Background: an optimization exercise with open tools, aiming at small area. Do not read the settings as production practice.
At most, simulation tests tie the RTL to the original design; equivalence was not proved.
The series may have gaps, and a smaller design here may also do less where the tests do not look.
The RTL of runs 14 to 16 was laid out without a check of its function.
Power and IR drop assume default switching activity.

[flow/flow/run.sh]
#!/bin/bash
# Standard ORFS layout with three changes:
#  - synthesis maps the logic with an area-oriented ABC script and without
#    Yosys's adder extraction (registers are unchanged: same synthesis script,
#    only the combinational mapping differs);
#  - the clock tree is built without dummy loads, from one buffer size;
#  - the port buffers are the smallest buffer.
# Full tool output goes to flow.log; ORFS's per-step logs stay under orfs/logs/.
set -euo pipefail
W=$PWD
rm -rf "$W/myscripts"
cp -r "$FLOW_HOME/scripts" "$W/myscripts"
printf 'strash\ndch\namap\ntopo\n' > "$W/myscripts/abc_area.script"
CTS="-sink_clustering_enable -repair_clock_nets -dont_use_dummy_load -buf_list sky130_fd_sc_hd__clkbuf_8 -sink_clustering_size 22 -sink_clustering_max_diameter 45"
bash standard.sh "SCRIPTS_DIR=$W/myscripts" "ADDER_MAP_FILE=" "ABC_AREA=1" "CTS_ARGS=$CTS" \
  "BUFFER_PORTS_ARGS=-buffer_cell sky130_fd_sc_hd__buf_1" finish > "$W/flow.log" 2>&1
[flow/standard.sh]
#!/bin/bash
# synth_recipe.tcl (not shown) runs the flow's synth.tcl, then flattens the netlist and writes it again
# the make line also repeats each setting of config.mk as NAME=value (left out here)
make -C /OpenROAD-flow-scripts/flow DESIGN_CONFIG=/design/flow/config.mk WORK_HOME=/design/flow/orfs CLKGATE_MAP_FILE= SYNTH_SCRIPT=/design/flow/synth_recipe.tcl "${@:-finish}"
[flow/config.mk]
export PLATFORM = sky130hd
export DESIGN_NAME = lbmem
export DESIGN_NICKNAME = lbmem
export VERILOG_FILES = /design/flow/design.v
export SDC_FILE = /design/flow/constraint.sdc
export NUM_CORES = 4
export LEC_CHECK = 0
export ABC_AREA = 1
export CAP_MARGIN = 20
export CORE_MARGIN = 2
export CORE_UTILIZATION = 70
export SETUP_SLACK_MARGIN = 0.2
export SLEW_MARGIN = 20
[flow/constraint.sdc]
create_clock -name core_clock -period 8.0 [get_ports {CLK}]
set_input_delay 1.6000 -clock core_clock [delete_from_list [all_inputs] [get_ports {CLK}]]
set_output_delay 1.6000 -clock core_clock [all_outputs]
set_load 0.01 [all_outputs]
[flow/design.v]
module lbmem(input CLK, input RESET, input [7:0] wdata, input wen, output [7:0] rdata, output valid);
  reg [7:0] sr [0:63];
  reg state;
  reg [2:0] cnt;
  integer i;
  wire we = wen & ~RESET;
  always @(posedge CLK) begin
    if (we) begin
      sr[0] <= wdata;
      for (i = 1; i < 64; i = i + 1)
        sr[i] <= sr[i-1];
    end
  end
  always @(posedge CLK or posedge RESET) begin
    if (RESET) begin
      state <= 1'b0;
      cnt <= 3'h0;
    end else begin
      if (state == 1'b0) begin
        cnt <= cnt + {2'h0, wen};
        state <= (cnt == 3'h7 & wen);
      end else begin
        cnt <= wen ? cnt : cnt - 1'b1;
        state <= (cnt != 3'h1 | wen);
      end
    end
  end
  assign valid = (state & (cnt != 3'h1 | wen)) | (cnt == 3'h7 & wen);
  wire [7:0] c1;   
  genvar j;
  generate
    for (j = 0; j < 8; j = j + 1) begin : dec
      assign c1[j] = (cnt == j);
    end
  endgenerate
  wire [7:0] hit;
  generate
    for (j = 0; j < 8; j = j + 1) begin : sel
      assign hit[j] = wen ? c1[(j + 1) % 8] : c1[(j + 2) % 8];
    end
  endgenerate
  wire [7:0] w [0:7];
  generate
    for (j = 0; j < 7; j = j + 1) begin : src
      assign w[j] = sr[j];
    end
  endgenerate
  assign w[7] = sr[63];
  reg [7:0] rd;
  integer k;
  always @(*) begin
    rd = 8'h00;
    for (k = 0; k < 8; k = k + 1)
      rd = rd | (w[k] & {8{hit[k]}});
  end
  assign rdata = rd;
endmodule
Fig. 1: run 1, selected gate families
(3 px per um)
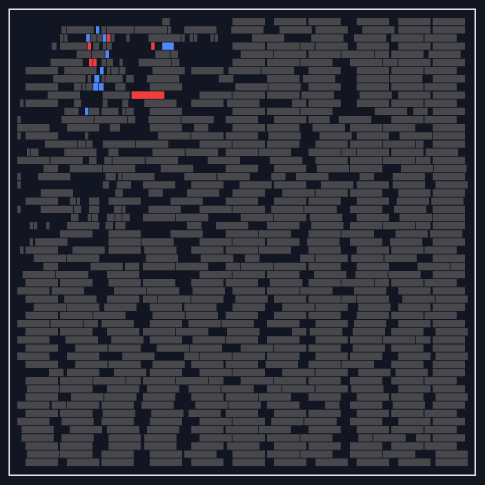
| family | colour | cells | most used | where |
|---|---|---|---|---|
| nor cells | blue | 10 | nor2_1 | north-west |
| inv cells | red | 6 | clkinv_1 | north-west |

Fig. 2: run 1, port wiring
(3 px per um)
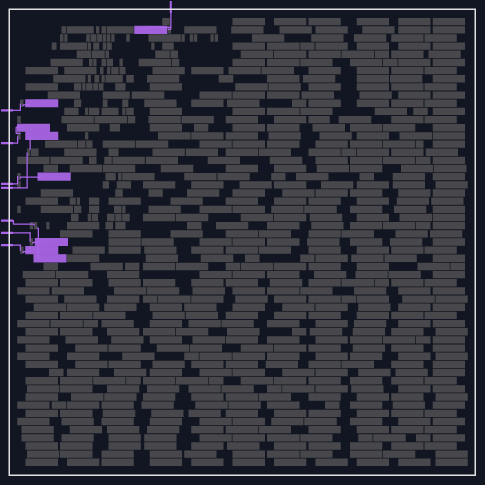
| port | colour | bits | direction | end cells | buffers | wire |
|---|---|---|---|---|---|---|
| wdata | purple | 8 | input | 8 | 8 | 110 um |
IO Port Bufs: 19
top-level I/O count: 20

Fig. 3: run 1, placement density heat map
(2 px per um) The die is cut into 15 by 15 equal tiles; dark purple is low, yellow is high, 0 to 100% covered.
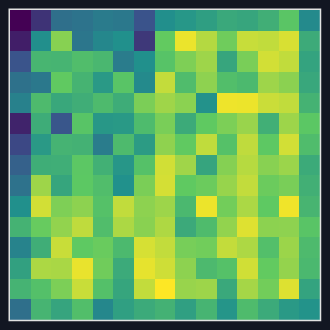
mean over tiles: 70%
nearly empty tiles: 0.40%
fullest tile: 100%

==> results.ini, run 1 <==
[run_status]
status=finished clean

[route]
wire_per_inst_um=20.32
wl_met1_um=9968
wl_met3_um=918
drtPass1Iterations=6
viasPerCell=5.847
drc_errors=0
via_count=5508
final_antenna_net_count=0

[sta]
fin_skew_ns=0.03685
setup_slack_ns=2.216
tns_ns=0
hold_viol_final=0
rsz0062_at_grt=no
period_share=0.7230
maxSlewHeadroom=0.2219
slew_viol_final=0
tightest_slew_ns=1.155

[final_layout]
area.growth.synth_to_final_pct=6.818
fin_cells=942
nets=670

[global_route]
globalRouteMet2Util=0.2122
antenna_found_initial=0
grt_pass1_vias=5169
grt_usage=0.1598
grt_use_met1=0.2743
grt_overflow=0
grt_max_degree=209
grt_first_pass_wirelength_um=28920

[power]
ir_drop_mv=0.1596
clockPowerShare=0.250
seqPwrFrac=0.686
combPwrFrac=0.063
power_w=0.004574

[floorplanning]
rows=55
fp.dieH_um=154.8
die_x_um=154.8
start_util=0.7078
dieArea_um2=23980

[clock_tree]
postCtsHoldBufs=0
cts-root-buf=clkbuf_8
clockBufferDepth=3
h-tree-depth=2
cts_resized=0
clkLatencyLatePin_ns=0.55
clkTransAtPathRegs_ns=0.10
cts_sinks=516

[placement]
placed_area_um2=16440
dp_cells=902
gp_congestion=0.7677
place_ws_ns=2.347

[worst_setup_path]
cp_common_cell=buf_1
worst-setup-path-type=in -> out
slowest_stage=nor3_1
critPathMaxFanout=8
end_kind=output pin

[logic_synthesis]
synth_commonest_cells=edfxtp_1 (512), a22oi_1 (16), nand2_1 (15), a222oi_1 (8), nand4_1 (8)
yosys-top-cells-area=edfxtp_1 (97%), a22oi_1 (0.75%), dfrtp_1 (0.63%), a222oi_1 (0.50%), nand2_1 (0.35%)
syn_inst=593
synth.most_common_cell=edfxtp_1
yosys.area.top_type=edfxtp_1
synth_cell_types=17
yosysWarnings=2
synth_edf_count=512
synthesis.area_um2=15930
synth_fp_nets=604
synth_top_area_frac=0.9653

[hold_path]
hold_class=reg -> reg

-- run 1: state kept, by name, indices dropped and copies added, names as in the netlist --
name and flops:
sr 512, cnt 3, state 1
-- run 1: placed cells by master, fill, tap and decap left out, drive strengths merged --
cell / synthesis / final
clkinv: 6 / 6
nand2: 15 / 15
buf: 1 / 25
nor2: 7 / 7
or2: 1 / 1
o32ai: 2 / 2
a21oi: 2 / 2
a222oi: 8 / 8
edfxtp: 512 / 512
o31ai: 1 / 1
o22ai: 2 / 2
dfrtp: 4 / 4
o21ai: 4 / 4
nor3: 3 / 3
nand3: 1 / 1
a22oi: 16 / 16
clkbuf: 0 / 40
nand4: 8 / 8
-- run 1: final cells by class --
type | count | area (um2)
tap | 285 | 356.6
sequential | 516 | 15470
multi-input combinational | 70 | 454.2
fill | 1129 | 5489
inverter | 6 | 48.80
clock buffer | 40 | 550.5
timing repair buffer | 25 | 128.9
-- run 1: logic make-up (layout without fill, tap and decap cells) --
family,Yosys count,in the layout,share of synthesized area
DFF,516,516,0.9716
AOI/OAI and AO/OA,35,35,0.01681
and+or+nand+nor,35,35,0.009976
buffers and inverters,7,71,0.001649
-- run 1: critical path: cells and delay by family --
family / cells / cell delay [ns]
buffers and inverters: 2 / 0.67
AOI/OAI and AO/OA: 1 / 0.22
and+or+nand+nor: 4 / 1.68
-- run 1: per-stage QoR --
step	hold slack, ns	util
detailed placement	0.4045	0.7307
global placement	0.4057	0.7307
floorplan	0.4003	-
CTS	0.3874	0.7552
global route	0.3832	0.7561
finish	0.3839	0.7561
-- run 1: power groups by stage --
stage          sequential, W  clock, W  combinational (W)
2_1_floorplan        0.00320         0           0.000189
3_3_place_gp         0.00319         0           0.000271
3_5_place_dp         0.00319         0           0.000283
4_1_cts              0.00314   0.00120           0.000282
5_1_grt              0.00315   0.00128           0.000320
6_report             0.00314   0.00115           0.000289
-- run 1: final timing paths --
kind	slack, ns	depth (start not counted)	startpoint	endpoint
setup / recovery	2.22	7	wen	rdata[2]
hold / removal	0.38	0	sr[14][4]	sr[15][4]
setup reg to reg	6.64	5	cnt[1]	cnt[2]
hold reg to reg	0.38	0	sr[14][4]	sr[15][4]
max in group asynchronous	6.84	2	RESET	cnt[1]
min in group asynchronous	1.00	2	RESET	state
## Run 2: what changed since run 1
--- a/flow/flow/run.sh
+++ b/flow/flow/run.sh
@@ -11,6 +11,6 @@
 rm -rf "$W/myscripts"
 cp -r "$FLOW_HOME/scripts" "$W/myscripts"
 printf 'strash\ndch\namap\ntopo\n' > "$W/myscripts/abc_area.script"
-CTS="-sink_clustering_enable -repair_clock_nets -dont_use_dummy_load -buf_list sky130_fd_sc_hd__clkbuf_8 -sink_clustering_size 22 -sink_clustering_max_diameter 45"
+CTS="-sink_clustering_enable -repair_clock_nets -dont_use_dummy_load -buf_list sky130_fd_sc_hd__clkbuf_2 -sink_clustering_size 6 -sink_clustering_max_diameter 30"
 bash standard.sh "SCRIPTS_DIR=$W/myscripts" "ADDER_MAP_FILE=" "ABC_AREA=1" "CTS_ARGS=$CTS" \
   "BUFFER_PORTS_ARGS=-buffer_cell sky130_fd_sc_hd__buf_1" finish > "$W/flow.log" 2>&1
Fig. 4: run 2, selected gate families
(3 px per um)
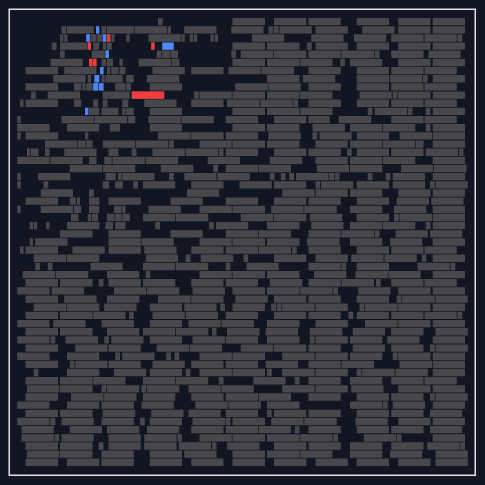
| family | colour | cells | most used | where |
|---|---|---|---|---|
| inv cells | red | 6 | clkinv_1 | north-west |
| nor cells | blue | 10 | nor2_1 | north-west |
non-filler cells, final: 1,003
fraction of area in multi-input gates: 0.02677
commonest non-fill, non-tap cell in the layout: edfxtp_1

Fig. 5: run 2, placement density heat map
(2 px per um) The die is cut into 15 by 15 equal tiles; dark purple is low, yellow is high, 0 to 100% covered.
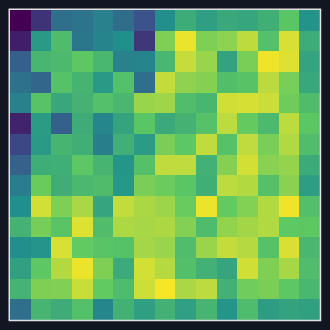
emptiest ninth of the die: north-west
tiles over 75% full: 40%
fullest tile: 99%
mean over tiles: 69%
nearly empty tiles: 0.40%

==> results.ini, run 2 <==
[run_status]
status=finished clean

[route]
wire_per_inst_um=19.74
viasPerCell=5.825
drc_errors=0
final_antenna_net_count=0

[logic_synthesis]
synth_top_family_by_area=compound AO/OA/AOI/OAI gates
yosys.area.top_type=edfxtp_1
yosys-top-cells-area=edfxtp_1 (97%), a22oi_1 (0.75%), dfrtp_1 (0.63%), a222oi_1 (0.50%), nand2_1 (0.35%)
synth_edf_count=512
synth_cell_types=17
synth-xor-area-share=0
synthesis.area_um2=15930
synthMuxAreaShare=0
synth_compound_area_frac=0.01681
synth_top_area_frac=0.9653

[final_layout]
nets=730
area.growth.synth_to_final_pct=6.520
final_core_util=0.7540
layout.cells.most_common_list=edfxtp_1 (512), clkbuf_2 (100), buf_1 (19)

[clock_tree]
cts_sinks=516
clockBufferDepth=3
cts-root-buf=clkbuf_2
clkTransAtPathRegs_ns=0.11

[worst_setup_path]
cp_num_buf_inv=2
r2r_start=cnt[2]
end_kind=output pin
rrSetupSlack_ns=6.60
critPathMaxFanout=8
cp_common_cell=buf_1

[floorplanning]
start_util=0.7078
rows=55
fp.dieH_um=154.8
ios=20
die_x_um=154.8

[hold_path]
holdPathStages=0
hold_class=reg -> reg

[placement]
gp_congestion=0.7677
port_buffers=19

[power]
ir_drop_mv=0.1468

[sta]
rsz0062_at_grt=no
tns_ns=0
hold_viol_final=0
maxSlewHeadroom=0.2647
tightest_slew_ns=1.094

[global_route]
antenna_found_initial=1
grt_first_pass_wirelength_um=30460

Fig. 6: run 2, signal wires on met1
(4 px per um)
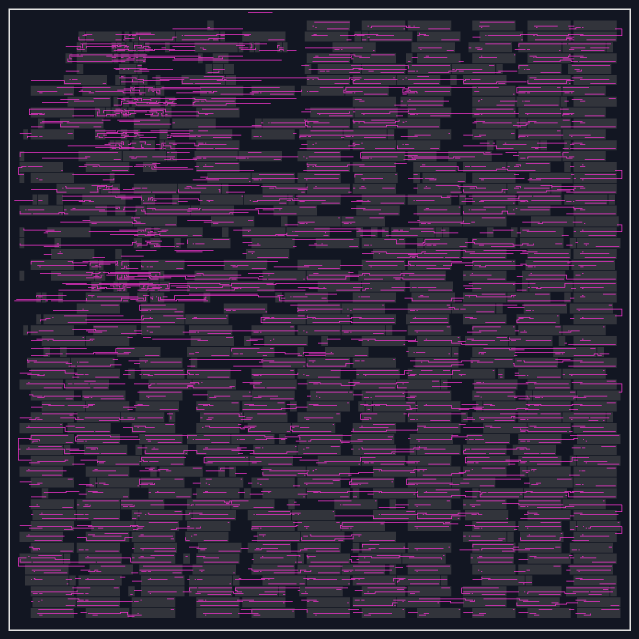
share of all routed wire: 52%
nets with wire on the layer: 710
wire length on this layer: 10,300 um
main direction: horizontal
longest straight run: 36.3 um
met1 GRT Util: 0.2890
Via Count: 5,842

[run 2: worst register-to-register path: stages, from the launching register on]
cell and delay, ns:
dfrtp_1 0.53, clkinv_1 0.21, nand3_1 0.17, nor2_1 0.05, o21ai_0 0.32
[run 2: per-layer routing]
metal	vias to the layer above	share of wire
li1	2672	-
met1	2950	0.52
met2	189	0.41
met3	31	0.056
met4	0	0.018
met5	-	0
[run 2: kinds of logic after synthesis]
family | Yosys count
flip-flops | 516
AO/OA/AOI/OAI | 35
buffers and inverters | 7
AND/OR/NAND/NOR | 35
[run 2: worst max path at each step]
stage / start / end / depth (start not counted)
floorplan: wen / sr[0][0] / 2
global placement: wen / rdata[0] / 7
detailed placement: wen / rdata[0] / 7
CTS: wen / rdata[0] / 7
global route: wen / rdata[0] / 7
finish: wen / rdata[4] / 7
[run 2: final cells by class]
class / count / area share
Timing Repair Buffer: 25 / 0.007596
Inverter: 6 / 0.002876
Multi-Input combinational cell: 70 / 0.02677
Sequential cell: 516 / 0.9121
Antenna cell: 1 / 0.0001475
Clock buffer: 100 / 0.02950
Tap cell: 285 / 0.02102
[run 2: stage by stage]
stage | area (um2) | hold slack (ns) | cells | total power [W] | setup WS [ns]
final | 16970 | 0.3233 | 1003 | 0.004525 | 2.248
after CTS | 16940 | 0.3085 | 1002 | 0.004592 | 2.340
after detailed placement | 16440 | 0.4045 | 902 | 0.003478 | 2.347
after global placement | 16440 | 0.4057 | 902 | 0.003465 | 2.568
after floorplan | 15960 | 0.4003 | 593 | 0.003391 | -1.602
after global routing | 16970 | 0.3288 | 1003 | 0.004745 | 2.054
[run 2: where the power goes]
part | internal (W) | leakage, nW | switching [W]
sequential | 0.00309 | 4.85 | 0.0000502
combinational | 0.0000841 | 0.199 | 0.000203
clock | 0.000324 | 0.415 | 0.000775
## Run 3: what changed since run 2
--- a/flow/flow/run.sh
+++ b/flow/flow/run.sh
@@ -11,6 +11,6 @@
 rm -rf "$W/myscripts"
 cp -r "$FLOW_HOME/scripts" "$W/myscripts"
 printf 'strash\ndch\namap\ntopo\n' > "$W/myscripts/abc_area.script"
-CTS="-sink_clustering_enable -repair_clock_nets -dont_use_dummy_load -buf_list sky130_fd_sc_hd__clkbuf_2 -sink_clustering_size 6 -sink_clustering_max_diameter 30"
+CTS="-sink_clustering_enable -repair_clock_nets -dont_use_dummy_load -buf_list sky130_fd_sc_hd__clkbuf_4 -sink_clustering_size 10 -sink_clustering_max_diameter 40"
 bash standard.sh "SCRIPTS_DIR=$W/myscripts" "ADDER_MAP_FILE=" "ABC_AREA=1" "CTS_ARGS=$CTS" \
   "BUFFER_PORTS_ARGS=-buffer_cell sky130_fd_sc_hd__buf_1" finish > "$W/flow.log" 2>&1
Fig. 7: run 3, port wiring
(3 px per um)
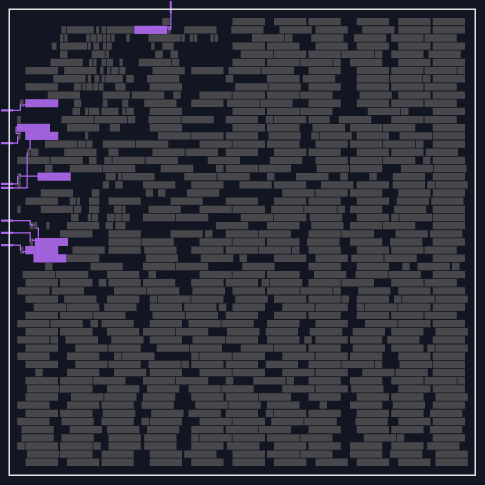
| port | colour | bits | direction | end cells | buffers | wire |
|---|---|---|---|---|---|---|
| wdata | purple | 8 | input | 8 | 8 | 110 um |

Fig. 8: run 3, placement density heat map
(2 px per um) The die is cut into 15 by 15 equal tiles; dark purple is low, yellow is high, 0 to 100% covered.
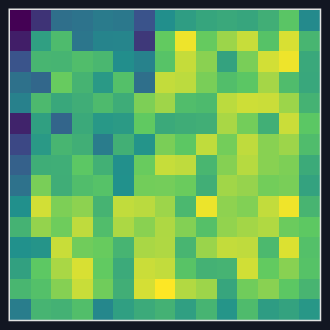
tiles over 75% full: 42%
emptiest ninth of the die: north-west
nearly empty tiles: 0.40%
Core Util, Final: 0.7514
Core Area: 22,500 um2
Initial Util: 0.7078

==> results.ini, run 3 <==
[global_route]
antenna_found_initial=1
grt_first_pass_wirelength_um=29400
grt_usage=0.1623
grt_overflow=0
grt_pass1_vias=5339
grt_max_degree=209

[logic_synthesis]
ys_ff_latch=516
syn_inst=593
synthMuxAreaShare=0
synth_fa_ha_area_frac=0
synth_top_area_frac=0.9653
yosys.area.top_type=edfxtp_1
yosysWarnings=2
ys_seq_area_frac=0.9716
synth_edf_count=512
synthesis.area_um2=15930
synth_top_family_by_area=compound AO/OA/AOI/OAI gates
synth_commonest_cells=edfxtp_1 (512), a22oi_1 (16), nand2_1 (15), a222oi_1 (8), nand4_1 (8)
syn_area_per_cell_um2=26.86
yosys-top-cells-area=edfxtp_1 (97%), a22oi_1 (0.75%), dfrtp_1 (0.63%), a222oi_1 (0.50%), nand2_1 (0.35%)
synth_cell_types=17
synth.most_common_cell=edfxtp_1
synth-xor-area-share=0
yosys.area_share.simple=0.009976
synth_fp_nets=604
synth_compound_area_frac=0.01681

[sta]
slew_viol_final=0
setup_slack_ns=2.226
max_freq_mhz=173.2
hold_viol_final=0
tightest_slew_ns=1.114
fin_skew_ns=0.07649
whs_ns=0.3528
rsz0062_at_grt=no
finalCriticalPeriod_ns=5.774
period_share=0.7218
setup-violations-final=0
maxSlewHeadroom=0.2494

[clock_tree]
h-tree-depth=2
numCtsBuffers=59
cts_resized=0
clkTransAtPathRegs_ns=0.10
postCtsHoldBufs=0
cts-root-buf=clkbuf_4
cts_sinks=516
clkLatencyLatePin_ns=0.70
clockBufferDepth=3

[worst_setup_path]
end_kind=output pin
critPathMaxFanout=8
cp_num_buf_inv=2
cp_common_cell=buf_1
worst-setup-path-type=in -> out
path_cells=buf_1 -> or2_0 -> nand2_1 -> nor3_1 -> a22oi_1 -> nand4_1 -> buf_1
rrSetupSlack_ns=6.62
startpoint=wen
start_kind=input port
slowest_stage=nor3_1
worstPathArrival_ns=4.17
cpLargestDelayFamily=simple AND/OR/NAND/NOR gates
r2r_start=cnt[2]
slowest_delay_ns=0.87
required_ns=6.40

[hold_path]
hold_class=reg -> reg
worstHoldStart=sr[14][4]

[route]
drtPass1Iterations=5
final_antenna_net_count=0
viasPerCell=5.858
drc_errors=0
wire_per_inst_um=20.07

[final_layout]
regArea_um2=15470
num-fill-cells=1159
multi_input_area_um2=454.2
regMostFlops=sr
largest_reg_flops=512
area.growth.synth_to_final_pct=6.159
final_common_cell=edfxtp_1
top_regs=sr x512, cnt x3, state x1
fin_cells=962
nets=689
layout.cells.most_common_list=edfxtp_1 (512), clkbuf_4 (59), buf_1 (19)
drive_above_1_share=0.1036

[floorplanning]
dieArea_um2=23980
rows=55
ios=20
fp.dieH_um=154.8
die_x_um=154.8

[placement]
dp_cells=902
place_ws_ns=2.347
dpl.hpwl_um=9122
gp_congestion=0.7677
port_buffers=19

[power]
power_density_nw_per_um2=264.3
ir_drop_mv=0.1598

[flow_run]
drv_cap=0

[run_status]
status=finished clean

Fig. 9: run 3, signal wires on met1
(4 px per um)
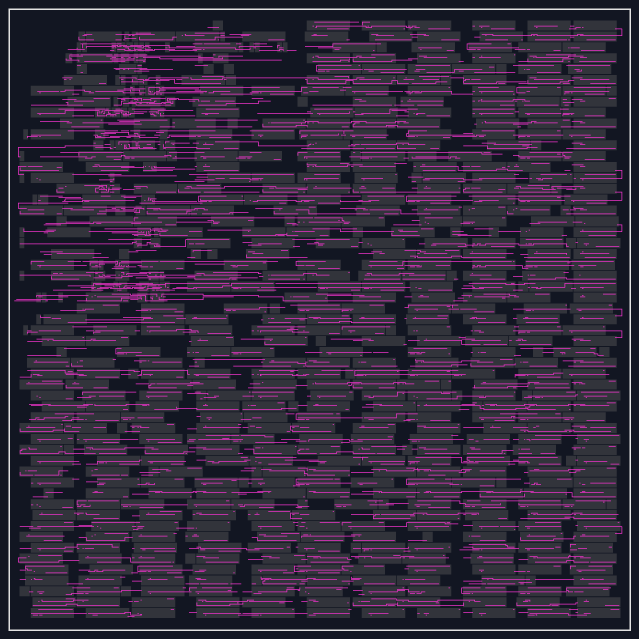
main direction: horizontal
nets with wire on the layer: 670
met1 GRT Util: 0.2820
Via Count: 5,635
drt total wl: 19,310 um

run 3: cell counts after synthesis:
No cell type changed its count.
run 3: area by class of cell:
type / count / share of cell area
inverters: 6 / 0.002886
repair buffers: 25 / 0.007622
clock buffers: 59 / 0.02620
diodes: 1 / 0.0001480
well taps: 285 / 0.02109
flip-flops and latches: 516 / 0.9152
multi-input cells: 70 / 0.02686
run 3: kinds of logic (layout without fill, tap and decap cells):
group                  count (synthesis)  after routing
and+or+nand+nor                       35             35
other                                  0              1
buffers and inverters                  7             90
AOI/OAI and AO/OA                     35             35
DFF                                  516            516
run 3: worst paths after layout:
path                        endpoint  depth (start not counted)
setup / recovery            rdata[4]                          7
hold reg to reg            sr[15][4]                          0
hold / removal             sr[15][4]                          0
max in group asynchronous     cnt[2]                          2
setup reg to reg               state                          4
min in group asynchronous      state                          2
run 3: power breakdown:
group / total (W) / leakage (nW) / internal [W] / switching [W]
Sequential: 0.00314 / 4.85 / 0.00309 / 0.0000502
Clock: 0.00104 / 0.271 / 0.000338 / 0.000705
Combinational: 0.000288 / 0.199 / 0.0000841 / 0.000204
Total: 0.00447 / 5.32 / 0.00351 / 0.000959
run 3: through the flow:
stage	cell area (um2)	setup TNS [ns]	total power, W	util
floorplan	15960	-820.27	0.003391	-
global placement	16440	0	0.003465	0.7307
detailed placement	16440	0	0.003478	0.7307
CTS	16890	0	0.004521	0.7504
global route	16910	0	0.004660	0.7514
finish	16910	0	0.004469	0.7514
run 3: layer usage:
| layer | global-route usage | share of wire | wire [um] |
|---|---|---|---|
| met5 | 0 | 0 | 0 |
| met4 | 0.06129 | 0.023 | 440 |
| met3 | 0.03670 | 0.051 | 985 |
| met2 | 0.2058 | 0.40 | 7773 |
| met1 | 0.2820 | 0.52 | 10110 |
## Run 4: what changed since run 3
--- a/flow/flow/run.sh
+++ b/flow/flow/run.sh
@@ -11,6 +11,6 @@
 rm -rf "$W/myscripts"
 cp -r "$FLOW_HOME/scripts" "$W/myscripts"
 printf 'strash\ndch\namap\ntopo\n' > "$W/myscripts/abc_area.script"
-CTS="-sink_clustering_enable -repair_clock_nets -dont_use_dummy_load -buf_list sky130_fd_sc_hd__clkbuf_4 -sink_clustering_size 10 -sink_clustering_max_diameter 40"
+CTS="-sink_clustering_enable -repair_clock_nets -dont_use_dummy_load -buf_list sky130_fd_sc_hd__clkbuf_8 -sink_clustering_size 18 -sink_clustering_max_diameter 60"
 bash standard.sh "SCRIPTS_DIR=$W/myscripts" "ADDER_MAP_FILE=" "ABC_AREA=1" "CTS_ARGS=$CTS" \
   "BUFFER_PORTS_ARGS=-buffer_cell sky130_fd_sc_hd__buf_1" finish > "$W/flow.log" 2>&1
Fig. 10: run 4, placement density heat map
(2 px per um) The die is cut into 15 by 15 equal tiles; dark purple is low, yellow is high, 0 to 100% covered.
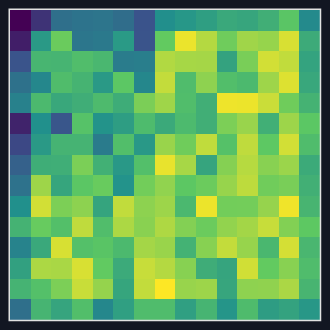
mean over tiles: 69%
fullest tile: 100%
emptiest ninth of the die: north-west
Core Util, Final: 0.7530

Fig. 11: run 4, signal wires on met1
(4 px per um)
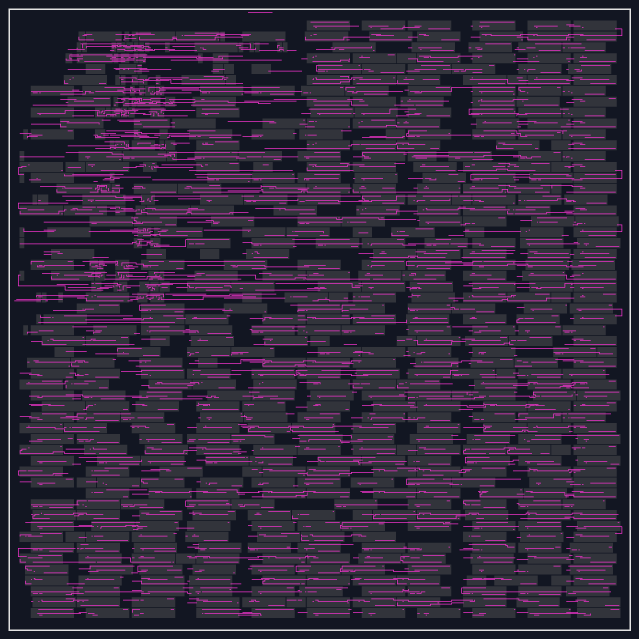
wire length on this layer: 9,870 um
main direction: horizontal
share of all routed wire: 52%
longest straight run: 44.2 um
nets with wire on the layer: 648
drt total wl: 18,920 um
met1 GRT Util: 0.2754
Via Count: 5,499

==> results.ini, run 4 <==
[run_status]
status=finished clean

[sta]
maxSlewHeadroom=0.2280
fin_skew_ns=0.04753
rsz0062_at_grt=no
max_freq_mhz=173.1
setup_slack_ns=2.224
whs_ns=0.3899
finalCriticalPeriod_ns=5.776
hold_viol_final=0
tightest_slew_ns=1.146
slew_viol_final=0
period_share=0.7220
setup-violations-final=0

[floorplanning]
dieArea_um2=23980
ios=20
start_util=0.7078
rows=55
fp.dieH_um=154.8

[final_layout]
largest_reg_flops=512
num_antenna_cells=0
drive_above_1_share=0.07055
nets=665
top_regs=sr x512, cnt x3, state x1
area.growth.synth_to_final_pct=6.386
final_common_cell=edfxtp_1
layout.cells.most_common_list=edfxtp_1 (512), clkbuf_8 (35), buf_1 (19)
regMostFlops=sr
fin_area_um2=16950

[worst_setup_path]
slowest_stage=nor3_1
rrSetupSlack_ns=6.60
worstPathArrival_ns=4.18
path_cells=buf_1 -> or2_0 -> nand2_1 -> nor3_1 -> a22oi_1 -> nand4_1 -> buf_1
slowest_delay_ns=0.88
worst-setup-path-type=in -> out
rr_worst_depth=4
end_kind=output pin
critPathMaxFanout=8
required_ns=6.40
cp_common_cell=buf_1

[logic_synthesis]
synth_edf_count=512
yosys-top-cells-area=edfxtp_1 (97%), a22oi_1 (0.75%), dfrtp_1 (0.63%), a222oi_1 (0.50%), nand2_1 (0.35%)
synth_fp_nets=604
synth_top_area_frac=0.9653
yosysWarnings=2
ys_seq_area_frac=0.9716
synthesis.area_um2=15930
synth_cell_types=17
ys_ff_latch=516
syn_area_per_cell_um2=26.86
synth_commonest_cells=edfxtp_1 (512), a22oi_1 (16), nand2_1 (15), a222oi_1 (8), nand4_1 (8)
synth.most_common_cell=edfxtp_1
yosys.area.top_type=edfxtp_1

[placement]
port_buffers=19
placed_area_um2=16440
dpl.hpwl_um=9122
gp_congestion=0.7677
place_ws_ns=2.347

[global_route]
antenna_found_initial=0
grt_overflow=0
grt_first_pass_wirelength_um=28650
grt_usage=0.1578
grt_max_degree=209
grt_pass1_vias=5170

[flow_run]
drv_cap=0

[power]
power_density_nw_per_um2=266.0
ir_drop_mv=0.1722

[route]
drc_errors=0
final_antenna_net_count=0
wire_per_inst_um=20.19
drtPass1Iterations=6
viasPerCell=5.869

[clock_tree]
clkTransAtPathRegs_ns=0.10
cts_resized=0
cts-root-buf=clkbuf_8
h-tree-depth=2
clockBufferDepth=3
numCtsBuffers=35
postCtsHoldBufs=0
clkLatencyLatePin_ns=0.54
cts_sinks=516

[hold_path]
hold_class=reg -> reg
holdPathStages=0

Fig. 12: run 4, selected gate families
(3 px per um)
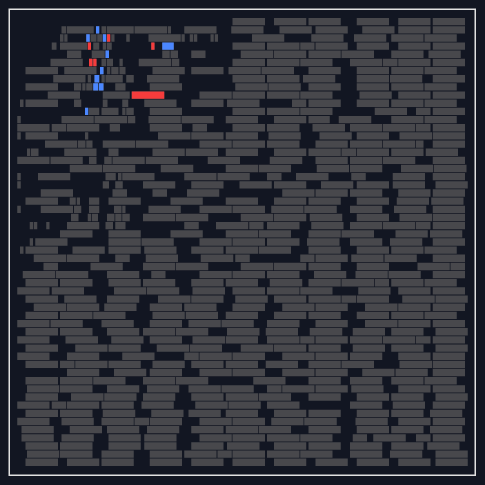
| family | colour | cells | most used | where |
|---|---|---|---|---|
| nor cells | blue | 10 | nor2_1 | north-west |
| inv cells | red | 6 | clkinv_1 | north-west |

-- run 4: area by class of cell --
cell class	instances	area [um2]
Timing Repair Buffer	25	128.9
Tap cell	285	356.6
Clock buffer	35	481.7
Sequential cell	516	15470
Fill cell	1134	5558
Multi-Input combinational cell	70	454.2
Inverter	6	48.80
-- run 4: path summary, 6_finish.rpt --
path,start,endpoint
max,wen,rdata[4]
min,sr[14][4],sr[15][4]
max reg2reg,cnt[2],state
min reg2reg,sr[14][4],sr[15][4]
max in group asynchronous,RESET,state
min in group asynchronous,RESET,cnt[0]
-- run 4: report_power, final --
group          total, W  internal (W)  switching [W]
combinational  0.000289     0.0000842       0.000205
sequential      0.00314       0.00309      0.0000502
clock           0.00108      0.000396       0.000683
-- run 4: layer usage --
metal | global-route usage | vias to the layer above | wire length [um]
met3 | 0.03082 | 31 | 951
met2 | 0.2077 | 139 | 7714
met1 | 0.2754 | 2813 | 9866
met4 | 0.04938 | 0 | 388
li1 | - | 2516 | -
met5 | 0 | - | 0
-- run 4: kinds of logic after synthesis --
family / Yosys count / synth area share
buffers and inverters: 7 / 0.001649
DFF: 516 / 0.9716
and+or+nand+nor: 35 / 0.009976
AOI/OAI and AO/OA: 35 / 0.01681
-- run 4: through the flow --
stage	setup TNS [ns]	util	total power (W)	std cells
2_1_floorplan	-820.27	-	0.003391	593
3_3_place_gp	0	0.7307	0.003465	902
3_5_place_dp	0	0.7307	0.003478	902
4_1_cts	0	0.7521	0.004556	937
5_1_grt	0	0.7530	0.004680	937
6_report	0	0.7530	0.004507	937
-- run 4: worst max-delay path: cells and delay by family --
family	cells	cell delay, ns
buffers and inverters	2	0.66
and+or+nand+nor	4	1.70
AOI/OAI and AO/OA	1	0.22
## Run 5: what changed since run 4
--- a/flow/flow/run.sh
+++ b/flow/flow/run.sh
@@ -11,6 +11,6 @@
 rm -rf "$W/myscripts"
 cp -r "$FLOW_HOME/scripts" "$W/myscripts"
 printf 'strash\ndch\namap\ntopo\n' > "$W/myscripts/abc_area.script"
-CTS="-sink_clustering_enable -repair_clock_nets -dont_use_dummy_load -buf_list sky130_fd_sc_hd__clkbuf_8 -sink_clustering_size 18 -sink_clustering_max_diameter 60"
+CTS="-sink_clustering_enable -repair_clock_nets -dont_use_dummy_load -buf_list sky130_fd_sc_hd__clkbuf_4 -sink_clustering_size 12 -sink_clustering_max_diameter 50"
 bash standard.sh "SCRIPTS_DIR=$W/myscripts" "ADDER_MAP_FILE=" "ABC_AREA=1" "CTS_ARGS=$CTS" \
   "BUFFER_PORTS_ARGS=-buffer_cell sky130_fd_sc_hd__buf_1" finish > "$W/flow.log" 2>&1
Fig. 13: run 5, signal wires on met1
(4 px per um)
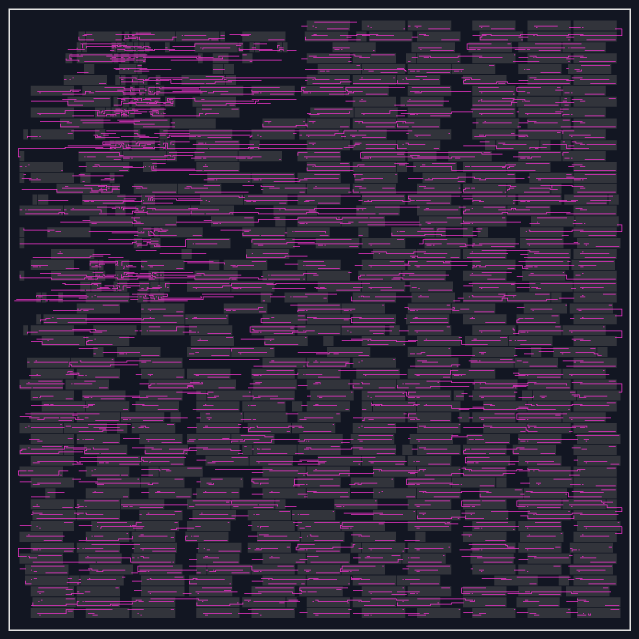
nets with wire on the layer: 660
main direction: horizontal
share of all routed wire: 52%
Via Count: 5,598
drt total wl: 19,110 um
met1 GRT Util: 0.2822

Fig. 14: run 5, port wiring
(3 px per um)
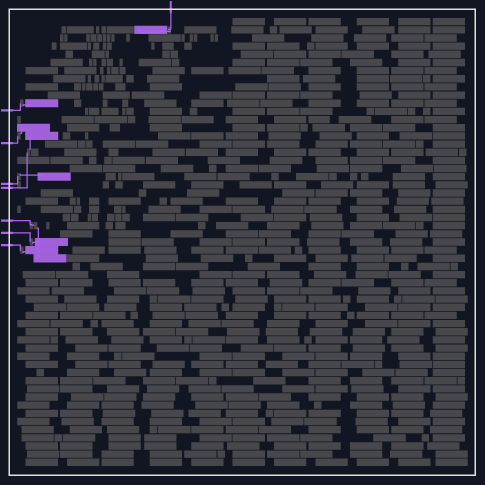
| port | colour | bits | direction | end cells | buffers | wire |
|---|---|---|---|---|---|---|
| wdata | purple | 8 | input | 8 | 8 | 108 um |

==> results.ini, run 5 <==
[final_layout]
final_common_cell=edfxtp_1
area.growth.synth_to_final_pct=5.687
num-fill-cells=1174
nets=679
top_regs=sr x512, cnt x3, state x1
fin_cells=952
regMostFlops=sr

[sta]
setup-violations-final=0
fin_skew_ns=0.07414
tightest_slew_ns=1.110
period_share=0.7187
maxSlewHeadroom=0.2523
slew_viol_final=0
finalCriticalPeriod_ns=5.750

[power]
clockPowerShare=0.220
p_sw_w=0.0009403
power_density_nw_per_um2=261.2
switching_share=0.2139

[route]
final_antenna_net_count=0
drc_errors=0
wire_per_inst_um=20.08

[run_status]
status=finished clean

[worst_setup_path]
critPathMaxFanout=8
worst-setup-path-type=in -> out
worst-path-stages=7
required_ns=6.40
cpLargestDelayFamily=simple AND/OR/NAND/NOR gates
end_kind=output pin
rr_worst_depth=4
slowest_stage=nor3_1

[floorplanning]
rows=55
fp.dieH_um=154.8
start_util=0.7078
ios=20

[logic_synthesis]
yosysWarnings=2
yosys-top-cells-area=edfxtp_1 (97%), a22oi_1 (0.75%), dfrtp_1 (0.63%), a222oi_1 (0.50%), nand2_1 (0.35%)
synth_cell_types=17
syn_inst=593
syn_area_per_cell_um2=26.86

[hold_path]
hold_class=reg -> reg
holdPathStages=0

[global_route]
grt_first_pass_wirelength_um=29080
grt_pass1_vias=5252
antenna_found_initial=1

[placement]
dpl.hpwl_um=9122

[clock_tree]
postCtsHoldBufs=0
clockBufferDepth=3
cts-root-buf=clkbuf_4

Fig. 15: run 5, selected gate families
(3 px per um)
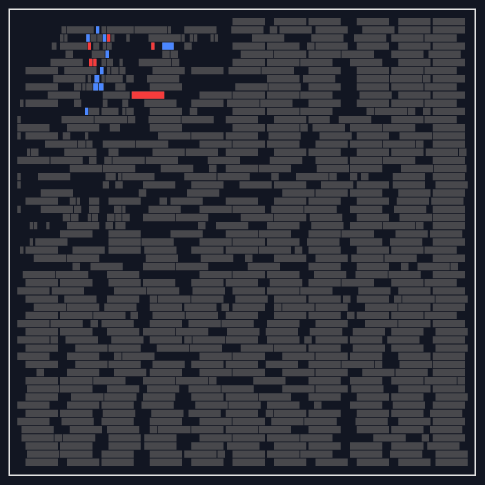
| family | colour | cells | most used | where |
|---|---|---|---|---|
| nor cells | blue | 10 | nor2_1 | north-west |
| inv cells | red | 6 | clkinv_1 | north-west |

[run 5: cell counts after synthesis]
Identical to the previous run, type by type.
[run 5: final cells by class]
type / count / area, um2 / share of cell area
inverters: 6 / 48.80 / 0.002899
clock buffers: 49 / 367.9 / 0.02185
multi-input cells: 70 / 454.2 / 0.02698
flip-flops and latches: 516 / 15470 / 0.9193
diodes: 1 / 2.502 / 0.0001487
well taps: 285 / 356.6 / 0.02118
repair buffers: 25 / 128.9 / 0.007656
[run 5: power groups by stage]
stage               logic (W)  registers [W]  clock network, W
global placement     0.000271        0.00319                 0
finish               0.000289        0.00314          0.000969
CTS                  0.000282        0.00314           0.00103
floorplan            0.000189        0.00320                 0
global route         0.000320        0.00315           0.00111
detailed placement   0.000283        0.00319                 0
[run 5: per-stage QoR]
| stage | utilization | TNS (ns) | hold slack [ns] | setup slack, ns |
|---|---|---|---|---|
| after detailed placement | 0.7307 | 0 | 0.4045 | 2.347 |
| after global placement | 0.7307 | 0 | 0.4057 | 2.568 |
| after global routing | 0.7481 | 0 | 0.3715 | 2.054 |
| final | 0.7481 | 0 | 0.3787 | 2.250 |
| after CTS | 0.7471 | 0 | 0.3704 | 2.340 |
| after floorplan | - | -820.27 | 0.4003 | -1.602 |
[run 5: path summary, 6_finish.rpt]
check,end,from,slack (ns)
max in group asynchronous,cnt[2],RESET,6.98
worst min-delay path,sr[16][1],sr[15][1],0.38
worst min register to register,sr[16][1],sr[15][1],0.38
worst max register to register,state,cnt[2],6.62
worst max-delay path,rdata[4],wen,2.25
min in group asynchronous,state,RESET,0.88
[run 5: cell families after synthesis]
group           synth area share
buf+inv                 0.001649
flops                     0.9716
compound gates           0.01681
simple gates            0.009976
[run 5: per-layer routing]
layer / wire, um / vias to the layer above / global-route usage
met1: 9934 / 2855 / 0.2822
met4: 405 / 0 / 0.05776
met2: 7905 / 138 / 0.2047
li1: - / 2569 / -
met3: 867 / 36 / 0.03166
met5: 0 / - / 0
## Run 6: what changed since run 5
--- a/flow/config.mk
+++ b/flow/config.mk
@@ -8,6 +8,6 @@
 export ABC_AREA = 1
 export CAP_MARGIN = 20
 export CORE_MARGIN = 2
-export CORE_UTILIZATION = 70
+export CORE_UTILIZATION = 80
 export SETUP_SLACK_MARGIN = 0.2
 export SLEW_MARGIN = 20
==> results.ini, run 6 <==
[logic_synthesis]
syn_inst=593
yosys-top-cells-area=edfxtp_1 (97%), a22oi_1 (0.75%), dfrtp_1 (0.63%), a222oi_1 (0.50%), nand2_1 (0.35%)
synth.most_common_cell=edfxtp_1
synth_top_area_frac=0.9653
synthFlopType=edfxtp_1
synth_commonest_cells=edfxtp_1 (512), a22oi_1 (16), nand2_1 (15), a222oi_1 (8), nand4_1 (8)
yosys.area_share.simple=0.009976
yosysWarnings=2
synthesis.area_um2=15930
syn_area_per_cell_um2=26.86
synth_cell_types=17
yosys.area.top_type=edfxtp_1
ys_ff_latch=516
synth_fa_ha_area_frac=0
synth-xor-area-share=0
synthMuxAreaShare=0
synth_edf_count=512
synth_top_family_by_area=compound AO/OA/AOI/OAI gates
synth_fp_nets=604
synth_compound_area_frac=0.01681
ys_seq_area_frac=0.9716
synthArstFlopShare=0.007752

[run_status]
firstError=[ERROR DPL-0033] detailed placement checks failed during check placement.
status=aborted with a tool error
lastStage=detailed placement

[placement]
dpl.hpwl_um=14190
gp_congestion=0.8177
port_buffers=19

[floorplanning]
rows=51
start_util=0.8157
die_x_um=145.1
fp.dieH_um=145.1
ios=20

[run 6: kinds of logic after synthesis]
logic type	Yosys count
AO/OA/AOI/OAI	35
buffers and inverters	7
flip-flops	516
AND/OR/NAND/NOR	35
[run 6: how the worst max path moves through the flow]
| stage | from | depth (start not counted) | to |
|---|---|---|---|
| after floorplan | wen | 2 | sr[0][0] |
| after global placement | wen | 7 | rdata[5] |
[run 6: through the flow]
stage             hold WS [ns]  worst slack [ns]  instances
global placement        0.4038             2.670        880
floorplan               0.4003            -1.602        593
[run 6: power groups by stage]
stage / Combinational, W / Clock [W] / Sequential (W)
global placement: 0.000257 / 0 / 0.00319
floorplan: 0.000189 / 0 / 0.00320
## Run 7: what changed since run 6
--- a/flow/config.mk
+++ b/flow/config.mk
@@ -6,8 +6,8 @@
 export NUM_CORES = 4
 export LEC_CHECK = 0
 export ABC_AREA = 1
-export CAP_MARGIN = 20
+export CAP_MARGIN = 5
 export CORE_MARGIN = 2
-export CORE_UTILIZATION = 80
+export CORE_UTILIZATION = 70
 export SETUP_SLACK_MARGIN = 0.2
-export SLEW_MARGIN = 20
+export SLEW_MARGIN = 5
Fig. 16: run 7, port wiring
(3 px per um)
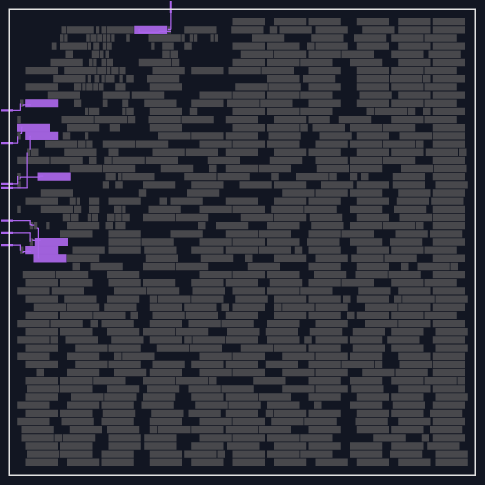
| port | colour | bits | direction | end cells | buffers | wire |
|---|---|---|---|---|---|---|
| wdata | purple | 8 | input | 8 | 8 | 108 um |

Fig. 17: run 7, selected gate families
(3 px per um)
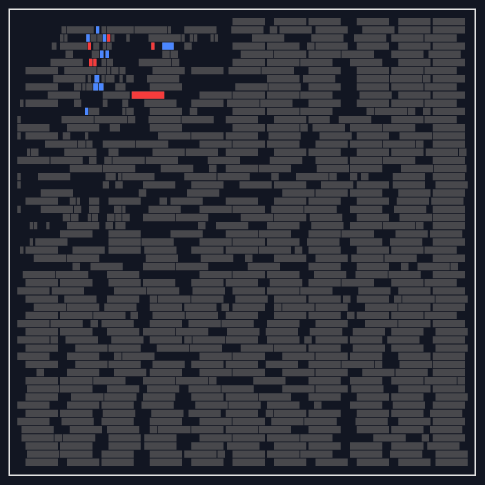
| family | colour | cells | most used | where |
|---|---|---|---|---|
| inv cells | red | 6 | clkinv_1 | north-west |
| nor cells | blue | 10 | nor2_1 | north-west |
non-filler cells, final: 952
fraction of area in multi-input gates: 0.02582

==> results.ini, run 7 <==
[sta]
maxSlewHeadroom=0.2087
whs_ns=0.3714
tightest_slew_ns=1.183
setup-violations-final=0
max_freq_mhz=176.6
hold_viol_final=0

[logic_synthesis]
yosys.area.top_type=edfxtp_1
synth_commonest_cells=edfxtp_1 (512), a22oi_1 (16), nand2_1 (15), a222oi_1 (8), nand4_1 (8)
synth_fa_ha_area_frac=0
synth-xor-area-share=0
synthMuxAreaShare=0
ys_ff_latch=516
synthFlopType=edfxtp_1
syn_area_per_cell_um2=26.86
yosysWarnings=2
synth_top_family_by_area=compound AO/OA/AOI/OAI gates

[route]
viasPerCell=5.880
wire_per_inst_um=20.08
final_antenna_net_count=0
drtPass1Iterations=5

[run_status]
status=finished clean

[power]
p_int_w=0.003453
p_sw_w=0.0009384
switching_share=0.2137
ir_drop_mv=0.1601
seqPwrFrac=0.714

[global_route]
grt_usage=0.1604
grt_busiest_layer=met1
grt_use_met1=0.2822
grt_max_degree=209
antenna_found_initial=1
grt_first_pass_wirelength_um=29080

[worst_setup_path]
rr_worst_depth=4
r2r_start=cnt[2]
required_ns=6.40
rrSetupSlack_ns=6.70
crit_path_end=rdata[1]
worst-setup-path-type=in -> out
r2r_end=state

[floorplanning]
die_x_um=154.8
fp.dieH_um=154.8

[final_layout]
regMostFlops=sr
nets=679
final_common_cell=edfxtp_1
largest_reg_flops=512

[clock_tree]
clkLatencyLatePin_ns=0.67
cts_resized=0
h-tree-depth=2
cts-root-buf=clkbuf_4
clkTransAtPathRegs_ns=0.11

[placement]
place_ws_ns=2.347
dpl.hpwl_um=9122
port_buffers=19

[hold_path]
hold_class=reg -> reg

Fig. 18: run 7, signal wires on met1
(4 px per um)
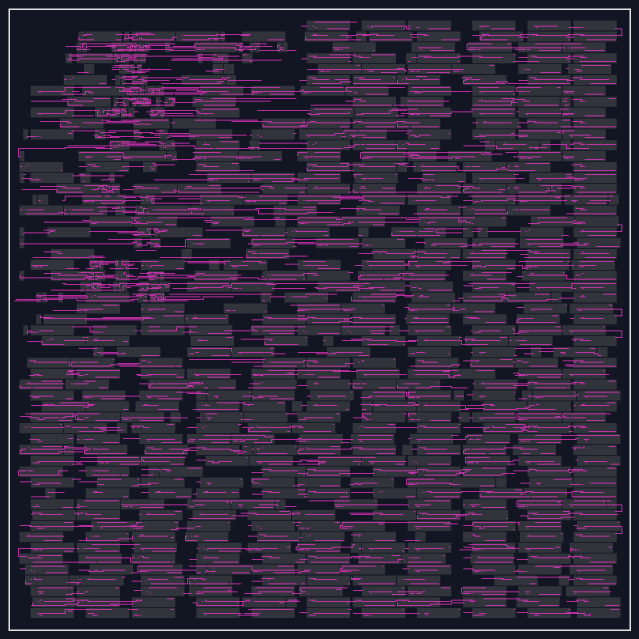
share of all routed wire: 53%
longest straight run: 30.4 um
drt total wl: 19,120 um

## run 7: through the flow
stage	area, um2	setup TNS, ns	instances	util
finish	16810	0	952	0.7472
global route	16810	0	952	0.7472
CTS	16810	0	951	0.7471
detailed placement	16440	0	902	0.7307
global placement	16440	0	902	0.7307
floorplan	15960	-820.27	593	-
## run 7: layout make-up
cell class                 count  area (um2)
fill                        1177        5689
tap                          285       356.6
antenna                        1       2.502
sequential                   516       15470
inverter                       6       48.80
clock buffer                  49       367.9
timing repair buffer          25       128.9
multi-input combinational     70       434.2
## run 7: worst max-delay path, stage by stage
cell     delay (ns)
buf_1          0.49
or2_0          0.39
nand2_1        0.17
nor3_1         0.84
a22oi_1        0.22
nand4_1        0.18
buf_1          0.17
## run 7: worst min path at each step
| stage | to | slack (ns) | cells after the start | start |
|---|---|---|---|---|
| floorplan | sr[10][0] | 0.40 | 0 | sr[9][0] |
| global placement | sr[34][6] | 0.41 | 0 | sr[33][6] |
| detailed placement | sr[17][3] | 0.40 | 0 | sr[16][3] |
| CTS | sr[16][1] | 0.37 | 0 | sr[15][1] |
| global route | sr[58][6] | 0.37 | 0 | sr[57][6] |
| finish | sr[58][6] | 0.37 | 0 | sr[57][6] |
## run 7: cells by family after synthesis
kind of cell           after synthesis
AOI/OAI and AO/OA                   35
DFF                                516
and+or+nand+nor                     35
buffers and inverters                7
## run 7: per-layer routing
| metal | wire (um) | share of wire |
|---|---|---|
| met1 | 10090 | 0.53 |
| met4 | 410 | 0.021 |
| met3 | 840 | 0.044 |
| met2 | 7770 | 0.41 |
| met5 | 0 | 0 |
## run 7: power by group through the flow
| stage | Combinational, W | Clock (W) | Sequential [W] |
|---|---|---|---|
| after floorplan | 0.000189 | 0 | 0.00320 |
| after global placement | 0.000271 | 0 | 0.00319 |
| after detailed placement | 0.000283 | 0 | 0.00319 |
| after CTS | 0.000282 | 0.00103 | 0.00314 |
| after global routing | 0.000314 | 0.00111 | 0.00315 |
| final | 0.000283 | 0.000972 | 0.00314 |
## Run 8: what changed since run 7
--- a/flow/design.v
+++ b/flow/design.v
@@ -1,21 +1,22 @@
 module lbmem(input CLK, input RESET, input [7:0] wdata, input wen, output [7:0] rdata, output valid);
   reg [7:0] sr [0:63];
+  reg pol;
   reg state;
   reg [2:0] cnt;
   integer i;
   wire we = wen & ~RESET;
   always @(posedge CLK) begin
-    if (we) begin
-      sr[0] <= wdata;
-      for (i = 1; i < 64; i = i + 1)
-        sr[i] <= sr[i-1];
-    end
+    sr[0] <= we ? ~(wdata ^ {8{pol}}) : ~sr[0];
+    for (i = 1; i < 64; i = i + 1)
+      sr[i] <= we ? ~sr[i-1] : ~sr[i];
   end
   always @(posedge CLK or posedge RESET) begin
     if (RESET) begin
+      pol <= 1'b0;
       state <= 1'b0;
       cnt <= 3'h0;
     end else begin
+      pol <= ~pol;
       if (state == 1'b0) begin
         cnt <= cnt + {2'h0, wen};
         state <= (cnt == 3'h7 & wen);
@@ -53,5 +54,5 @@
     for (k = 0; k < 8; k = k + 1)
       rd = rd | (w[k] & {8{hit[k]}});
   end
-  assign rdata = rd;
+  assign rdata = rd ^ {8{pol}};
 endmodule
--- a/flow/config.mk
+++ b/flow/config.mk
@@ -6,8 +6,8 @@
 export NUM_CORES = 4
 export LEC_CHECK = 0
 export ABC_AREA = 1
-export CAP_MARGIN = 5
+export CAP_MARGIN = 20
 export CORE_MARGIN = 2
 export CORE_UTILIZATION = 70
 export SETUP_SLACK_MARGIN = 0.2
-export SLEW_MARGIN = 5
+export SLEW_MARGIN = 20
Fig. 19: run 8, clock nets
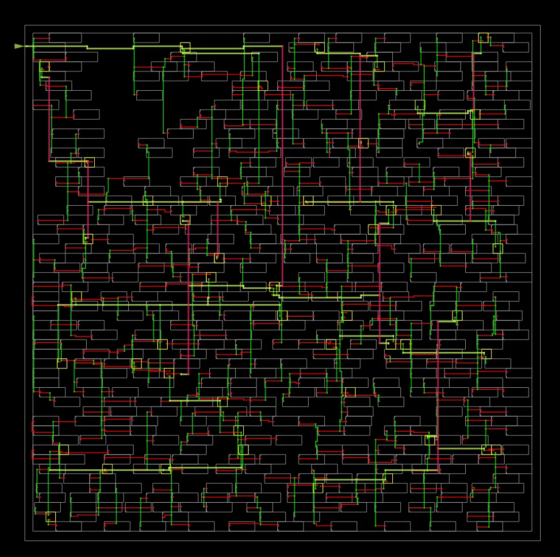
cts bufs inserted: 49
layout clock buffer count: 49
Final Skew: 0.06299 ns
FFs & Latches: 517
latest clock arrival within the worst-skew pair: 0.68 ns

Fig. 20: run 8, port wiring
(3 px per um)
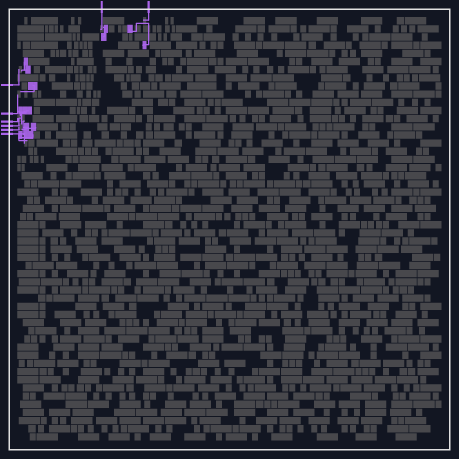
| port | colour | bits | direction | end cells | buffers | wire |
|---|---|---|---|---|---|---|
| wdata | purple | 8 | input | 16 | 8 | 117 um |

==> results.ini, run 8 <==
[worst_setup_path]
end_kind=output pin
critPathMaxFanout=7
start_kind=input port
worst-setup-path-type=in -> out
required_ns=6.40
path_cells=buf_1 -> clkinv_8 -> nor2b_1 -> nor2_1 -> nand3_1 -> clkinv_1 -> a222oi_1 -> clkinv_1 -> a221o_1 -> a221o_1 -> a21oi_1 -> nor2_1 -> a21oi_1 -> buf_1
worstPathArrival_ns=4.26
slowest_stage=a222oi_1
slowest_delay_ns=0.42

[placement]
dp_cells=1430
gp_congestion=0.8299
port_buffers=19
dpl.hpwl_um=11920

[logic_synthesis]
yosysWarnings=2
synthFlopType=dfxtp_1
yosys.area.top_type=dfxtp_1
syn_inst=1138
synth_fp_nets=1149
synth.most_common_cell=o22ai_1
synth_commonest_cells=o22ai_1 (515), dfxtp_1 (512), nor2_1 (19), a21oi_1 (14), clkinv_1 (14)
ys_ff_latch=517
yosys-top-cells-area=dfxtp_1 (72%), o22ai_1 (23%), a222oi_1 (0.92%), dfrtp_1 (0.88%), nor2_1 (0.50%)
synthesis.area_um2=14190
synth_top_area_frac=0.7223
synthArstFlopShare=0.009671
ys_seq_area_frac=0.7312
syn_area_per_cell_um2=12.47
synth_edf_count=0

[final_layout]
regArea_um2=10380
drive_above_1_share=0.04793
regMostFlops=sr
num-fill-cells=1433
layout.cells.most_common_list=o22ai_1 (515), dfxtp_1 (512), clkbuf_4 (49)
top_regs=sr x512, cnt x3
area.growth.synth_to_final_pct=6.340
largest_reg_flops=512
fin_cells=1482
nets=1223
multi_input_area_um2=3774
final_common_cell=o22ai_1

[route]
via_count=9349
wire_per_inst_um=15.18
drtPass1Iterations=6
routed_wl_um=22500
viasPerCell=6.308
drc_errors=0
final_antenna_net_count=0

[clock_tree]
cts_sinks=517
h-tree-depth=2
post-cts-setup-buffers=0
postCtsHoldBufs=0
cts-root-buf=clkbuf_4
clockBufferDepth=3
clkTransAtPathRegs_ns=0.11
cts_resized=0

[floorplanning]
fp.dieH_um=146.4
coreArea_um2=20040
dieArea_um2=21430
ios=20
rows=52
start_util=0.7081
die_x_um=146.4

[sta]
finalCriticalPeriod_ns=5.855
slew_viol_final=0
tns_ns=0
hold_viol_final=0
max_freq_mhz=170.8
tightest_slew_ns=1.154
setup-violations-final=0
period_share=0.7319
maxSlewHeadroom=0.2309
rsz0062_at_grt=no

[global_route]
grt_max_degree=308
antenna_found_initial=1
grt_first_pass_wirelength_um=38780
grt_overflow=0
grt_pass1_vias=8670
grt_usage=0.2072

[power]
ir_drop_mv=0.2444
power_density_nw_per_um2=343.1

[run_status]
status=finished clean

[flow_run]
drv_cap=0

[hold_path]
hold_class=reg -> reg

Fig. 21: run 8, placement density heat map
(2 px per um) The die is cut into 15 by 15 equal tiles; dark purple is low, yellow is high, 0 to 100% covered.
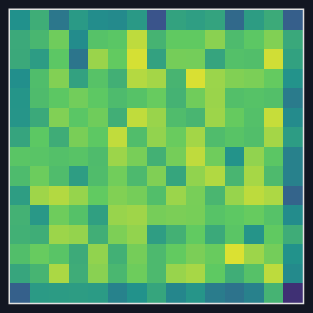
densest ninth of the die: centre
tiles over 75% full: 39%
mean over tiles: 69%
fullest tile: 95%

-- run 8: cell families (layout without fill, tap and decap cells) --
| logic type | after synthesis | in the layout | share of synthesized area |
|---|---|---|---|
| flip-flops | 517 | 517 | 0.7312 |
| other | 0 | 2 | 0 |
| AND/OR/NAND/NOR | 43 | 43 | 0.01358 |
| buffers and inverters | 15 | 87 | 0.003968 |
| AO/OA/AOI/OAI | 563 | 563 | 0.2513 |
-- run 8: area by class of cell --
type | count | share of cell area
Sequential cell | 517 | 0.6876
Antenna cell | 2 | 0.0003317
Inverter | 14 | 0.004809
Timing Repair Buffer | 24 | 0.01045
Tap cell | 270 | 0.02239
Multi-Input combinational cell | 606 | 0.2501
Clock buffer | 49 | 0.02438
-- run 8: layer usage --
layer | vias to the layer above | GRT usage | share of wire | wire (um)
li1 | 4799 | - | - | -
met1 | 4377 | 0.2929 | 0.51 | 11390
met2 | 138 | 0.3276 | 0.44 | 9807
met3 | 35 | 0.03781 | 0.041 | 914
met4 | 0 | 0.06796 | 0.017 | 385
met5 | - | 0 | 0 | 0
-- run 8: critical path: cells and delay by family --
kind | cells | cell delay [ns]
buffers and inverters | 5 | 0.81
AOI/OAI and AO/OA | 5 | 1.23
and+or+nand+nor | 4 | 0.59
-- run 8: final timing paths --
check                           from        end  cells after the start  slack, ns
min reg2reg                sr[31][5]  sr[32][5]                      1       0.37
max reg2reg                      pol   sr[0][4]                      3       6.34
max in group asynchronous      RESET     cnt[2]                      2       7.03
min in group asynchronous      RESET        pol                      2       0.84
min                        sr[31][5]  sr[32][5]                      1       0.37
max                              wen   rdata[7]                     14       2.14
-- run 8: through the flow --
step / setup slack, ns / power, W / hold WS, ns / utilization / cell area, um2
final: 2.145 / 0.005178 / 0.3686 / 0.7530 / 15090
after global routing: 1.950 / 0.005478 / 0.3796 / 0.7530 / 15090
after CTS: 2.178 / 0.005213 / 0.3721 / 0.7508 / 15050
after floorplan: -10.39 / 0.004039 / 0.4262 / - / 14210
after global placement: 2.266 / 0.004204 / 0.4307 / 0.7325 / 14680
after detailed placement: 2.179 / 0.004246 / 0.4351 / 0.7325 / 14680
-- run 8: power by group --
group / switching [W] / internal, W
clock: 0.000693 / 0.000283
combinational: 0.000368 / 0.000394
sequential: 0.000314 / 0.00313
## Run 9: what changed since run 8
--- a/flow/config.mk
+++ b/flow/config.mk
@@ -8,6 +8,6 @@
 export ABC_AREA = 1
 export CAP_MARGIN = 20
 export CORE_MARGIN = 2
-export CORE_UTILIZATION = 70
+export CORE_UTILIZATION = 78
 export SETUP_SLACK_MARGIN = 0.2
 export SLEW_MARGIN = 20
Fig. 22: run 9, signal wires on met1
(4 px per um)
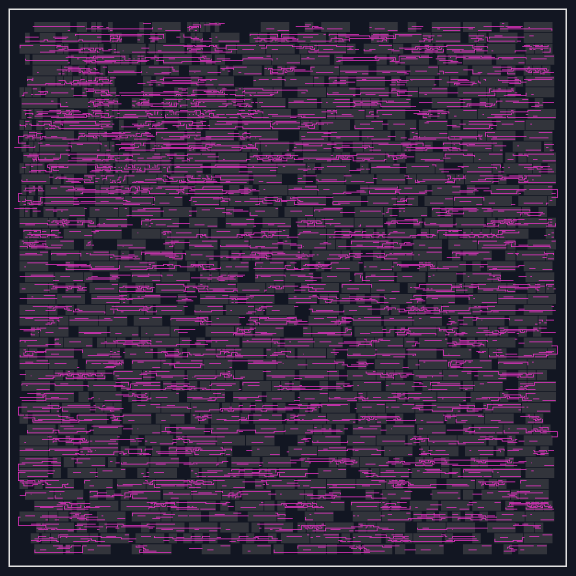
main direction: horizontal
nets with wire on the layer: 1,210
wire length on this layer: 11,200 um
share of all routed wire: 47%
longest straight run: 33.1 um
met1 GRT Util: 0.3494
drt total wl: 23,810 um
Via Count: 9,485

Fig. 23: run 9, port wiring
(3 px per um)
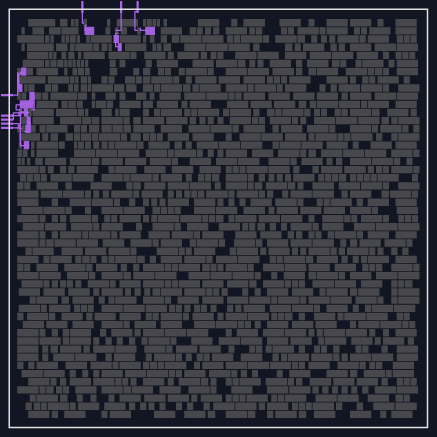
| port | colour | bits | direction | end cells | buffers | wire |
|---|---|---|---|---|---|---|
| wdata | purple | 8 | input | 16 | 8 | 111 um |

==> results.ini, run 9 <==
[worst_setup_path]
slowest_stage=a222oi_1
rrSetupSlack_ns=6.36
required_ns=6.40
end_kind=output pin
r2r_end=sr[0][1]
path_cells=buf_1 -> clkinv_8 -> nor2b_1 -> nor2_1 -> nand3_1 -> clkinv_1 -> a222oi_1 -> clkinv_1 -> a221o_1 -> a221o_1 -> a21oi_1 -> nor2_1 -> a21oi_1 -> buf_1
worst-setup-path-type=in -> out
worstPathArrival_ns=4.26
rr_worst_depth=3
startpoint=wen
start_kind=input port
critPathMaxFanout=7
r2r_start=pol
slowest_delay_ns=0.41

[final_layout]
area.growth.synth_to_final_pct=5.838
nets=1225
layout.cells.most_common_list=o22ai_1 (515), dfxtp_1 (512), clkbuf_4 (49)
drive_above_1_share=0.04950
largest_reg_flops=512
top_regs=sr x512, cnt x3

[sta]
maxSlewHeadroom=0.2981
setup-violations-final=0
hold_viol_final=0
slew_viol_final=0
whs_ns=0.3699
rsz0062_at_grt=no
finalCriticalPeriod_ns=5.865
tns_ns=0
tightest_slew_ns=1.053

[hold_path]
holdPathStages=1
hold_class=reg -> reg
worstHoldStart=sr[28][0]
whs_endpoint=sr[29][0]

[clock_tree]
h-tree-depth=2
postCtsHoldBufs=0
clkTransAtPathRegs_ns=0.12
cts_resized=0
cts-root-buf=clkbuf_4
post-cts-setup-buffers=0

[floorplanning]
dieArea_um2=19290
rows=49
fp.dieH_um=138.9
die_x_um=138.9

[route]
final_antenna_net_count=0
drc_errors=0
drtPass1Iterations=5

[logic_synthesis]
ys_seq_area_frac=0.7312
synth_edf_count=0
synth_fp_nets=1149
synth.most_common_cell=o22ai_1
yosys-top-cells-area=dfxtp_1 (72%), o22ai_1 (23%), a222oi_1 (0.92%), dfrtp_1 (0.88%), nor2_1 (0.50%)
synth_commonest_cells=o22ai_1 (515), dfxtp_1 (512), nor2_1 (19), a21oi_1 (14), clkinv_1 (14)
synth_top_area_frac=0.7223
yosysWarnings=2
syn_area_per_cell_um2=12.47
synthArstFlopShare=0.009671

[global_route]
grt_pass1_vias=8728
grt_first_pass_wirelength_um=40400
grt_usage=0.2422
grt_max_degree=197
grt_overflow=0
antenna_found_initial=1

[flow_run]
drv_cap=0

[power]
ir_drop_mv=0.2855

[run_status]
status=finished clean

[placement]
dpl.hpwl_um=13590
gp_congestion=0.8391
port_buffers=19

Fig. 24: run 9, placement density heat map
(3 px per um) The die is cut into 14 by 14 equal tiles; dark purple is low, yellow is high, 0 to 100% covered.
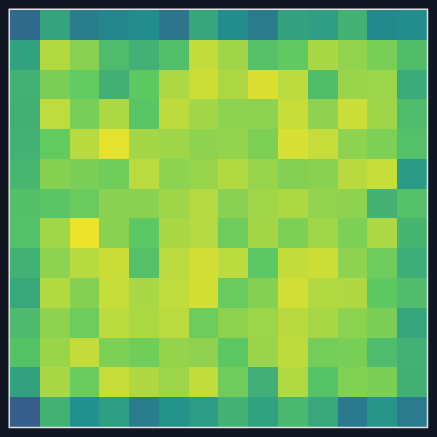
fullest tile: 97%
tiles over 75% full: 64%
mean over tiles: 76%

## run 9: cell count changes in the layout (fill, tap and decap cells not counted)
cell     change
buf_4        +4
buf_16       -1
buf_12       -1
diode_2      -1
## run 9: cell type report
cell class / instances / area [um2]
sequential: 517 / 10380
multi-input combinational: 606 / 3774
fill: 1052 / 2884
clock buffer: 49 / 367.9
tap: 229 / 286.5
timing repair buffer: 26 / 140.1
inverter: 14 / 72.57
antenna: 1 / 2.502
## run 9: kinds of logic after synthesis
kind of cell | after synthesis | synth area share
buf+inv | 15 | 0.003968
compound gates | 563 | 0.2513
flops | 517 | 0.7312
simple gates | 43 | 0.01358
## run 9: worst max-delay path, delay by kind of cell
family / cells / cell delay [ns]
compound gates: 5 / 1.28
buf+inv: 5 / 0.79
simple gates: 4 / 0.60
## run 9: worst max-delay path by stage
stage / to / slack, ns
after detailed placement: rdata[7] / 2.19
after floorplan: sr[0][0] / -10.39
final: rdata[7] / 2.14
after global routing: rdata[7] / 1.90
after global placement: rdata[7] / 2.24
after CTS: rdata[7] / 2.16
## run 9: report_power, final
| part | internal [W] | switching [W] | total (W) |
|---|---|---|---|
| clock network | 0.000284 | 0.000700 | 0.000984 |
| registers | 0.00313 | 0.000328 | 0.00345 |
| logic | 0.000393 | 0.000373 | 0.000766 |
| total | 0.00380 | 0.00140 | 0.00520 |
## run 9: through the flow
step,util,instance area [um2],setup WS [ns],power [W],std cells
final,0.8389,15020,2.135,0.005204,1442
after CTS,0.8381,15000,2.160,0.005223,1441
after global placement,0.8176,14640,2.240,0.004197,1392
after floorplan,-,14210,-10.39,0.004039,1138
after detailed placement,0.8176,14640,2.185,0.004260,1392
after global routing,0.8389,15020,1.902,0.005474,1442
## run 9: per-layer routing
metal	track usage	routed length, um	vias to the layer above
met5	0	0	-
met2	0.3798	11060	167
met3	0.04454	1087	42
li1	-	-	4797
met1	0.3494	11250	4479
met4	0.07390	406	0
## Run 10: what changed since run 9
--- a/flow/config.mk
+++ b/flow/config.mk
@@ -9,5 +9,6 @@
 export CAP_MARGIN = 20
 export CORE_MARGIN = 2
 export CORE_UTILIZATION = 78
+export PLACE_DENSITY = 0.9
 export SETUP_SLACK_MARGIN = 0.2
 export SLEW_MARGIN = 20
Fig. 25: run 10, selected gate families
(3 px per um)
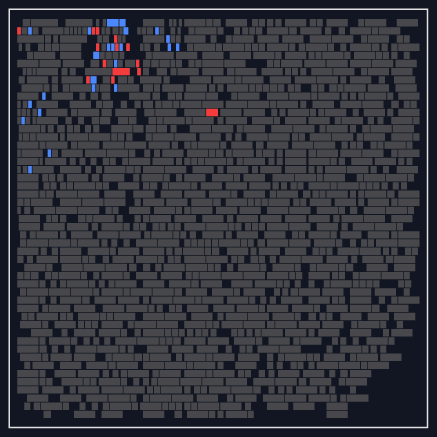
| family | colour | cells | most used | where |
|---|---|---|---|---|
| inv cells | red | 14 | clkinv_1 | north-west |
| nor cells | blue | 23 | nor2_1 | north-west |
fraction of area in multi-input gates: 0.2509
commonest non-fill, non-tap cell in the layout: o22ai_1
non-filler cells, final: 1,440

Fig. 26: run 10, placement density heat map
(3 px per um) The die is cut into 14 by 14 equal tiles; dark purple is low, yellow is high, 0 to 100% covered.
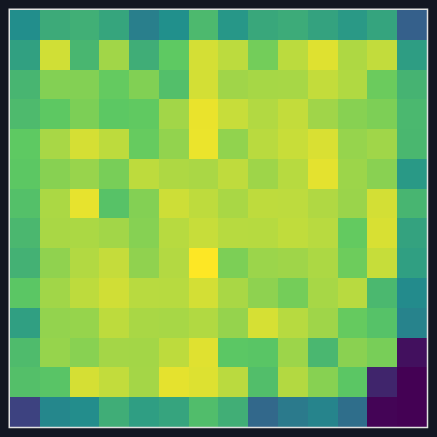
tiles over 75% full: 65%
fullest tile: 100%
mean over tiles: 76%
nearly empty tiles: 1.5%
emptiest ninth of the die: south-east
Core Area: 17,900 um2
Initial Util: 0.7926
Core Util, Final: 0.8386

==> results.ini, run 10 <==
[logic_synthesis]
yosys-top-cells-area=dfxtp_1 (72%), o22ai_1 (23%), a222oi_1 (0.92%), dfrtp_1 (0.88%), nor2_1 (0.50%)
synthFlopType=dfxtp_1
yosysWarnings=2
ys_seq_area_frac=0.7312
synth_fp_nets=1149
synth_top_area_frac=0.7223
ys_ff_latch=517
synth_commonest_cells=o22ai_1 (515), dfxtp_1 (512), nor2_1 (19), a21oi_1 (14), clkinv_1 (14)
synth_cell_types=19
synth_edf_count=0
synth.most_common_cell=o22ai_1
syn_inst=1138
synthArstFlopShare=0.009671
synthesis.area_um2=14190
syn_area_per_cell_um2=12.47
yosys.area.top_type=dfxtp_1

[global_route]
grt_max_degree=272
grt_pass1_vias=8973
antenna_found_initial=1
grt_overflow=0
grt_usage=0.2597
grt_first_pass_wirelength_um=42650

[worst_setup_path]
startpoint=wen
critPathMaxFanout=7
r2r_start=pol
worst-setup-path-type=in -> out
end_kind=output pin
start_kind=input port
rrSetupSlack_ns=6.23
worstPathArrival_ns=4.27
required_ns=6.40

[power]
power_w=0.005240
ir_drop_mv=0.2281
power_density_nw_per_um2=349.0

[placement]
gp_congestion=0.8579
port_buffers=19
dp_cells=1390
dpl.hpwl_um=14340

[floorplanning]
die_x_um=138.9
fp.dieH_um=138.9
dieArea_um2=19290
ios=20
rows=49

[sta]
finalCriticalPeriod_ns=5.869
tightest_slew_ns=1.194
period_share=0.7336
hold_viol_final=0
rsz0062_at_grt=no
max_freq_mhz=170.4
maxSlewHeadroom=0.2040
fin_skew_ns=0.08007
setup-violations-final=0
slew_viol_final=0

[route]
via_count=9588
final_antenna_net_count=0
drtPass1Iterations=6
drc_errors=0
routed_wl_um=25410
wire_per_inst_um=17.65
viasPerCell=6.658

[final_layout]
regArea_um2=10380
multi_input_area_um2=3766
num-fill-cells=988
area.growth.synth_to_final_pct=5.793
top_regs=sr x512, cnt x3
regMostFlops=sr
nets=1223
layout.cells.most_common_list=o22ai_1 (515), dfxtp_1 (512), clkbuf_4 (49)
drive_above_1_share=0.04711
largest_reg_flops=512

[clock_tree]
h-tree-depth=2
clkLatencyLatePin_ns=0.71
numCtsBuffers=49
cts_sinks=517
postCtsHoldBufs=0
clkTransAtPathRegs_ns=0.11
clockBufferDepth=3
cts-root-buf=clkbuf_4
post-cts-setup-buffers=0
cts_resized=0

[hold_path]
hold_class=reg -> reg
worstHoldStart=sr[53][4]

[run_status]
status=finished clean

[flow_run]
drv_cap=0

Fig. 27: run 10, port wiring
(3 px per um)
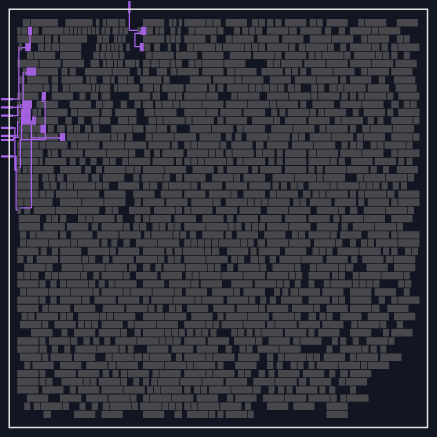
| port | colour | bits | direction | end cells | buffers | wire |
|---|---|---|---|---|---|---|
| wdata | purple | 8 | input | 16 | 8 | 214 um |

[run 10: cell types whose count changed in the layout (fill, tap and decap cells not counted)]
cell     delta
buf_6       +1
o32ai_1     +1
buf_12      +1
buf_4       -4
o32ai_2     -1
[run 10: area by class of cell]
class                      count  share of cell area
timing repair buffer          24            0.009418
sequential                   517              0.6911
multi-input combinational    606              0.2509
inverter                      14            0.004834
antenna                        1           0.0001667
clock buffer                  49             0.02450
tap                          229             0.01909
[run 10: cells by family (layout without fill, tap and decap cells)]
logic type	count (synthesis)	after routing	synth area share
compound gates	563	563	0.2513
buf+inv	15	87	0.003968
flops	517	517	0.7312
other cells	0	1	0
simple gates	43	43	0.01358
[run 10: worst max-delay path: stages]
cell,delay [ns]
buf_1,0.26
clkinv_8,0.08
nor2b_1,0.25
nor2_1,0.15
nand3_1,0.13
clkinv_1,0.21
a222oi_1,0.42
clkinv_1,0.12
a221o_1,0.27
a221o_1,0.26
a21oi_1,0.16
nor2_1,0.06
a21oi_1,0.12
buf_1,0.18
[run 10: where the power goes]
part	internal, W	switching (W)	total (W)	leakage [nW]
registers	0.00313	0.000340	0.00347	4.38
clock network	0.000283	0.000714	0.000997	0.225
logic	0.000392	0.000384	0.000776	0.930
[run 10: stage by stage]
stage                     hold slack [ns]  utilization  worst slack (ns)  instance area (um2)  setup TNS (ns)
after detailed placement           0.4363       0.8174             2.178                14630               0
after floorplan                    0.4262            -            -10.39                14210        -5266.95
final                              0.3826       0.8386             2.131                15010               0
after global placement             0.4315       0.8174             2.237                14630               0
after global routing               0.3957       0.8386             1.850                15010               0
after CTS                          0.3766       0.8380             2.167                15000               0
[run 10: routing by layer]
| metal | up-vias | share of wire | track usage |
|---|---|---|---|
| li1 | 4805 | - | - |
| met5 | - | 0 | 0 |
| met1 | 4528 | 0.45 | 0.3575 |
| met3 | 56 | 0.043 | 0.04454 |
| met4 | 0 | 0.022 | 0.08347 |
| met2 | 199 | 0.49 | 0.4268 |
[run 10: path summary, 6_finish.rpt]
kind | cells past startpoint | end
max | 14 | rdata[7]
min | 1 | sr[54][4]
max reg2reg | 3 | sr[0][4]
min reg2reg | 1 | sr[54][4]
max in group asynchronous | 2 | cnt[2]
min in group asynchronous | 2 | cnt[0]
## Run 11: what changed since run 10
--- a/flow/config.mk
+++ b/flow/config.mk
@@ -9,6 +9,6 @@
 export CAP_MARGIN = 20
 export CORE_MARGIN = 2
 export CORE_UTILIZATION = 78
-export PLACE_DENSITY = 0.9
+export GPL_ROUTABILITY_DRIVEN = 0
 export SETUP_SLACK_MARGIN = 0.2
 export SLEW_MARGIN = 20
Fig. 28: run 11, clock nets
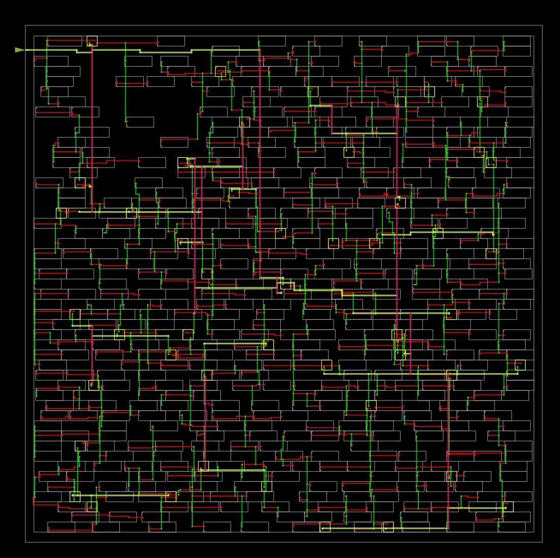
Final Skew: 0.06662 ns
power in the clock group: 0.000984 W
clk sink count: 517
latest clock arrival within the worst-skew pair: 0.67 ns

==> results.ini, run 11 <==
[worst_setup_path]
cp_num_buf_inv=5
worst-path-stages=14
start_kind=input port
path_cells=buf_1 -> clkinv_8 -> nor2b_1 -> nor2_1 -> nand3_1 -> clkinv_1 -> a222oi_1 -> clkinv_1 -> a221o_1 -> a221o_1 -> a21oi_1 -> nor2_1 -> a21oi_1 -> buf_1
worst-setup-path-type=in -> out
critPathMaxFanout=7
slowest_stage=a222oi_1
slowest_delay_ns=0.41
worstPathArrival_ns=4.26
required_ns=6.40

[logic_synthesis]
synth-xor-area-share=0
syn_area_per_cell_um2=12.47
synth_edf_count=0
synth_cell_types=19
yosys-top-cells-area=dfxtp_1 (72%), o22ai_1 (23%), a222oi_1 (0.92%), dfrtp_1 (0.88%), nor2_1 (0.50%)
synth_fa_ha_area_frac=0
ys_ff_latch=517
synthArstFlopShare=0.009671
synthMuxAreaShare=0
synthesis.area_um2=14190
synth.most_common_cell=o22ai_1
synth_fp_nets=1149

[route]
drc_errors=0
viasPerCell=6.578
routed_wl_um=23810
via_count=9485
drtPass1Iterations=5

[clock_tree]
cts_resized=0
cts-root-buf=clkbuf_4
numCtsBuffers=49
clkTransAtPathRegs_ns=0.12
clockBufferDepth=3
postCtsHoldBufs=0

[final_layout]
area.growth.synth_to_final_pct=5.838
layout.cells.most_common_list=o22ai_1 (515), dfxtp_1 (512), clkbuf_4 (49)
top_regs=sr x512, cnt x3
nets=1225
final_common_cell=o22ai_1
largest_reg_flops=512
num-fill-cells=1052
regMostFlops=sr

[floorplanning]
dieArea_um2=19290
ios=20
start_util=0.7926
rows=49

[power]
combPwrFrac=0.147
clockPowerShare=0.189
power_w=0.005204
switching_share=0.2693
ir_drop_mv=0.2855
seqPwrFrac=0.664

[sta]
maxSlewHeadroom=0.2981
setup_slack_ns=2.135
whs_ns=0.3699
setup-violations-final=0
finalCriticalPeriod_ns=5.865
period_share=0.7331
hold_viol_final=0
tightest_slew_ns=1.053

[global_route]
grt_first_pass_wirelength_um=40400
grt_overflow=0
grt_pass1_vias=8728

[hold_path]
hold_class=reg -> reg

[run_status]
status=finished clean

Fig. 29: run 11, selected gate families
(3 px per um)
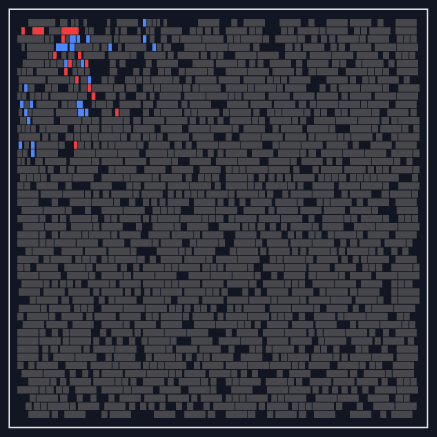
| family | colour | cells | most used | where |
|---|---|---|---|---|
| inv cells | red | 14 | clkinv_1 | north-west |
| nor cells | blue | 23 | nor2_1 | north-west |
non-filler cells, final: 1,442
fraction of area in multi-input gates: 0.2513

[run 11: final timing paths]
path | from | to | slack, ns
worst min-delay path | sr[28][0] | sr[29][0] | 0.37
worst max register to register | pol | sr[0][1] | 6.36
worst max-delay path | wen | rdata[7] | 2.14
max in group asynchronous | RESET | cnt[1] | 7.03
min in group asynchronous | RESET | cnt[2] | 0.83
worst min register to register | sr[28][0] | sr[29][0] | 0.37
[run 11: area by class of cell]
type	count	area (um2)	share of cell area
sequential	517	10380	0.6908
multi-input combinational	606	3774	0.2513
clock buffer	49	367.9	0.02449
tap	229	286.5	0.01908
timing repair buffer	26	140.1	0.009331
inverter	14	72.57	0.004832
antenna	1	2.502	0.0001666
[run 11: kinds of logic (layout without fill, tap and decap cells)]
group                  after synthesis  count (layout)
AOI/OAI and AO/OA                  563             563
and+or+nand+nor                     43              43
other                                0               1
DFF                                517             517
buffers and inverters               15              89
[run 11: worst register-to-register path, stage by stage, from the launching register on]
cell and delay [ns]:
dfrtp_1 0.51, clkinv_1 0.54, o21ai_0 0.34, o22ai_1 0.11
[run 11: power by group through the flow]
stage / registers (W) / logic [W] / clock network, W
2_1_floorplan: 0.00341 / 0.000630 / 0
3_3_place_gp: 0.00348 / 0.000719 / 0
3_5_place_dp: 0.00350 / 0.000758 / 0
4_1_cts: 0.00345 / 0.000764 / 0.00101
5_1_grt: 0.00352 / 0.000857 / 0.00110
6_report: 0.00345 / 0.000766 / 0.000984
[run 11: layer usage]
metal,vias up,global-route usage,wire length [um]
li1,4797,-,-
met1,4479,0.3494,11250
met2,167,0.3798,11060
met3,42,0.04454,1087
met4,0,0.07390,406
met5,-,0,0
[run 11: per-stage QoR]
stage | cell area [um2] | setup TNS [ns]
after CTS | 15000 | 0
final | 15020 | 0
after detailed placement | 14640 | 0
after global routing | 15020 | 0
after floorplan | 14210 | -5266.95
after global placement | 14640 | 0
## Run 12: what changed since run 11
==> flow/config.mk (replaced) <==
export PLATFORM = sky130hd
export DESIGN_NAME = lbmem
export DESIGN_NICKNAME = lbmem
export VERILOG_FILES = /design/flow/design.v
export SDC_FILE = /design/flow/constraint.sdc
export NUM_CORES = 4
export LEC_CHECK = 0
export ABC_AREA = 1
export CAP_MARGIN = 10
export CORE_MARGIN = 2
export CORE_UTILIZATION = 70
export GPL_TIMING_DRIVEN = 0
export SETUP_SLACK_MARGIN = 0.2
export SLEW_MARGIN = 10
Fig. 30: run 12, selected gate families
(3 px per um)
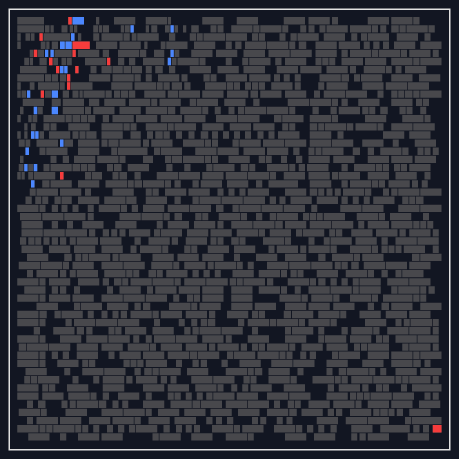
| family | colour | cells | most used | where |
|---|---|---|---|---|
| inv cells | red | 14 | clkinv_1 | north-west |
| nor cells | blue | 23 | nor2_1 | north-west |
non-filler cells, final: 1,494
fraction of area in multi-input gates: 0.2452

Fig. 31: run 12, placement density heat map
(2 px per um) The die is cut into 15 by 15 equal tiles; dark purple is low, yellow is high, 0 to 100% covered.
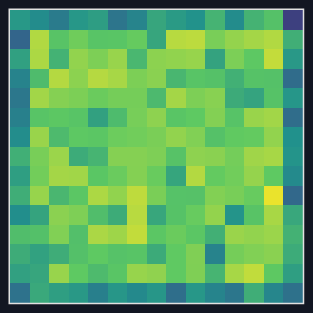
fullest tile: 97%
mean over tiles: 70%
tiles over 75% full: 45%
Initial Util: 0.7081
Core Area: 20,040 um2

==> results.ini, run 12 <==
[run_status]
status=finished clean

[clock_tree]
post-cts-setup-buffers=0
postCtsHoldBufs=0
h-tree-depth=2
cts_tree=done
clockBufferDepth=3
clkTransAtPathRegs_ns=0.11
cts-root-buf=clkbuf_4
clkLatencyLatePin_ns=0.70
numCtsBuffers=49
cts_sinks=517
cts_resized=0

[sta]
tightest_slew_ns=0.8599
finalCriticalPeriod_ns=5.897
setup_slack_ns=2.103
rsz0062_at_grt=no
fin_skew_ns=0.05475
max_freq_mhz=169.6
hold_viol_final=0
period_share=0.7371
setup-violations-final=0
slew_viol_final=0
maxSlewHeadroom=0.4268

[logic_synthesis]
ys_ff_latch=517
synth_edf_count=0
yosysWarnings=2
synthArstFlopShare=0.009671
syn_area_per_cell_um2=12.47
yosys-top-cells-area=dfxtp_1 (72%), o22ai_1 (23%), a222oi_1 (0.92%), dfrtp_1 (0.88%), nor2_1 (0.50%)
synth.most_common_cell=o22ai_1
synth_cell_types=19
synthFlopType=dfxtp_1
synth_commonest_cells=o22ai_1 (515), dfxtp_1 (512), nor2_1 (19), a21oi_1 (14), clkinv_1 (14)
yosys.area.top_type=dfxtp_1
synth_top_area_frac=0.7223
ys_seq_area_frac=0.7312
syn_inst=1138
synthesis.area_um2=14190
synth_fp_nets=1149

[worst_setup_path]
worstPathArrival_ns=4.30
slowest_stage=a222oi_1
start_kind=input port
critPathMaxFanout=7
required_ns=6.40
cp_num_buf_inv=5
path_cells=buf_1 -> clkinv_8 -> nor2b_1 -> nor2_1 -> nand3_1 -> clkinv_1 -> a222oi_1 -> clkinv_1 -> a221o_1 -> a221o_1 -> a21oi_1 -> nor2_1 -> a21oi_1 -> buf_1
worst-setup-path-type=in -> out
cpLargestDelayFamily=compound AO/OA/AOI/OAI gates
end_kind=output pin
slowest_delay_ns=0.41

[final_layout]
nets=1236
drive_above_1_share=0.05724
largest_reg_flops=512
area.growth.synth_to_final_pct=8.439
regArea_um2=10380
num-fill-cells=1391
final_common_cell=o22ai_1
regMostFlops=sr
layout.cells.most_common_list=o22ai_1 (515), dfxtp_1 (512), clkbuf_4 (49)
top_regs=sr x512, cnt x3
multi_input_area_um2=3774

[power]
power_density_nw_per_um2=338.8
ir_drop_mv=0.2383
p_leak_nw=5.672

[floorplanning]
fp.dieH_um=146.4
ios=20
rows=52
die_x_um=146.4
dieArea_um2=21430

[global_route]
grt_pass1_vias=8956
antenna_found_initial=1
grt_overflow=0
grt_usage=0.2170
grt_first_pass_wirelength_um=40300
grt_max_degree=137

[route]
drc_errors=0
via_count=9521
final_antenna_net_count=0
viasPerCell=6.373
wire_per_inst_um=15.61
drtPass1Iterations=4
drt_iter0_markers=550
routed_wl_um=23320

[placement]
gp_congestion=0.8021
dp_cells=1444
port_buffers=19
dpl.hpwl_um=13640
place_ws_ns=2.165

[hold_path]
hold_class=reg -> reg

[flow_run]
drv_cap=0

Fig. 32: run 12, port wiring
(3 px per um)
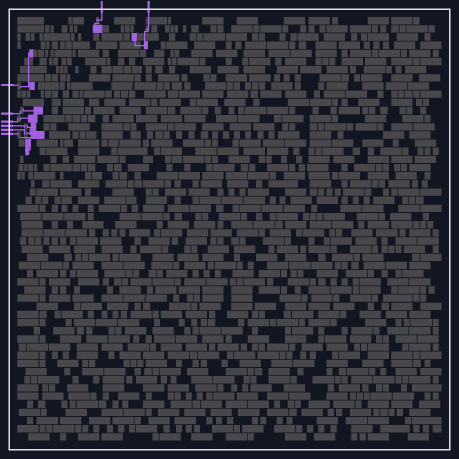
| port | colour | bits | direction | end cells | buffers | wire |
|---|---|---|---|---|---|---|
| wdata | purple | 8 | input | 16 | 8 | 104 um |

-- run 12: changes by cell type in the layout (fill, tap and decap cells not counted), sizes merged --
cell    change
buf        +11
inv         -1
clkinv      +1
-- run 12: worst register-to-register path: cells and delay by family, from the launching register on --
kind	cells	cell delay (ns)
DFF	1	0.49
AOI/OAI and AO/OA	2	0.54
buffers and inverters	1	0.55
-- run 12: area by class of cell --
cell class,count,area share
buffer,1,0.0002439
sequential,517,0.6743
multi-input combinational,606,0.2452
clock buffer,49,0.02391
timing repair buffer,36,0.02968
inverter,14,0.004554
antenna,1,0.0001626
tap,270,0.02195
-- run 12: routing by layer --
metal	up-vias	GRT usage	part of all wire
met3	43	0.04063	0.039
li1	4825	-	-
met2	143	0.3573	0.46
met4	0	0.06456	0.019
met1	4510	0.2965	0.49
met5	-	0	0
-- run 12: cell families (layout without fill, tap and decap cells) --
| logic type | count (synthesis) | after routing | share of synthesized area |
|---|---|---|---|
| and+or+nand+nor | 43 | 43 | 0.01358 |
| other | 0 | 1 | 0 |
| AOI/OAI and AO/OA | 563 | 563 | 0.2513 |
| buffers and inverters | 15 | 100 | 0.003968 |
| DFF | 517 | 517 | 0.7312 |
-- run 12: power by group --
part	leakage (nW)	total [W]	switching (W)	internal (W)
registers	4.38	0.00343	0.000310	0.00312
logic	1.07	0.000793	0.000384	0.000409
clock network	0.225	0.000986	0.000703	0.000283
-- run 12: final timing paths --
kind,start,to,slack (ns),cells after the start
max in group asynchronous,RESET,cnt[2],7.02,2
setup / recovery,wen,rdata[7],2.10,14
hold / removal,sr[22][5],sr[23][5],0.37,1
hold reg to reg,sr[22][5],sr[23][5],0.37,1
min in group asynchronous,RESET,cnt[1],0.84,2
setup reg to reg,pol,sr[0][3],6.31,3
-- run 12: through the flow --
stage	util	setup TNS (ns)	area (um2)	power [W]	hold WS, ns
after floorplan	-	-5266.95	14210	0.004039	0.4262
after global placement	0.7295	-9007.26	14620	0.004233	0.4304
after detailed placement	0.7490	0	15010	0.004274	0.4346
after CTS	0.7674	0	15380	0.005248	0.3776
after global routing	0.7679	0	15390	0.005507	0.3949
final	0.7679	0	15390	0.005213	0.3731
## Run 13: what changed since run 12
--- a/flow/design.v
+++ b/flow/design.v
@@ -1,22 +1,21 @@
 module lbmem(input CLK, input RESET, input [7:0] wdata, input wen, output [7:0] rdata, output valid);
   reg [7:0] sr [0:63];
-  reg pol;
   reg state;
   reg [2:0] cnt;
   integer i;
   wire we = wen & ~RESET;
   always @(posedge CLK) begin
-    sr[0] <= we ? ~(wdata ^ {8{pol}}) : ~sr[0];
-    for (i = 1; i < 64; i = i + 1)
-      sr[i] <= we ? ~sr[i-1] : ~sr[i];
+    if (we) begin
+      sr[0] <= wdata;
+      for (i = 1; i < 64; i = i + 1)
+        sr[i] <= sr[i-1];
+    end
   end
   always @(posedge CLK or posedge RESET) begin
     if (RESET) begin
-      pol <= 1'b0;
       state <= 1'b0;
       cnt <= 3'h0;
     end else begin
-      pol <= ~pol;
       if (state == 1'b0) begin
         cnt <= cnt + {2'h0, wen};
         state <= (cnt == 3'h7 & wen);
@@ -54,5 +53,5 @@
     for (k = 0; k < 8; k = k + 1)
       rd = rd | (w[k] & {8{hit[k]}});
   end
-  assign rdata = rd ^ {8{pol}};
+  assign rdata = rd;
 endmodule
--- a/flow/flow/run.sh
+++ b/flow/flow/run.sh
@@ -11,6 +11,6 @@
 rm -rf "$W/myscripts"
 cp -r "$FLOW_HOME/scripts" "$W/myscripts"
 printf 'strash\ndch\namap\ntopo\n' > "$W/myscripts/abc_area.script"
-CTS="-sink_clustering_enable -repair_clock_nets -dont_use_dummy_load -buf_list sky130_fd_sc_hd__clkbuf_4 -sink_clustering_size 12 -sink_clustering_max_diameter 50"
+CTS="-sink_clustering_enable -repair_clock_nets -dont_use_dummy_load -buf_list sky130_fd_sc_hd__clkbuf_16 -sink_clustering_size 26 -sink_clustering_max_diameter 45"
 bash standard.sh "SCRIPTS_DIR=$W/myscripts" "ADDER_MAP_FILE=" "ABC_AREA=1" "CTS_ARGS=$CTS" \
   "BUFFER_PORTS_ARGS=-buffer_cell sky130_fd_sc_hd__buf_1" finish > "$W/flow.log" 2>&1
--- a/flow/config.mk
+++ b/flow/config.mk
@@ -6,9 +6,8 @@
 export NUM_CORES = 4
 export LEC_CHECK = 0
 export ABC_AREA = 1
-export CAP_MARGIN = 10
+export CAP_MARGIN = 20
 export CORE_MARGIN = 2
 export CORE_UTILIZATION = 70
-export GPL_TIMING_DRIVEN = 0
 export SETUP_SLACK_MARGIN = 0.2
-export SLEW_MARGIN = 10
+export SLEW_MARGIN = 20
Fig. 33: run 13, signal wires on met1
(4 px per um)
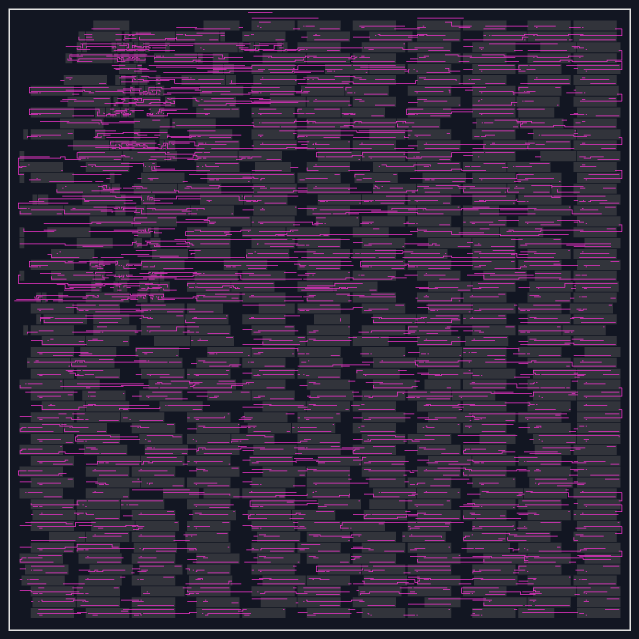
share of all routed wire: 49%
longest straight run: 52.4 um
wire length on this layer: 10,500 um

Fig. 34: run 13, port wiring
(3 px per um)
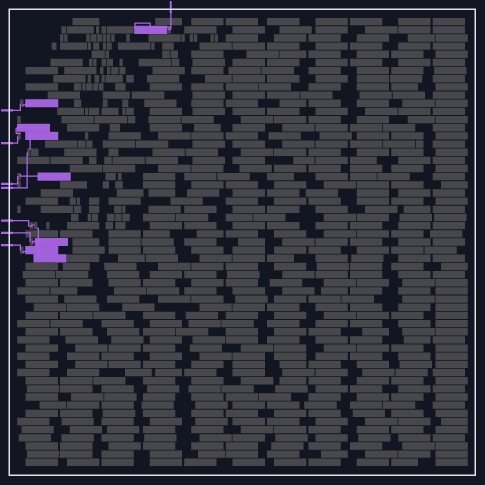
| port | colour | bits | direction | end cells | buffers | wire |
|---|---|---|---|---|---|---|
| wdata | purple | 8 | input | 8 | 8 | 116 um |

==> results.ini, run 13 <==
[clock_tree]
clkTransAtPathRegs_ns=0.08
clkLatencyLatePin_ns=0.53
cts-root-buf=clkbuf_16
cts_sinks=516
numCtsBuffers=40
post-cts-setup-buffers=0
clockBufferDepth=3

[logic_synthesis]
synthFlopType=edfxtp_1
synth_fp_nets=604
synth_cell_types=17
synth_top_area_frac=0.9653
synthesis.area_um2=15930
ys_seq_area_frac=0.9716
ys_ff_latch=516
synth.most_common_cell=edfxtp_1
syn_inst=593

[run_status]
status=finished clean

[power]
p_leak_nw=5.545
combPwrFrac=0.056
clockPowerShare=0.328
p_sw_w=0.001055
switching_share=0.2063
ir_drop_mv=0.1771
p_int_w=0.004059
power_density_nw_per_um2=292.8

[final_layout]
drive_above_1_share=0.07763
area.growth.synth_to_final_pct=9.646
nets=670
top_regs=sr x512, cnt x3, state x1
num_antenna_cells=0
largest_reg_flops=512
regMostFlops=sr

[sta]
max_freq_mhz=173.5
finalCriticalPeriod_ns=5.763
tightest_slew_ns=1.085
setup-violations-final=0
maxSlewHeadroom=0.2712
slew_viol_final=0
setup_slack_ns=2.237
period_share=0.7203
hold_viol_final=0
tns_ns=0
fin_skew_ns=0.03130

[hold_path]
hold_class=reg -> reg

[worst_setup_path]
slowest_stage=nor3_1
slowest_delay_ns=0.85
rrSetupSlack_ns=6.60
worst-setup-path-type=in -> out
cpLargestDelayFamily=simple AND/OR/NAND/NOR gates
required_ns=6.40
end_kind=output pin
cp_common_cell=buf_1
path_cells=buf_1 -> or2_0 -> nand2_1 -> nor3_1 -> a22oi_1 -> nand4_1 -> buf_1

[floorplanning]
ios=20
fp.dieH_um=154.8
die_x_um=154.8
start_util=0.7078
dieArea_um2=23980
rows=55
coreArea_um2=22500

[flow_run]
drv_cap=0

[route]
routed_wl_um=21410
wire_per_inst_um=22.73
drc_errors=0
drt_iter0_markers=616
via_count=5599
final_antenna_net_count=0

[placement]
place_ws_ns=2.347
gp_congestion=0.7677

[global_route]
grt_first_pass_wirelength_um=32060
grt_max_degree=209
grt_overflow=0
antenna_found_initial=0

Fig. 35: run 13, selected gate families
(3 px per um)
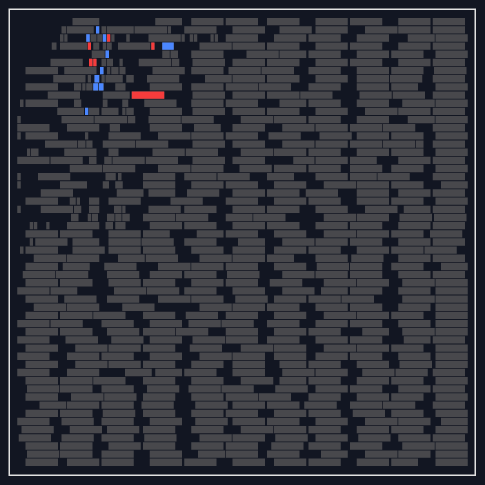
| family | colour | cells | most used | where |
|---|---|---|---|---|
| nor cells | blue | 10 | nor2_1 | north-west |
| inv cells | red | 6 | clkinv_1 | north-west |
commonest non-fill, non-tap cell in the layout: edfxtp_1
fraction of area in multi-input gates: 0.02601
non-filler cells, final: 942

run 13: changes by cell type after synthesis, sizes merged, moves of 8 or more:
cell	delta
o22ai	-513
dfxtp	-512
edfxtp	+512
a21oi	-12
nor2	-12
a22oi	+9
and3	-8
clkinv	-8
nand4	+8
run 13: final timing paths:
path | startpoint | end | depth (start not counted)
worst min register to register | sr[62][6] | sr[63][6] | 0
min in group asynchronous | RESET | state | 2
worst min-delay path | sr[62][6] | sr[63][6] | 0
worst max-delay path | wen | rdata[4] | 7
max in group asynchronous | RESET | cnt[1] | 2
worst max register to register | cnt[2] | state | 4
run 13: metrics by stage:
step                total power, W  cell area (um2)  hold slack, ns  cells  utilization
floorplan                 0.003391            15960          0.4003    593            -
global placement          0.003465            16440          0.4057    902       0.7307
detailed placement        0.003478            16440          0.4045    902       0.7307
CTS                       0.005163            17440          0.3935    942       0.7752
global route              0.005290            17460          0.4040    942       0.7761
finish                    0.005114            17460          0.3953    942       0.7761
run 13: layout make-up:
cell class                 instances  area, um2
clock buffer                      40       1001
fill                            1075       5039
inverter                           6      48.80
multi-input combinational         70      454.2
sequential                       516      15470
tap                              285      356.6
timing repair buffer              25      128.9
run 13: worst reg2reg max path: stages, from the launching register on:
cell and delay, ns:
dfrtp_1 0.52, clkinv_1 0.21, nand3_1 0.17, nor2_1 0.05, o21ai_0 0.33
run 13: routing by layer:
| layer | global-route usage | share of wire | up-vias |
|---|---|---|---|
| met5 | 0 | 0 | - |
| met4 | 0.05247 | 0.021 | 0 |
| met3 | 0.03278 | 0.036 | 37 |
| met2 | 0.2628 | 0.45 | 111 |
| met1 | 0.2915 | 0.49 | 2916 |
| li1 | - | - | 2535 |
run 13: cells by family after synthesis:
kind of cell	Yosys count	synth area share
compound gates	35	0.01681
buf+inv	7	0.001649
flops	516	0.9716
simple gates	35	0.009976
run 13: power groups by stage:
stage | registers [W] | clock network [W] | logic (W)
global route | 0.00316 | 0.00181 | 0.000320
finish | 0.00315 | 0.00168 | 0.000288
global placement | 0.00319 | 0 | 0.000271
detailed placement | 0.00319 | 0 | 0.000283
CTS | 0.00315 | 0.00173 | 0.000282
floorplan | 0.00320 | 0 | 0.000189
## Run 14: what changed since run 13
--- a/flow/design.v
+++ b/flow/design.v
@@ -26,32 +26,19 @@
     end
   end
   assign valid = (state & (cnt != 3'h1 | wen)) | (cnt == 3'h7 & wen);
-  wire [7:0] c1;   
-  genvar j;
-  generate
-    for (j = 0; j < 8; j = j + 1) begin : dec
-      assign c1[j] = (cnt == j);
-    end
-  endgenerate
-  wire [7:0] hit;
-  generate
-    for (j = 0; j < 8; j = j + 1) begin : sel
-      assign hit[j] = wen ? c1[(j + 1) % 8] : c1[(j + 2) % 8];
-    end
-  endgenerate
-  wire [7:0] w [0:7];
-  generate
-    for (j = 0; j < 7; j = j + 1) begin : src
-      assign w[j] = sr[j];
-    end
-  endgenerate
-  assign w[7] = sr[63];
+  wire [2:0] sel = wen ? cnt - 3'd1 : cnt - 3'd2;
   reg [7:0] rd;
-  integer k;
   always @(*) begin
-    rd = 8'h00;
-    for (k = 0; k < 8; k = k + 1)
-      rd = rd | (w[k] & {8{hit[k]}});
+    case (sel)
+      3'd0: rd = sr[0];
+      3'd1: rd = sr[1];
+      3'd2: rd = sr[2];
+      3'd3: rd = sr[3];
+      3'd4: rd = sr[4];
+      3'd5: rd = sr[5];
+      3'd6: rd = sr[6];
+      default: rd = sr[63];
+    endcase
   end
   assign rdata = rd;
 endmodule
==> flow/run.sh (new file) <==
#!/bin/bash
# synth_recipe.tcl (not shown) runs the flow's synth.tcl, then flattens the netlist and writes it again
# the make line also repeats each setting of config.mk as NAME=value (left out here)
make -C /OpenROAD-flow-scripts/flow DESIGN_CONFIG=/design/flow/config.mk WORK_HOME=/design/flow/orfs CLKGATE_MAP_FILE= SYNTH_SCRIPT=/design/flow/synth_recipe.tcl finish
--- a/flow/config.mk
+++ b/flow/config.mk
@@ -5,9 +5,8 @@
 export SDC_FILE = /design/flow/constraint.sdc
 export NUM_CORES = 4
 export LEC_CHECK = 0
-export ABC_AREA = 1
 export CAP_MARGIN = 20
 export CORE_MARGIN = 2
-export CORE_UTILIZATION = 70
+export CORE_UTILIZATION = 40
 export SETUP_SLACK_MARGIN = 0.2
 export SLEW_MARGIN = 20
removed: flow/flow/run.sh
removed: flow/standard.sh
Fig. 36: run 14, placement density heat map
(2 px per um) The die is cut into 21 by 21 equal tiles; dark purple is low, yellow is high, 0 to 100% covered.
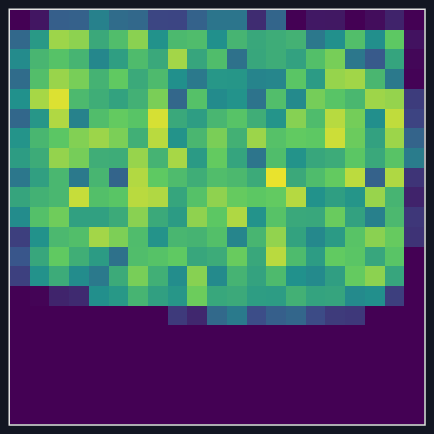
emptiest ninth of the die: south-west
tiles over 75% full: 16%
fullest tile: 97%
nearly empty tiles: 29%
densest ninth of the die: centre
mean over tiles: 42%
Core Util, Final: 0.4598
Initial Util: 0.4044
Core Area: 40,830 um2

Fig. 37: run 14, selected gate families
(2 px per um)
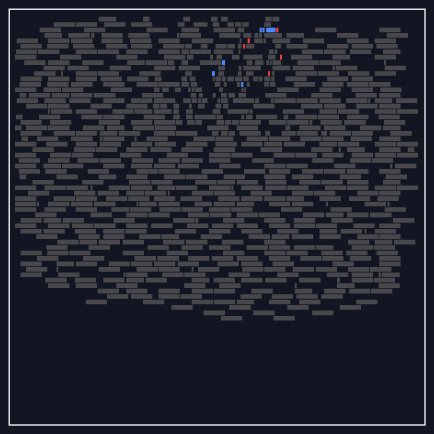
| family | colour | cells | most used |
|---|---|---|---|
| nor cells | blue | 6 | nor2_1 |
| inv cells | red | 5 | inv_1 |
fraction of area in multi-input gates: 0.05125
non-filler cells, final: 1,268

==> results.ini, run 14 <==
[run_status]
status=finished clean

[logic_synthesis]
yosys.area.top_type=edfxtp_1
ys_ff_latch=516
ys_seq_area_frac=0.9372
synth_edf_count=512
yosysWarnings=2
synth_commonest_cells=edfxtp_1 (512), mux2i_1 (27), mux2_2 (11), o21ai_0 (10), a32oi_1 (7)
syn_area_per_cell_um2=25.76
synth.most_common_cell=edfxtp_1
synthFlopType=edfxtp_1
synthArstFlopShare=0.007752
synth_cell_types=41
yosys-top-cells-area=edfxtp_1 (93%), mux2i_1 (1.6%), mux2_2 (0.75%), dfrtp_1 (0.61%), ha_1 (0.38%)
synth_top_area_frac=0.9311
synthesis.area_um2=16510
synth_fp_nets=657
syn_inst=641

[worst_setup_path]
startpoint=wen
rr_worst_depth=4
required_ns=6.40
r2r_end=cnt[1]
start_kind=input port
crit_path_end=rdata[2]
end_kind=output pin
critPathMaxFanout=22
rrSetupSlack_ns=6.34
worst-setup-path-type=in -> out
r2r_start=cnt[1]
worstPathArrival_ns=4.87

[power]
seqPwrFrac=0.538
combPwrFrac=0.114
clockPowerShare=0.348
p_leak_nw=6.087
switching_share=0.2243
p_int_w=0.004564
power_w=0.005884
ir_drop_mv=0.1933
p_sw_w=0.001320
power_density_nw_per_um2=313.4

[clock_tree]
cts-root-buf=clkbuf_16
clkLatencyLatePin_ns=0.54
postCtsHoldBufs=0
cts_tree=done
cts_sinks=516
clkTransAtPathRegs_ns=0.06
h-tree-depth=2
clockBufferDepth=3
numCtsBuffers=45
post-cts-setup-buffers=0
cts_resized=0

[final_layout]
largest_reg_flops=512
drive_above_1_share=0.1155
final_common_cell=edfxtp_1
fin_area_um2=18770
regMostFlops=sr
top_regs=sr x512, cnt x3, state x1
layout.cells.most_common_list=edfxtp_1 (512), clkbuf_16 (47), mux2i_1 (27)
nets=719
area.growth.synth_to_final_pct=13.69
num_antenna_cells=0

[global_route]
grt_busiest_layer=met1
grt_usage=0.09521
grt_overflow=0
met3_usage=0.02517
grt_max_degree=189
grt_use_met1=0.1598
antenna_found_initial=1
grt_first_pass_wirelength_um=32530
grt_pass1_vias=5702
globalRouteMet2Util=0.1157

[placement]
gp_congestion=0.7570
port_buffers=19
placed_area_um2=17370
dpl.hpwl_um=9979
place_ws_ns=1.531

[floorplanning]
die_x_um=207.2
fp.dieH_um=207.2
rows=74
dieArea_um2=42920
ios=20

[sta]
slew_viol_final=0
maxSlewHeadroom=0.3518
setup-violations-final=0
whs_ns=0.4143
tightest_slew_ns=0.9723
setup_slack_ns=1.526
finalCriticalPeriod_ns=6.474
fin_skew_ns=0.01438
hold_viol_final=0
max_freq_mhz=154.5
rsz0062_at_grt=no
period_share=0.8093

[route]
drtPass1Iterations=5
final_antenna_net_count=0
via_count=5928
wire_per_inst_um=16.51
drc_errors=0
routed_wl_um=20940
viasPerCell=4.675
drt_iter0_markers=541

[hold_path]
worstHoldStart=sr[53][0]
hold_class=reg -> reg

[flow_run]
drv_cap=0

Fig. 38: run 14, signal wires on met1
(3 px per um)
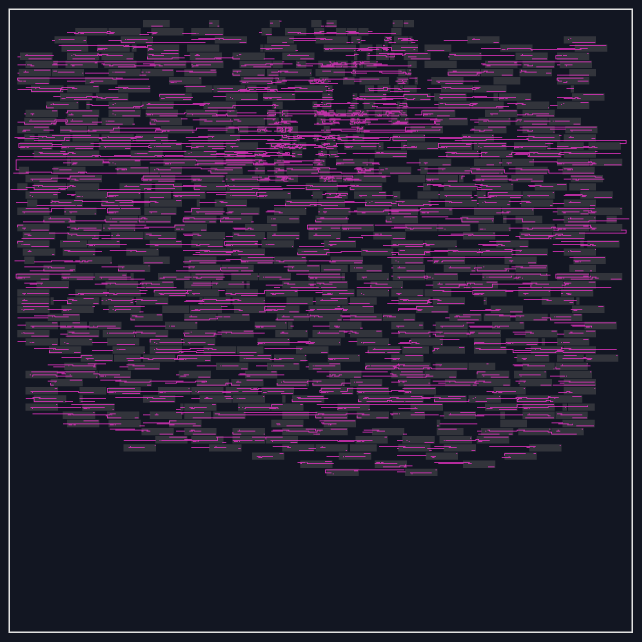
share of all routed wire: 54%
nets with wire on the layer: 710
wire length on this layer: 11,300 um
longest straight run: 60.0 um

[run 14: cell count changes after synthesis, sizes merged, moves of 6 or more]
cell    before  now
clkinv       6    0
a22oi       16    0
o221ai       0    6
nand2       15    8
o21ai        4   12
mux2i        0   27
nand4        8    0
a32oi        0    7
a222oi       8    0
mux2         0   11
[run 14: cells by family after synthesis]
kind of cell,Yosys count,synth area share
buffers and inverters,14,0.005001
xor gates and xnor gates,4,0.004396
adders and majority gates,5,0.003789
muxes,38,0.02387
AOI/OAI and AO/OA,36,0.01591
and+or+nand+nor,28,0.009851
DFF,516,0.9372
[run 14: worst min path at each step]
stage          cells past startpoint         to
2_1_floorplan                      0  sr[10][0]
3_3_place_gp                       0  sr[36][3]
3_5_place_dp                       0  sr[23][5]
4_1_cts                            0  sr[63][2]
5_1_grt                            0  sr[52][0]
6_report                           0  sr[54][0]
[run 14: power groups by stage]
stage	sequential (W)	combinational, W	clock [W]
final	0.00316	0.000671	0.00205
after global routing	0.00318	0.000729	0.00222
after CTS	0.00316	0.000677	0.00213
after detailed placement	0.00322	0.000676	0
after global placement	0.00322	0.000664	0
after floorplan	0.00321	0.000491	0
[run 14: area by class of cell]
class / count / area [um2]
fillers: 3335 / 22060
flip-flops and latches: 516 / 15470
clock buffers: 55 / 1206
multi-input cells: 111 / 962.2
well taps: 532 / 665.6
repair buffers: 24 / 252.7
clock inverters: 25 / 192.7
inverters: 5 / 18.77
[run 14: critical path, stage by stage]
cell and delay (ns):
clkdlybuf4s50_1 0.81, ha_1 0.93, and3b_1 0.40, a32oi_1 0.07, o21ai_0 0.12, mux2i_1 0.11, o221ai_1 0.18, clkdlybuf4s50_1 0.65
[run 14: metrics by stage]
| stage | cells | setup TNS, ns |
|---|---|---|
| final | 1268 | 0 |
| after global routing | 1268 | 0 |
| after CTS | 1268 | 0 |
| after detailed placement | 1188 | 0 |
| after global placement | 1188 | 0 |
| after floorplan | 641 | -984.72 |
[run 14: routing by layer]
metal,share of wire,routed length [um]
met2,0.39,8211
met1,0.54,11300
met5,0,0
met4,0.022,456
met3,0.046,972
## Run 15: what changed since run 14
--- a/flow/config.mk
+++ b/flow/config.mk
@@ -7,6 +7,7 @@
 export LEC_CHECK = 0
 export CAP_MARGIN = 20
 export CORE_MARGIN = 2
-export CORE_UTILIZATION = 40
+export CORE_UTILIZATION = 60
+export CTS_BUF_LIST = sky130_fd_sc_hd__clkbuf_4 sky130_fd_sc_hd__clkbuf_8
 export SETUP_SLACK_MARGIN = 0.2
 export SLEW_MARGIN = 20
Fig. 39: run 15, selected gate families
(3 px per um)
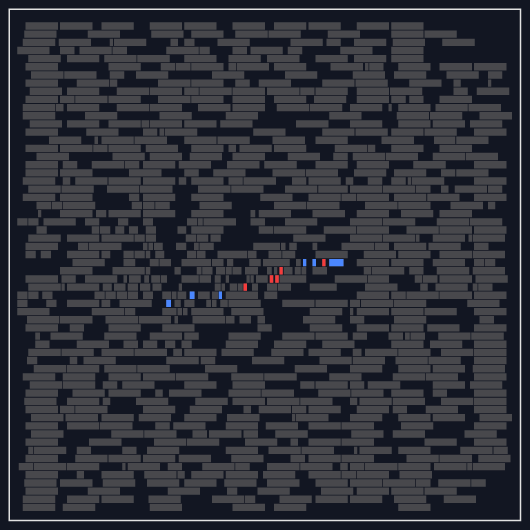
| family | colour | cells | most used | where |
|---|---|---|---|---|
| nor cells | blue | 6 | nor2_1 | centre |
| inv cells | red | 5 | inv_1 | centre |
non-filler cells, final: 1,132
fraction of area in multi-input gates: 0.05153

Fig. 40: run 15, signal wires on met1
(3 px per um)
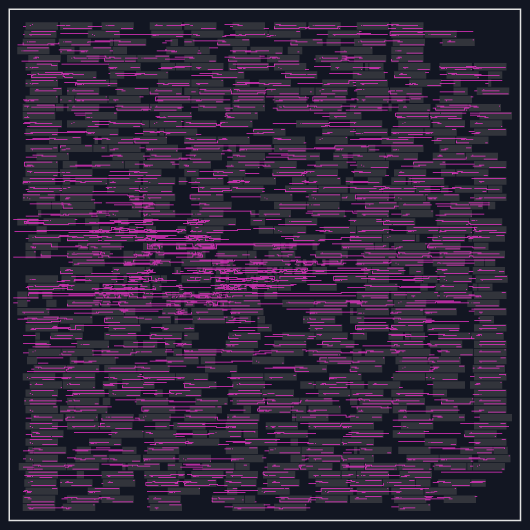
main direction: horizontal
longest straight run: 51.3 um

==> results.ini, run 15 <==
[run_status]
status=finished clean

[sta]
slew_viol_final=0
finalCriticalPeriod_ns=6.377
rsz0062_at_grt=no
setup-violations-final=0
max_freq_mhz=156.8
tightest_slew_ns=1.052
fin_skew_ns=0.03049
maxSlewHeadroom=0.2986
period_share=0.7971
hold_viol_final=0

[worst_setup_path]
crit_path_end=rdata[5]
rr_worst_depth=4
start_kind=input port
r2r_end=cnt[1]
startpoint=wen
critPathMaxFanout=22
worst-setup-path-type=in -> out
end_kind=output pin
rrSetupSlack_ns=6.37
r2r_start=cnt[1]
worstPathArrival_ns=4.78
required_ns=6.40

[hold_path]
worstHoldStart=sr[58][3]
hold_class=reg -> reg

[route]
via_count=6098
viasPerCell=5.387
drt_iter0_markers=576
final_antenna_net_count=0
routed_wl_um=20480
drc_errors=0
drtPass1Iterations=4
wire_per_inst_um=18.09

[logic_synthesis]
yosys.area.top_type=edfxtp_1
ys_seq_area_frac=0.9372
yosys-top-cells-area=edfxtp_1 (93%), mux2i_1 (1.6%), mux2_2 (0.75%), dfrtp_1 (0.61%), ha_1 (0.38%)
synth_commonest_cells=edfxtp_1 (512), mux2i_1 (27), mux2_2 (11), o21ai_0 (10), a32oi_1 (7)
synthFlopType=edfxtp_1
syn_area_per_cell_um2=25.76
synthMuxAreaShare=0.02387
ys_ff_latch=516
syn_inst=641
synth_cell_types=41
synth_fp_nets=657
synth_fa_ha_area_frac=0.003789
synth.most_common_cell=edfxtp_1
synthesis.area_um2=16510
yosys.area_share.simple=0.009851
synth-xor-area-share=0.004395
synth_compound_area_frac=0.01591
synth_top_area_frac=0.9311
synth_top_family_by_area=multiplexers
yosysWarnings=2
synth_edf_count=512
synthArstFlopShare=0.007752

[global_route]
grt_pass1_vias=5962
grt_usage=0.1452
grt_first_pass_wirelength_um=32020
grt_max_degree=224
antenna_found_initial=0
grt_overflow=0

[power]
seqPwrFrac=0.535
ir_drop_mv=0.2019
p_sw_w=0.001348
power_w=0.005910
clockPowerShare=0.353
p_int_w=0.004563
power_density_nw_per_um2=316.5
combPwrFrac=0.112
p_leak_nw=6.204
switching_share=0.2280

[final_layout]
fin_area_um2=18670
area.growth.synth_to_final_pct=13.09
drive_above_1_share=0.1820
num-fill-cells=1646
num_antenna_cells=0
top_regs=sr x512, cnt x3, state x1
regMostFlops=sr
layout.cells.most_common_list=edfxtp_1 (512), clkbuf_8 (79), mux2i_1 (27)
final_common_cell=edfxtp_1
nets=750
largest_reg_flops=512

[placement]
dp_cells=995
gp_congestion=0.7871
placed_area_um2=17120
port_buffers=19
dpl.hpwl_um=8994

[clock_tree]
clockBufferDepth=3
numCtsBuffers=77
cts_resized=0
cts_sinks=516
clkTransAtPathRegs_ns=0.07
h-tree-depth=3
postCtsHoldBufs=0
clkLatencyLatePin_ns=0.59
cts-root-buf=clkbuf_8
post-cts-setup-buffers=0
cts_tree=done

[floorplanning]
ios=20
fp.dieH_um=169.9
dieArea_um2=28860
die_x_um=169.9
rows=60

[flow_run]
drv_cap=0

Fig. 41: run 15, placement density heat map
(2 px per um) The die is cut into 17 by 17 equal tiles; dark purple is low, yellow is high, 0 to 100% covered.
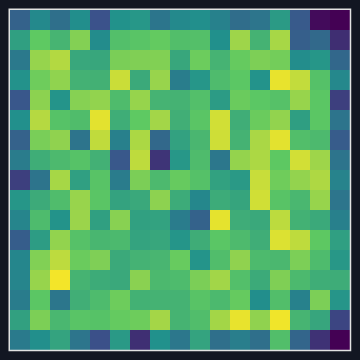
mean over tiles: 63%
tiles over 75% full: 29%
fullest tile: 98%
nearly empty tiles: 0.70%
Core Util, Final: 0.6929
Core Area: 26,950 um2
Initial Util: 0.6127

==> run 15: cell count changes in the layout (fill, tap and decap cells not counted), moves of 2 or more <==
| cell | change |
|---|---|
| buf_4 | -2 |
| clkbuf_1 | -8 |
| clkbuf_16 | -47 |
| clkbuf_4 | +24 |
| clkbuf_8 | +79 |
| clkinv_1 | +4 |
| clkinvlp_4 | +2 |
==> run 15: cell families after synthesis <==
logic type / count (synthesis)
adders and majority gates: 5
AOI/OAI and AO/OA: 36
DFF: 516
muxes: 38
buffers and inverters: 14
xor gates and xnor gates: 4
and+or+nand+nor: 28
==> run 15: power by group through the flow <==
| stage | Sequential, W | Clock, W | Combinational [W] |
|---|---|---|---|
| floorplan | 0.00321 | 0 | 0.000491 |
| global placement | 0.00321 | 0 | 0.000653 |
| detailed placement | 0.00322 | 0 | 0.000662 |
| CTS | 0.00317 | 0.00216 | 0.000666 |
| global route | 0.00317 | 0.00228 | 0.000723 |
| finish | 0.00316 | 0.00208 | 0.000662 |
==> run 15: area by class of cell <==
| class | count | area [um2] | share of cell area |
|---|---|---|---|
| clock buffers | 103 | 1267 | 0.06788 |
| clock inverters | 33 | 257.7 | 0.01380 |
| inverters | 5 | 18.77 | 0.001005 |
| multi-input cells | 111 | 962.2 | 0.05153 |
| flip-flops and latches | 516 | 15470 | 0.8287 |
| well taps | 341 | 426.7 | 0.02285 |
| repair buffers | 23 | 265.3 | 0.01421 |
==> run 15: stage by stage <==
step                setup TNS, ns  worst slack, ns  hold WS (ns)
finish                          0            1.623        0.3943
global route                    0            1.324        0.4048
CTS                             0            1.630        0.3974
detailed placement              0            1.642        0.4045
global placement                0            1.710        0.4016
floorplan                 -984.72           -1.923        0.4003
==> run 15: worst min path at each step <==
stage,slack (ns),end,depth (start not counted)
finish,0.39,sr[59][3],0
global route,0.40,sr[33][1],0
floorplan,0.40,sr[10][0],0
detailed placement,0.40,sr[18][3],0
CTS,0.40,sr[59][3],0
global placement,0.40,sr[9][2],0
==> run 15: metal layers <==
metal  global-route usage  part of all wire  vias up
met2               0.1746              0.40      128
met4              0.06652             0.021        0
met1               0.2451              0.53     3130
met3              0.04093             0.051       40
li1                     -                 -     2800
met5                    0                 0        -
==> run 15: critical path, cell delays in order <==
cell and delay [ns]:
clkdlybuf4s50_1 0.81, ha_1 0.92, nand3_1 0.33, o21ai_0 0.26, mux2i_1 0.10, o221ai_1 0.14, clkdlybuf4s50_1 0.61
## Run 16: what changed since run 15
--- a/flow/config.mk
+++ b/flow/config.mk
@@ -8,6 +8,8 @@
 export CAP_MARGIN = 20
 export CORE_MARGIN = 2
 export CORE_UTILIZATION = 60
-export CTS_BUF_LIST = sky130_fd_sc_hd__clkbuf_4 sky130_fd_sc_hd__clkbuf_8
+export CTS_BUF_LIST = sky130_fd_sc_hd__clkbuf_8
+export CTS_CLUSTER_DIAMETER = 50
+export CTS_CLUSTER_SIZE = 24
 export SETUP_SLACK_MARGIN = 0.2
 export SLEW_MARGIN = 20
Fig. 42: run 16, clock nets
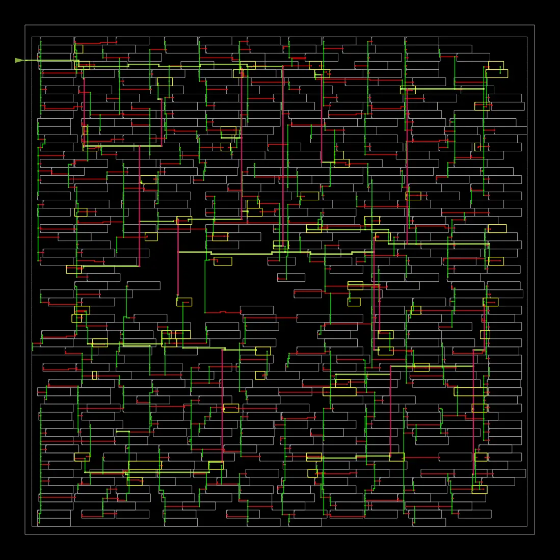
Final Skew: 0.02584 ns
clk sink count: 516
power in the clock group: 0.00150 W
latest clock arrival within the worst-skew pair: 0.56 ns

Fig. 43: run 16, signal wires on met1
(3 px per um)
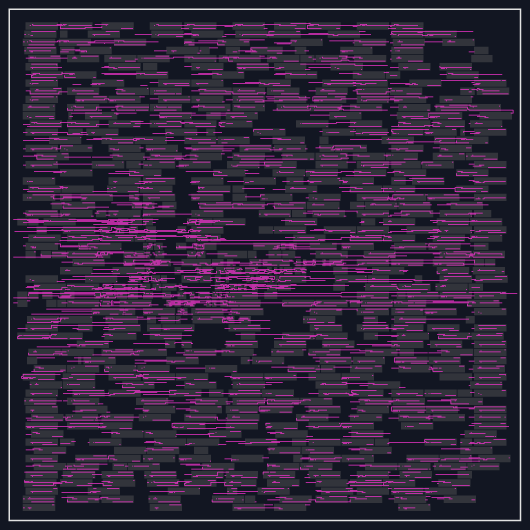
share of all routed wire: 54%
nets with wire on the layer: 691
wire length on this layer: 10,500 um
main direction: horizontal
longest straight run: 44.4 um

==> results.ini, run 16 <==
[worst_setup_path]
end_kind=output pin
cp_num_buf_inv=2
path_cells=clkdlybuf4s50_1 -> ha_1 -> and3b_1 -> a32oi_1 -> o21ai_0 -> mux2i_1 -> o221ai_1 -> clkdlybuf4s50_1
required_ns=6.40
slowest_delay_ns=0.93
critPathMaxFanout=22
r2r_start=cnt[1]
worstPathArrival_ns=4.77

[placement]
place_ws_ns=1.642
dp_cells=995

[power]
seqPwrFrac=0.594
switching_share=0.2428
p_leak_nw=5.854
clockPowerShare=0.282
p_int_w=0.004027
p_sw_w=0.001291
ir_drop_mv=0.2727
power_w=0.005318

[logic_synthesis]
ys_seq_area_frac=0.9372
synth_compound_area_frac=0.01591
syn_inst=641
syn_area_per_cell_um2=25.76
synthMuxAreaShare=0.02387
synthesis.area_um2=16510
synth-xor-area-share=0.004395
yosys.area_share.simple=0.009851
synth_edf_count=512
synth_commonest_cells=edfxtp_1 (512), mux2i_1 (27), mux2_2 (11), o21ai_0 (10), a32oi_1 (7)
synth_fa_ha_area_frac=0.003789
synth_fp_nets=657
synth_top_area_frac=0.9311

[final_layout]
nets=711
num-fill-cells=1675
regArea_um2=15470
area.growth.synth_to_final_pct=9.237
final_common_cell=edfxtp_1
layout.cells.most_common_list=edfxtp_1 (512), clkbuf_8 (41), mux2i_1 (27)
drive_above_1_share=0.1233

[global_route]
grt_first_pass_wirelength_um=30180
grt_pass1_vias=5524
grt_max_degree=224
grt_overflow=0

[route]
routed_wl_um=19560
wl_met3_um=877
viasPerCell=5.459
wl_met1_um=10480
dr_wl_met2_um=7736
final_antenna_net_count=0
via_count=5803
drt_iter0_markers=552
drtPass1Iterations=4

[sta]
finalCriticalPeriod_ns=6.369
setup-violations-final=0
hold_viol_final=0
setup_slack_ns=1.631
tightest_slew_ns=1.062
maxSlewHeadroom=0.2918
slew_viol_final=0
whs_ns=0.4041
max_freq_mhz=157.0
tns_ns=0
period_share=0.7962
rsz0062_at_grt=no

[flow_run]
drv_cap=0

[floorplanning]
coreArea_um2=26950
ios=20
dieArea_um2=28860

[run_status]
status=finished clean

[clock_tree]
cts_tree=done
cts_resized=0
clockBufferDepth=3
cts-root-buf=clkbuf_8
postCtsHoldBufs=0
h-tree-depth=2

[hold_path]
worstHoldStart=sr[17][6]
hold_class=reg -> reg

Fig. 44: run 16, selected gate families
(3 px per um)
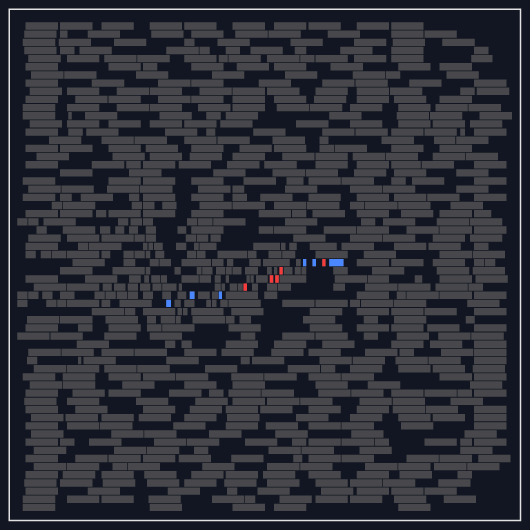
| family | colour | cells | most used | where |
|---|---|---|---|---|
| inv cells | red | 5 | inv_1 | centre |
| nor cells | blue | 6 | nor2_1 | centre |

-- run 16: cell count changes in the layout (fill, tap and decap cells not counted), sizes merged --
cell | before | now
clkinv | 25 | 7
clkinvlp | 2 | 1
bufinv | 4 | 3
clkbuf | 103 | 41
inv | 7 | 20
-- run 16: worst paths after layout --
path	slack, ns	end	cells after the start
worst min-delay path	0.40	sr[18][6]	0
max in group asynchronous	6.47	cnt[1]	2
worst max register to register	6.36	cnt[1]	4
worst min register to register	0.40	sr[18][6]	0
min in group asynchronous	1.37	cnt[0]	2
worst max-delay path	1.63	rdata[5]	8
-- run 16: final cells by class --
| class | count | share of cell area |
|---|---|---|
| sequential | 516 | 0.8579 |
| multi-input combinational | 111 | 0.05334 |
| clock buffer | 41 | 0.03128 |
| tap | 341 | 0.02365 |
| clock inverter | 26 | 0.01804 |
| timing repair buffer | 23 | 0.01471 |
| inverter | 5 | 0.001041 |
-- run 16: layer usage --
| metal | up-vias | GRT usage |
|---|---|---|
| li1 | 2695 | - |
| met1 | 2978 | 0.2322 |
| met2 | 91 | 0.1714 |
| met3 | 39 | 0.03023 |
| met4 | 0 | 0.04682 |
| met5 | - | 0 |
-- run 16: worst register-to-register path, cell delays in order, from the launching register on --
cell	delay [ns]
dfrtp_1	0.57
inv_1	0.14
ha_1	0.42
o21ai_0	0.12
mux2_2	0.29
-- run 16: logic make-up after synthesis --
family | after synthesis
multiplexers | 38
XOR/XNOR | 4
AO/OA/AOI/OAI | 36
AND/OR/NAND/NOR | 28
buffers and inverters | 14
adder cells (fa/ha/maj) | 5
flip-flops | 516
-- run 16: stage by stage --
step | instance area, um2 | utilization
6_report | 18040 | 0.6693
5_1_grt | 18040 | 0.6693
4_1_cts | 18010 | 0.6682
3_5_place_dp | 17120 | 0.6352
3_3_place_gp | 17120 | 0.6352
2_1_floorplan | 16540 | -
-- run 16: power by group through the flow --
stage	sequential, W	clock [W]	combinational, W
after floorplan	0.00321	0	0.000491
final	0.00316	0.00150	0.000663
after CTS	0.00316	0.00156	0.000666
after global placement	0.00321	0	0.000653
after detailed placement	0.00322	0	0.000662
after global routing	0.00317	0.00165	0.000724

-- separate check: timing with driven ports --
The flow's constraints put no driver on any port. The routed layouts listed below were extracted and timed again, unchanged, in two steps. Step 1 (the two cells are an assumption about what drives the block):
set clk [get_ports {CLK}]
set_driving_cell -lib_cell sky130_fd_sc_hd__clkbuf_16 $clk
set_driving_cell -lib_cell sky130_fd_sc_hd__buf_2 [delete_from_list [all_inputs] $clk]
Step 2 also shifts input and output timing later by t, the mid clock arrival at the registers, as if the neighbouring blocks saw the same clock. Three values: ideal, step 1, step 2; two values: the first two.
run	shift t [ns]	slack for setup (ns)	cell pins on the clock port's net
run 1	0.569	2.216 / 2.189 / 2.189	1
run 2	0.832	2.248 / 2.221 / 2.221	1
run 3	0.707	2.226 / 2.199 / 2.199	1
run 4	0.563	2.224 / 2.197 / 2.197	1
run 5	0.675	2.250 / 2.223 / 2.223	1
run 7	0.678	2.337 / 2.310 / 2.310	1
run 8	0.694	2.145 / 2.123 / 2.123	1
run 9	0.679	2.135 / 2.113 / 2.113	1
run 10	0.716	2.131 / 2.104 / 2.104	1
run 11	0.679	2.135 / 2.113 / 2.113	1
run 12	0.710	2.103 / 2.078 / 2.078	1
run 13	0.550	2.237 / 2.210 / 2.210	1
run 14	0.585	1.526 / 1.505 / 1.505	1
run 15	0.611	1.623 / 1.568 / 1.568	1
run 16	0.598	1.631 / 1.575 / 1.575	1
After both steps setup and hold are still met in every run listed. The setup slack of run 16, which loses most, moves by -0.056 ns with the drivers and by -0.056 ns with both steps.
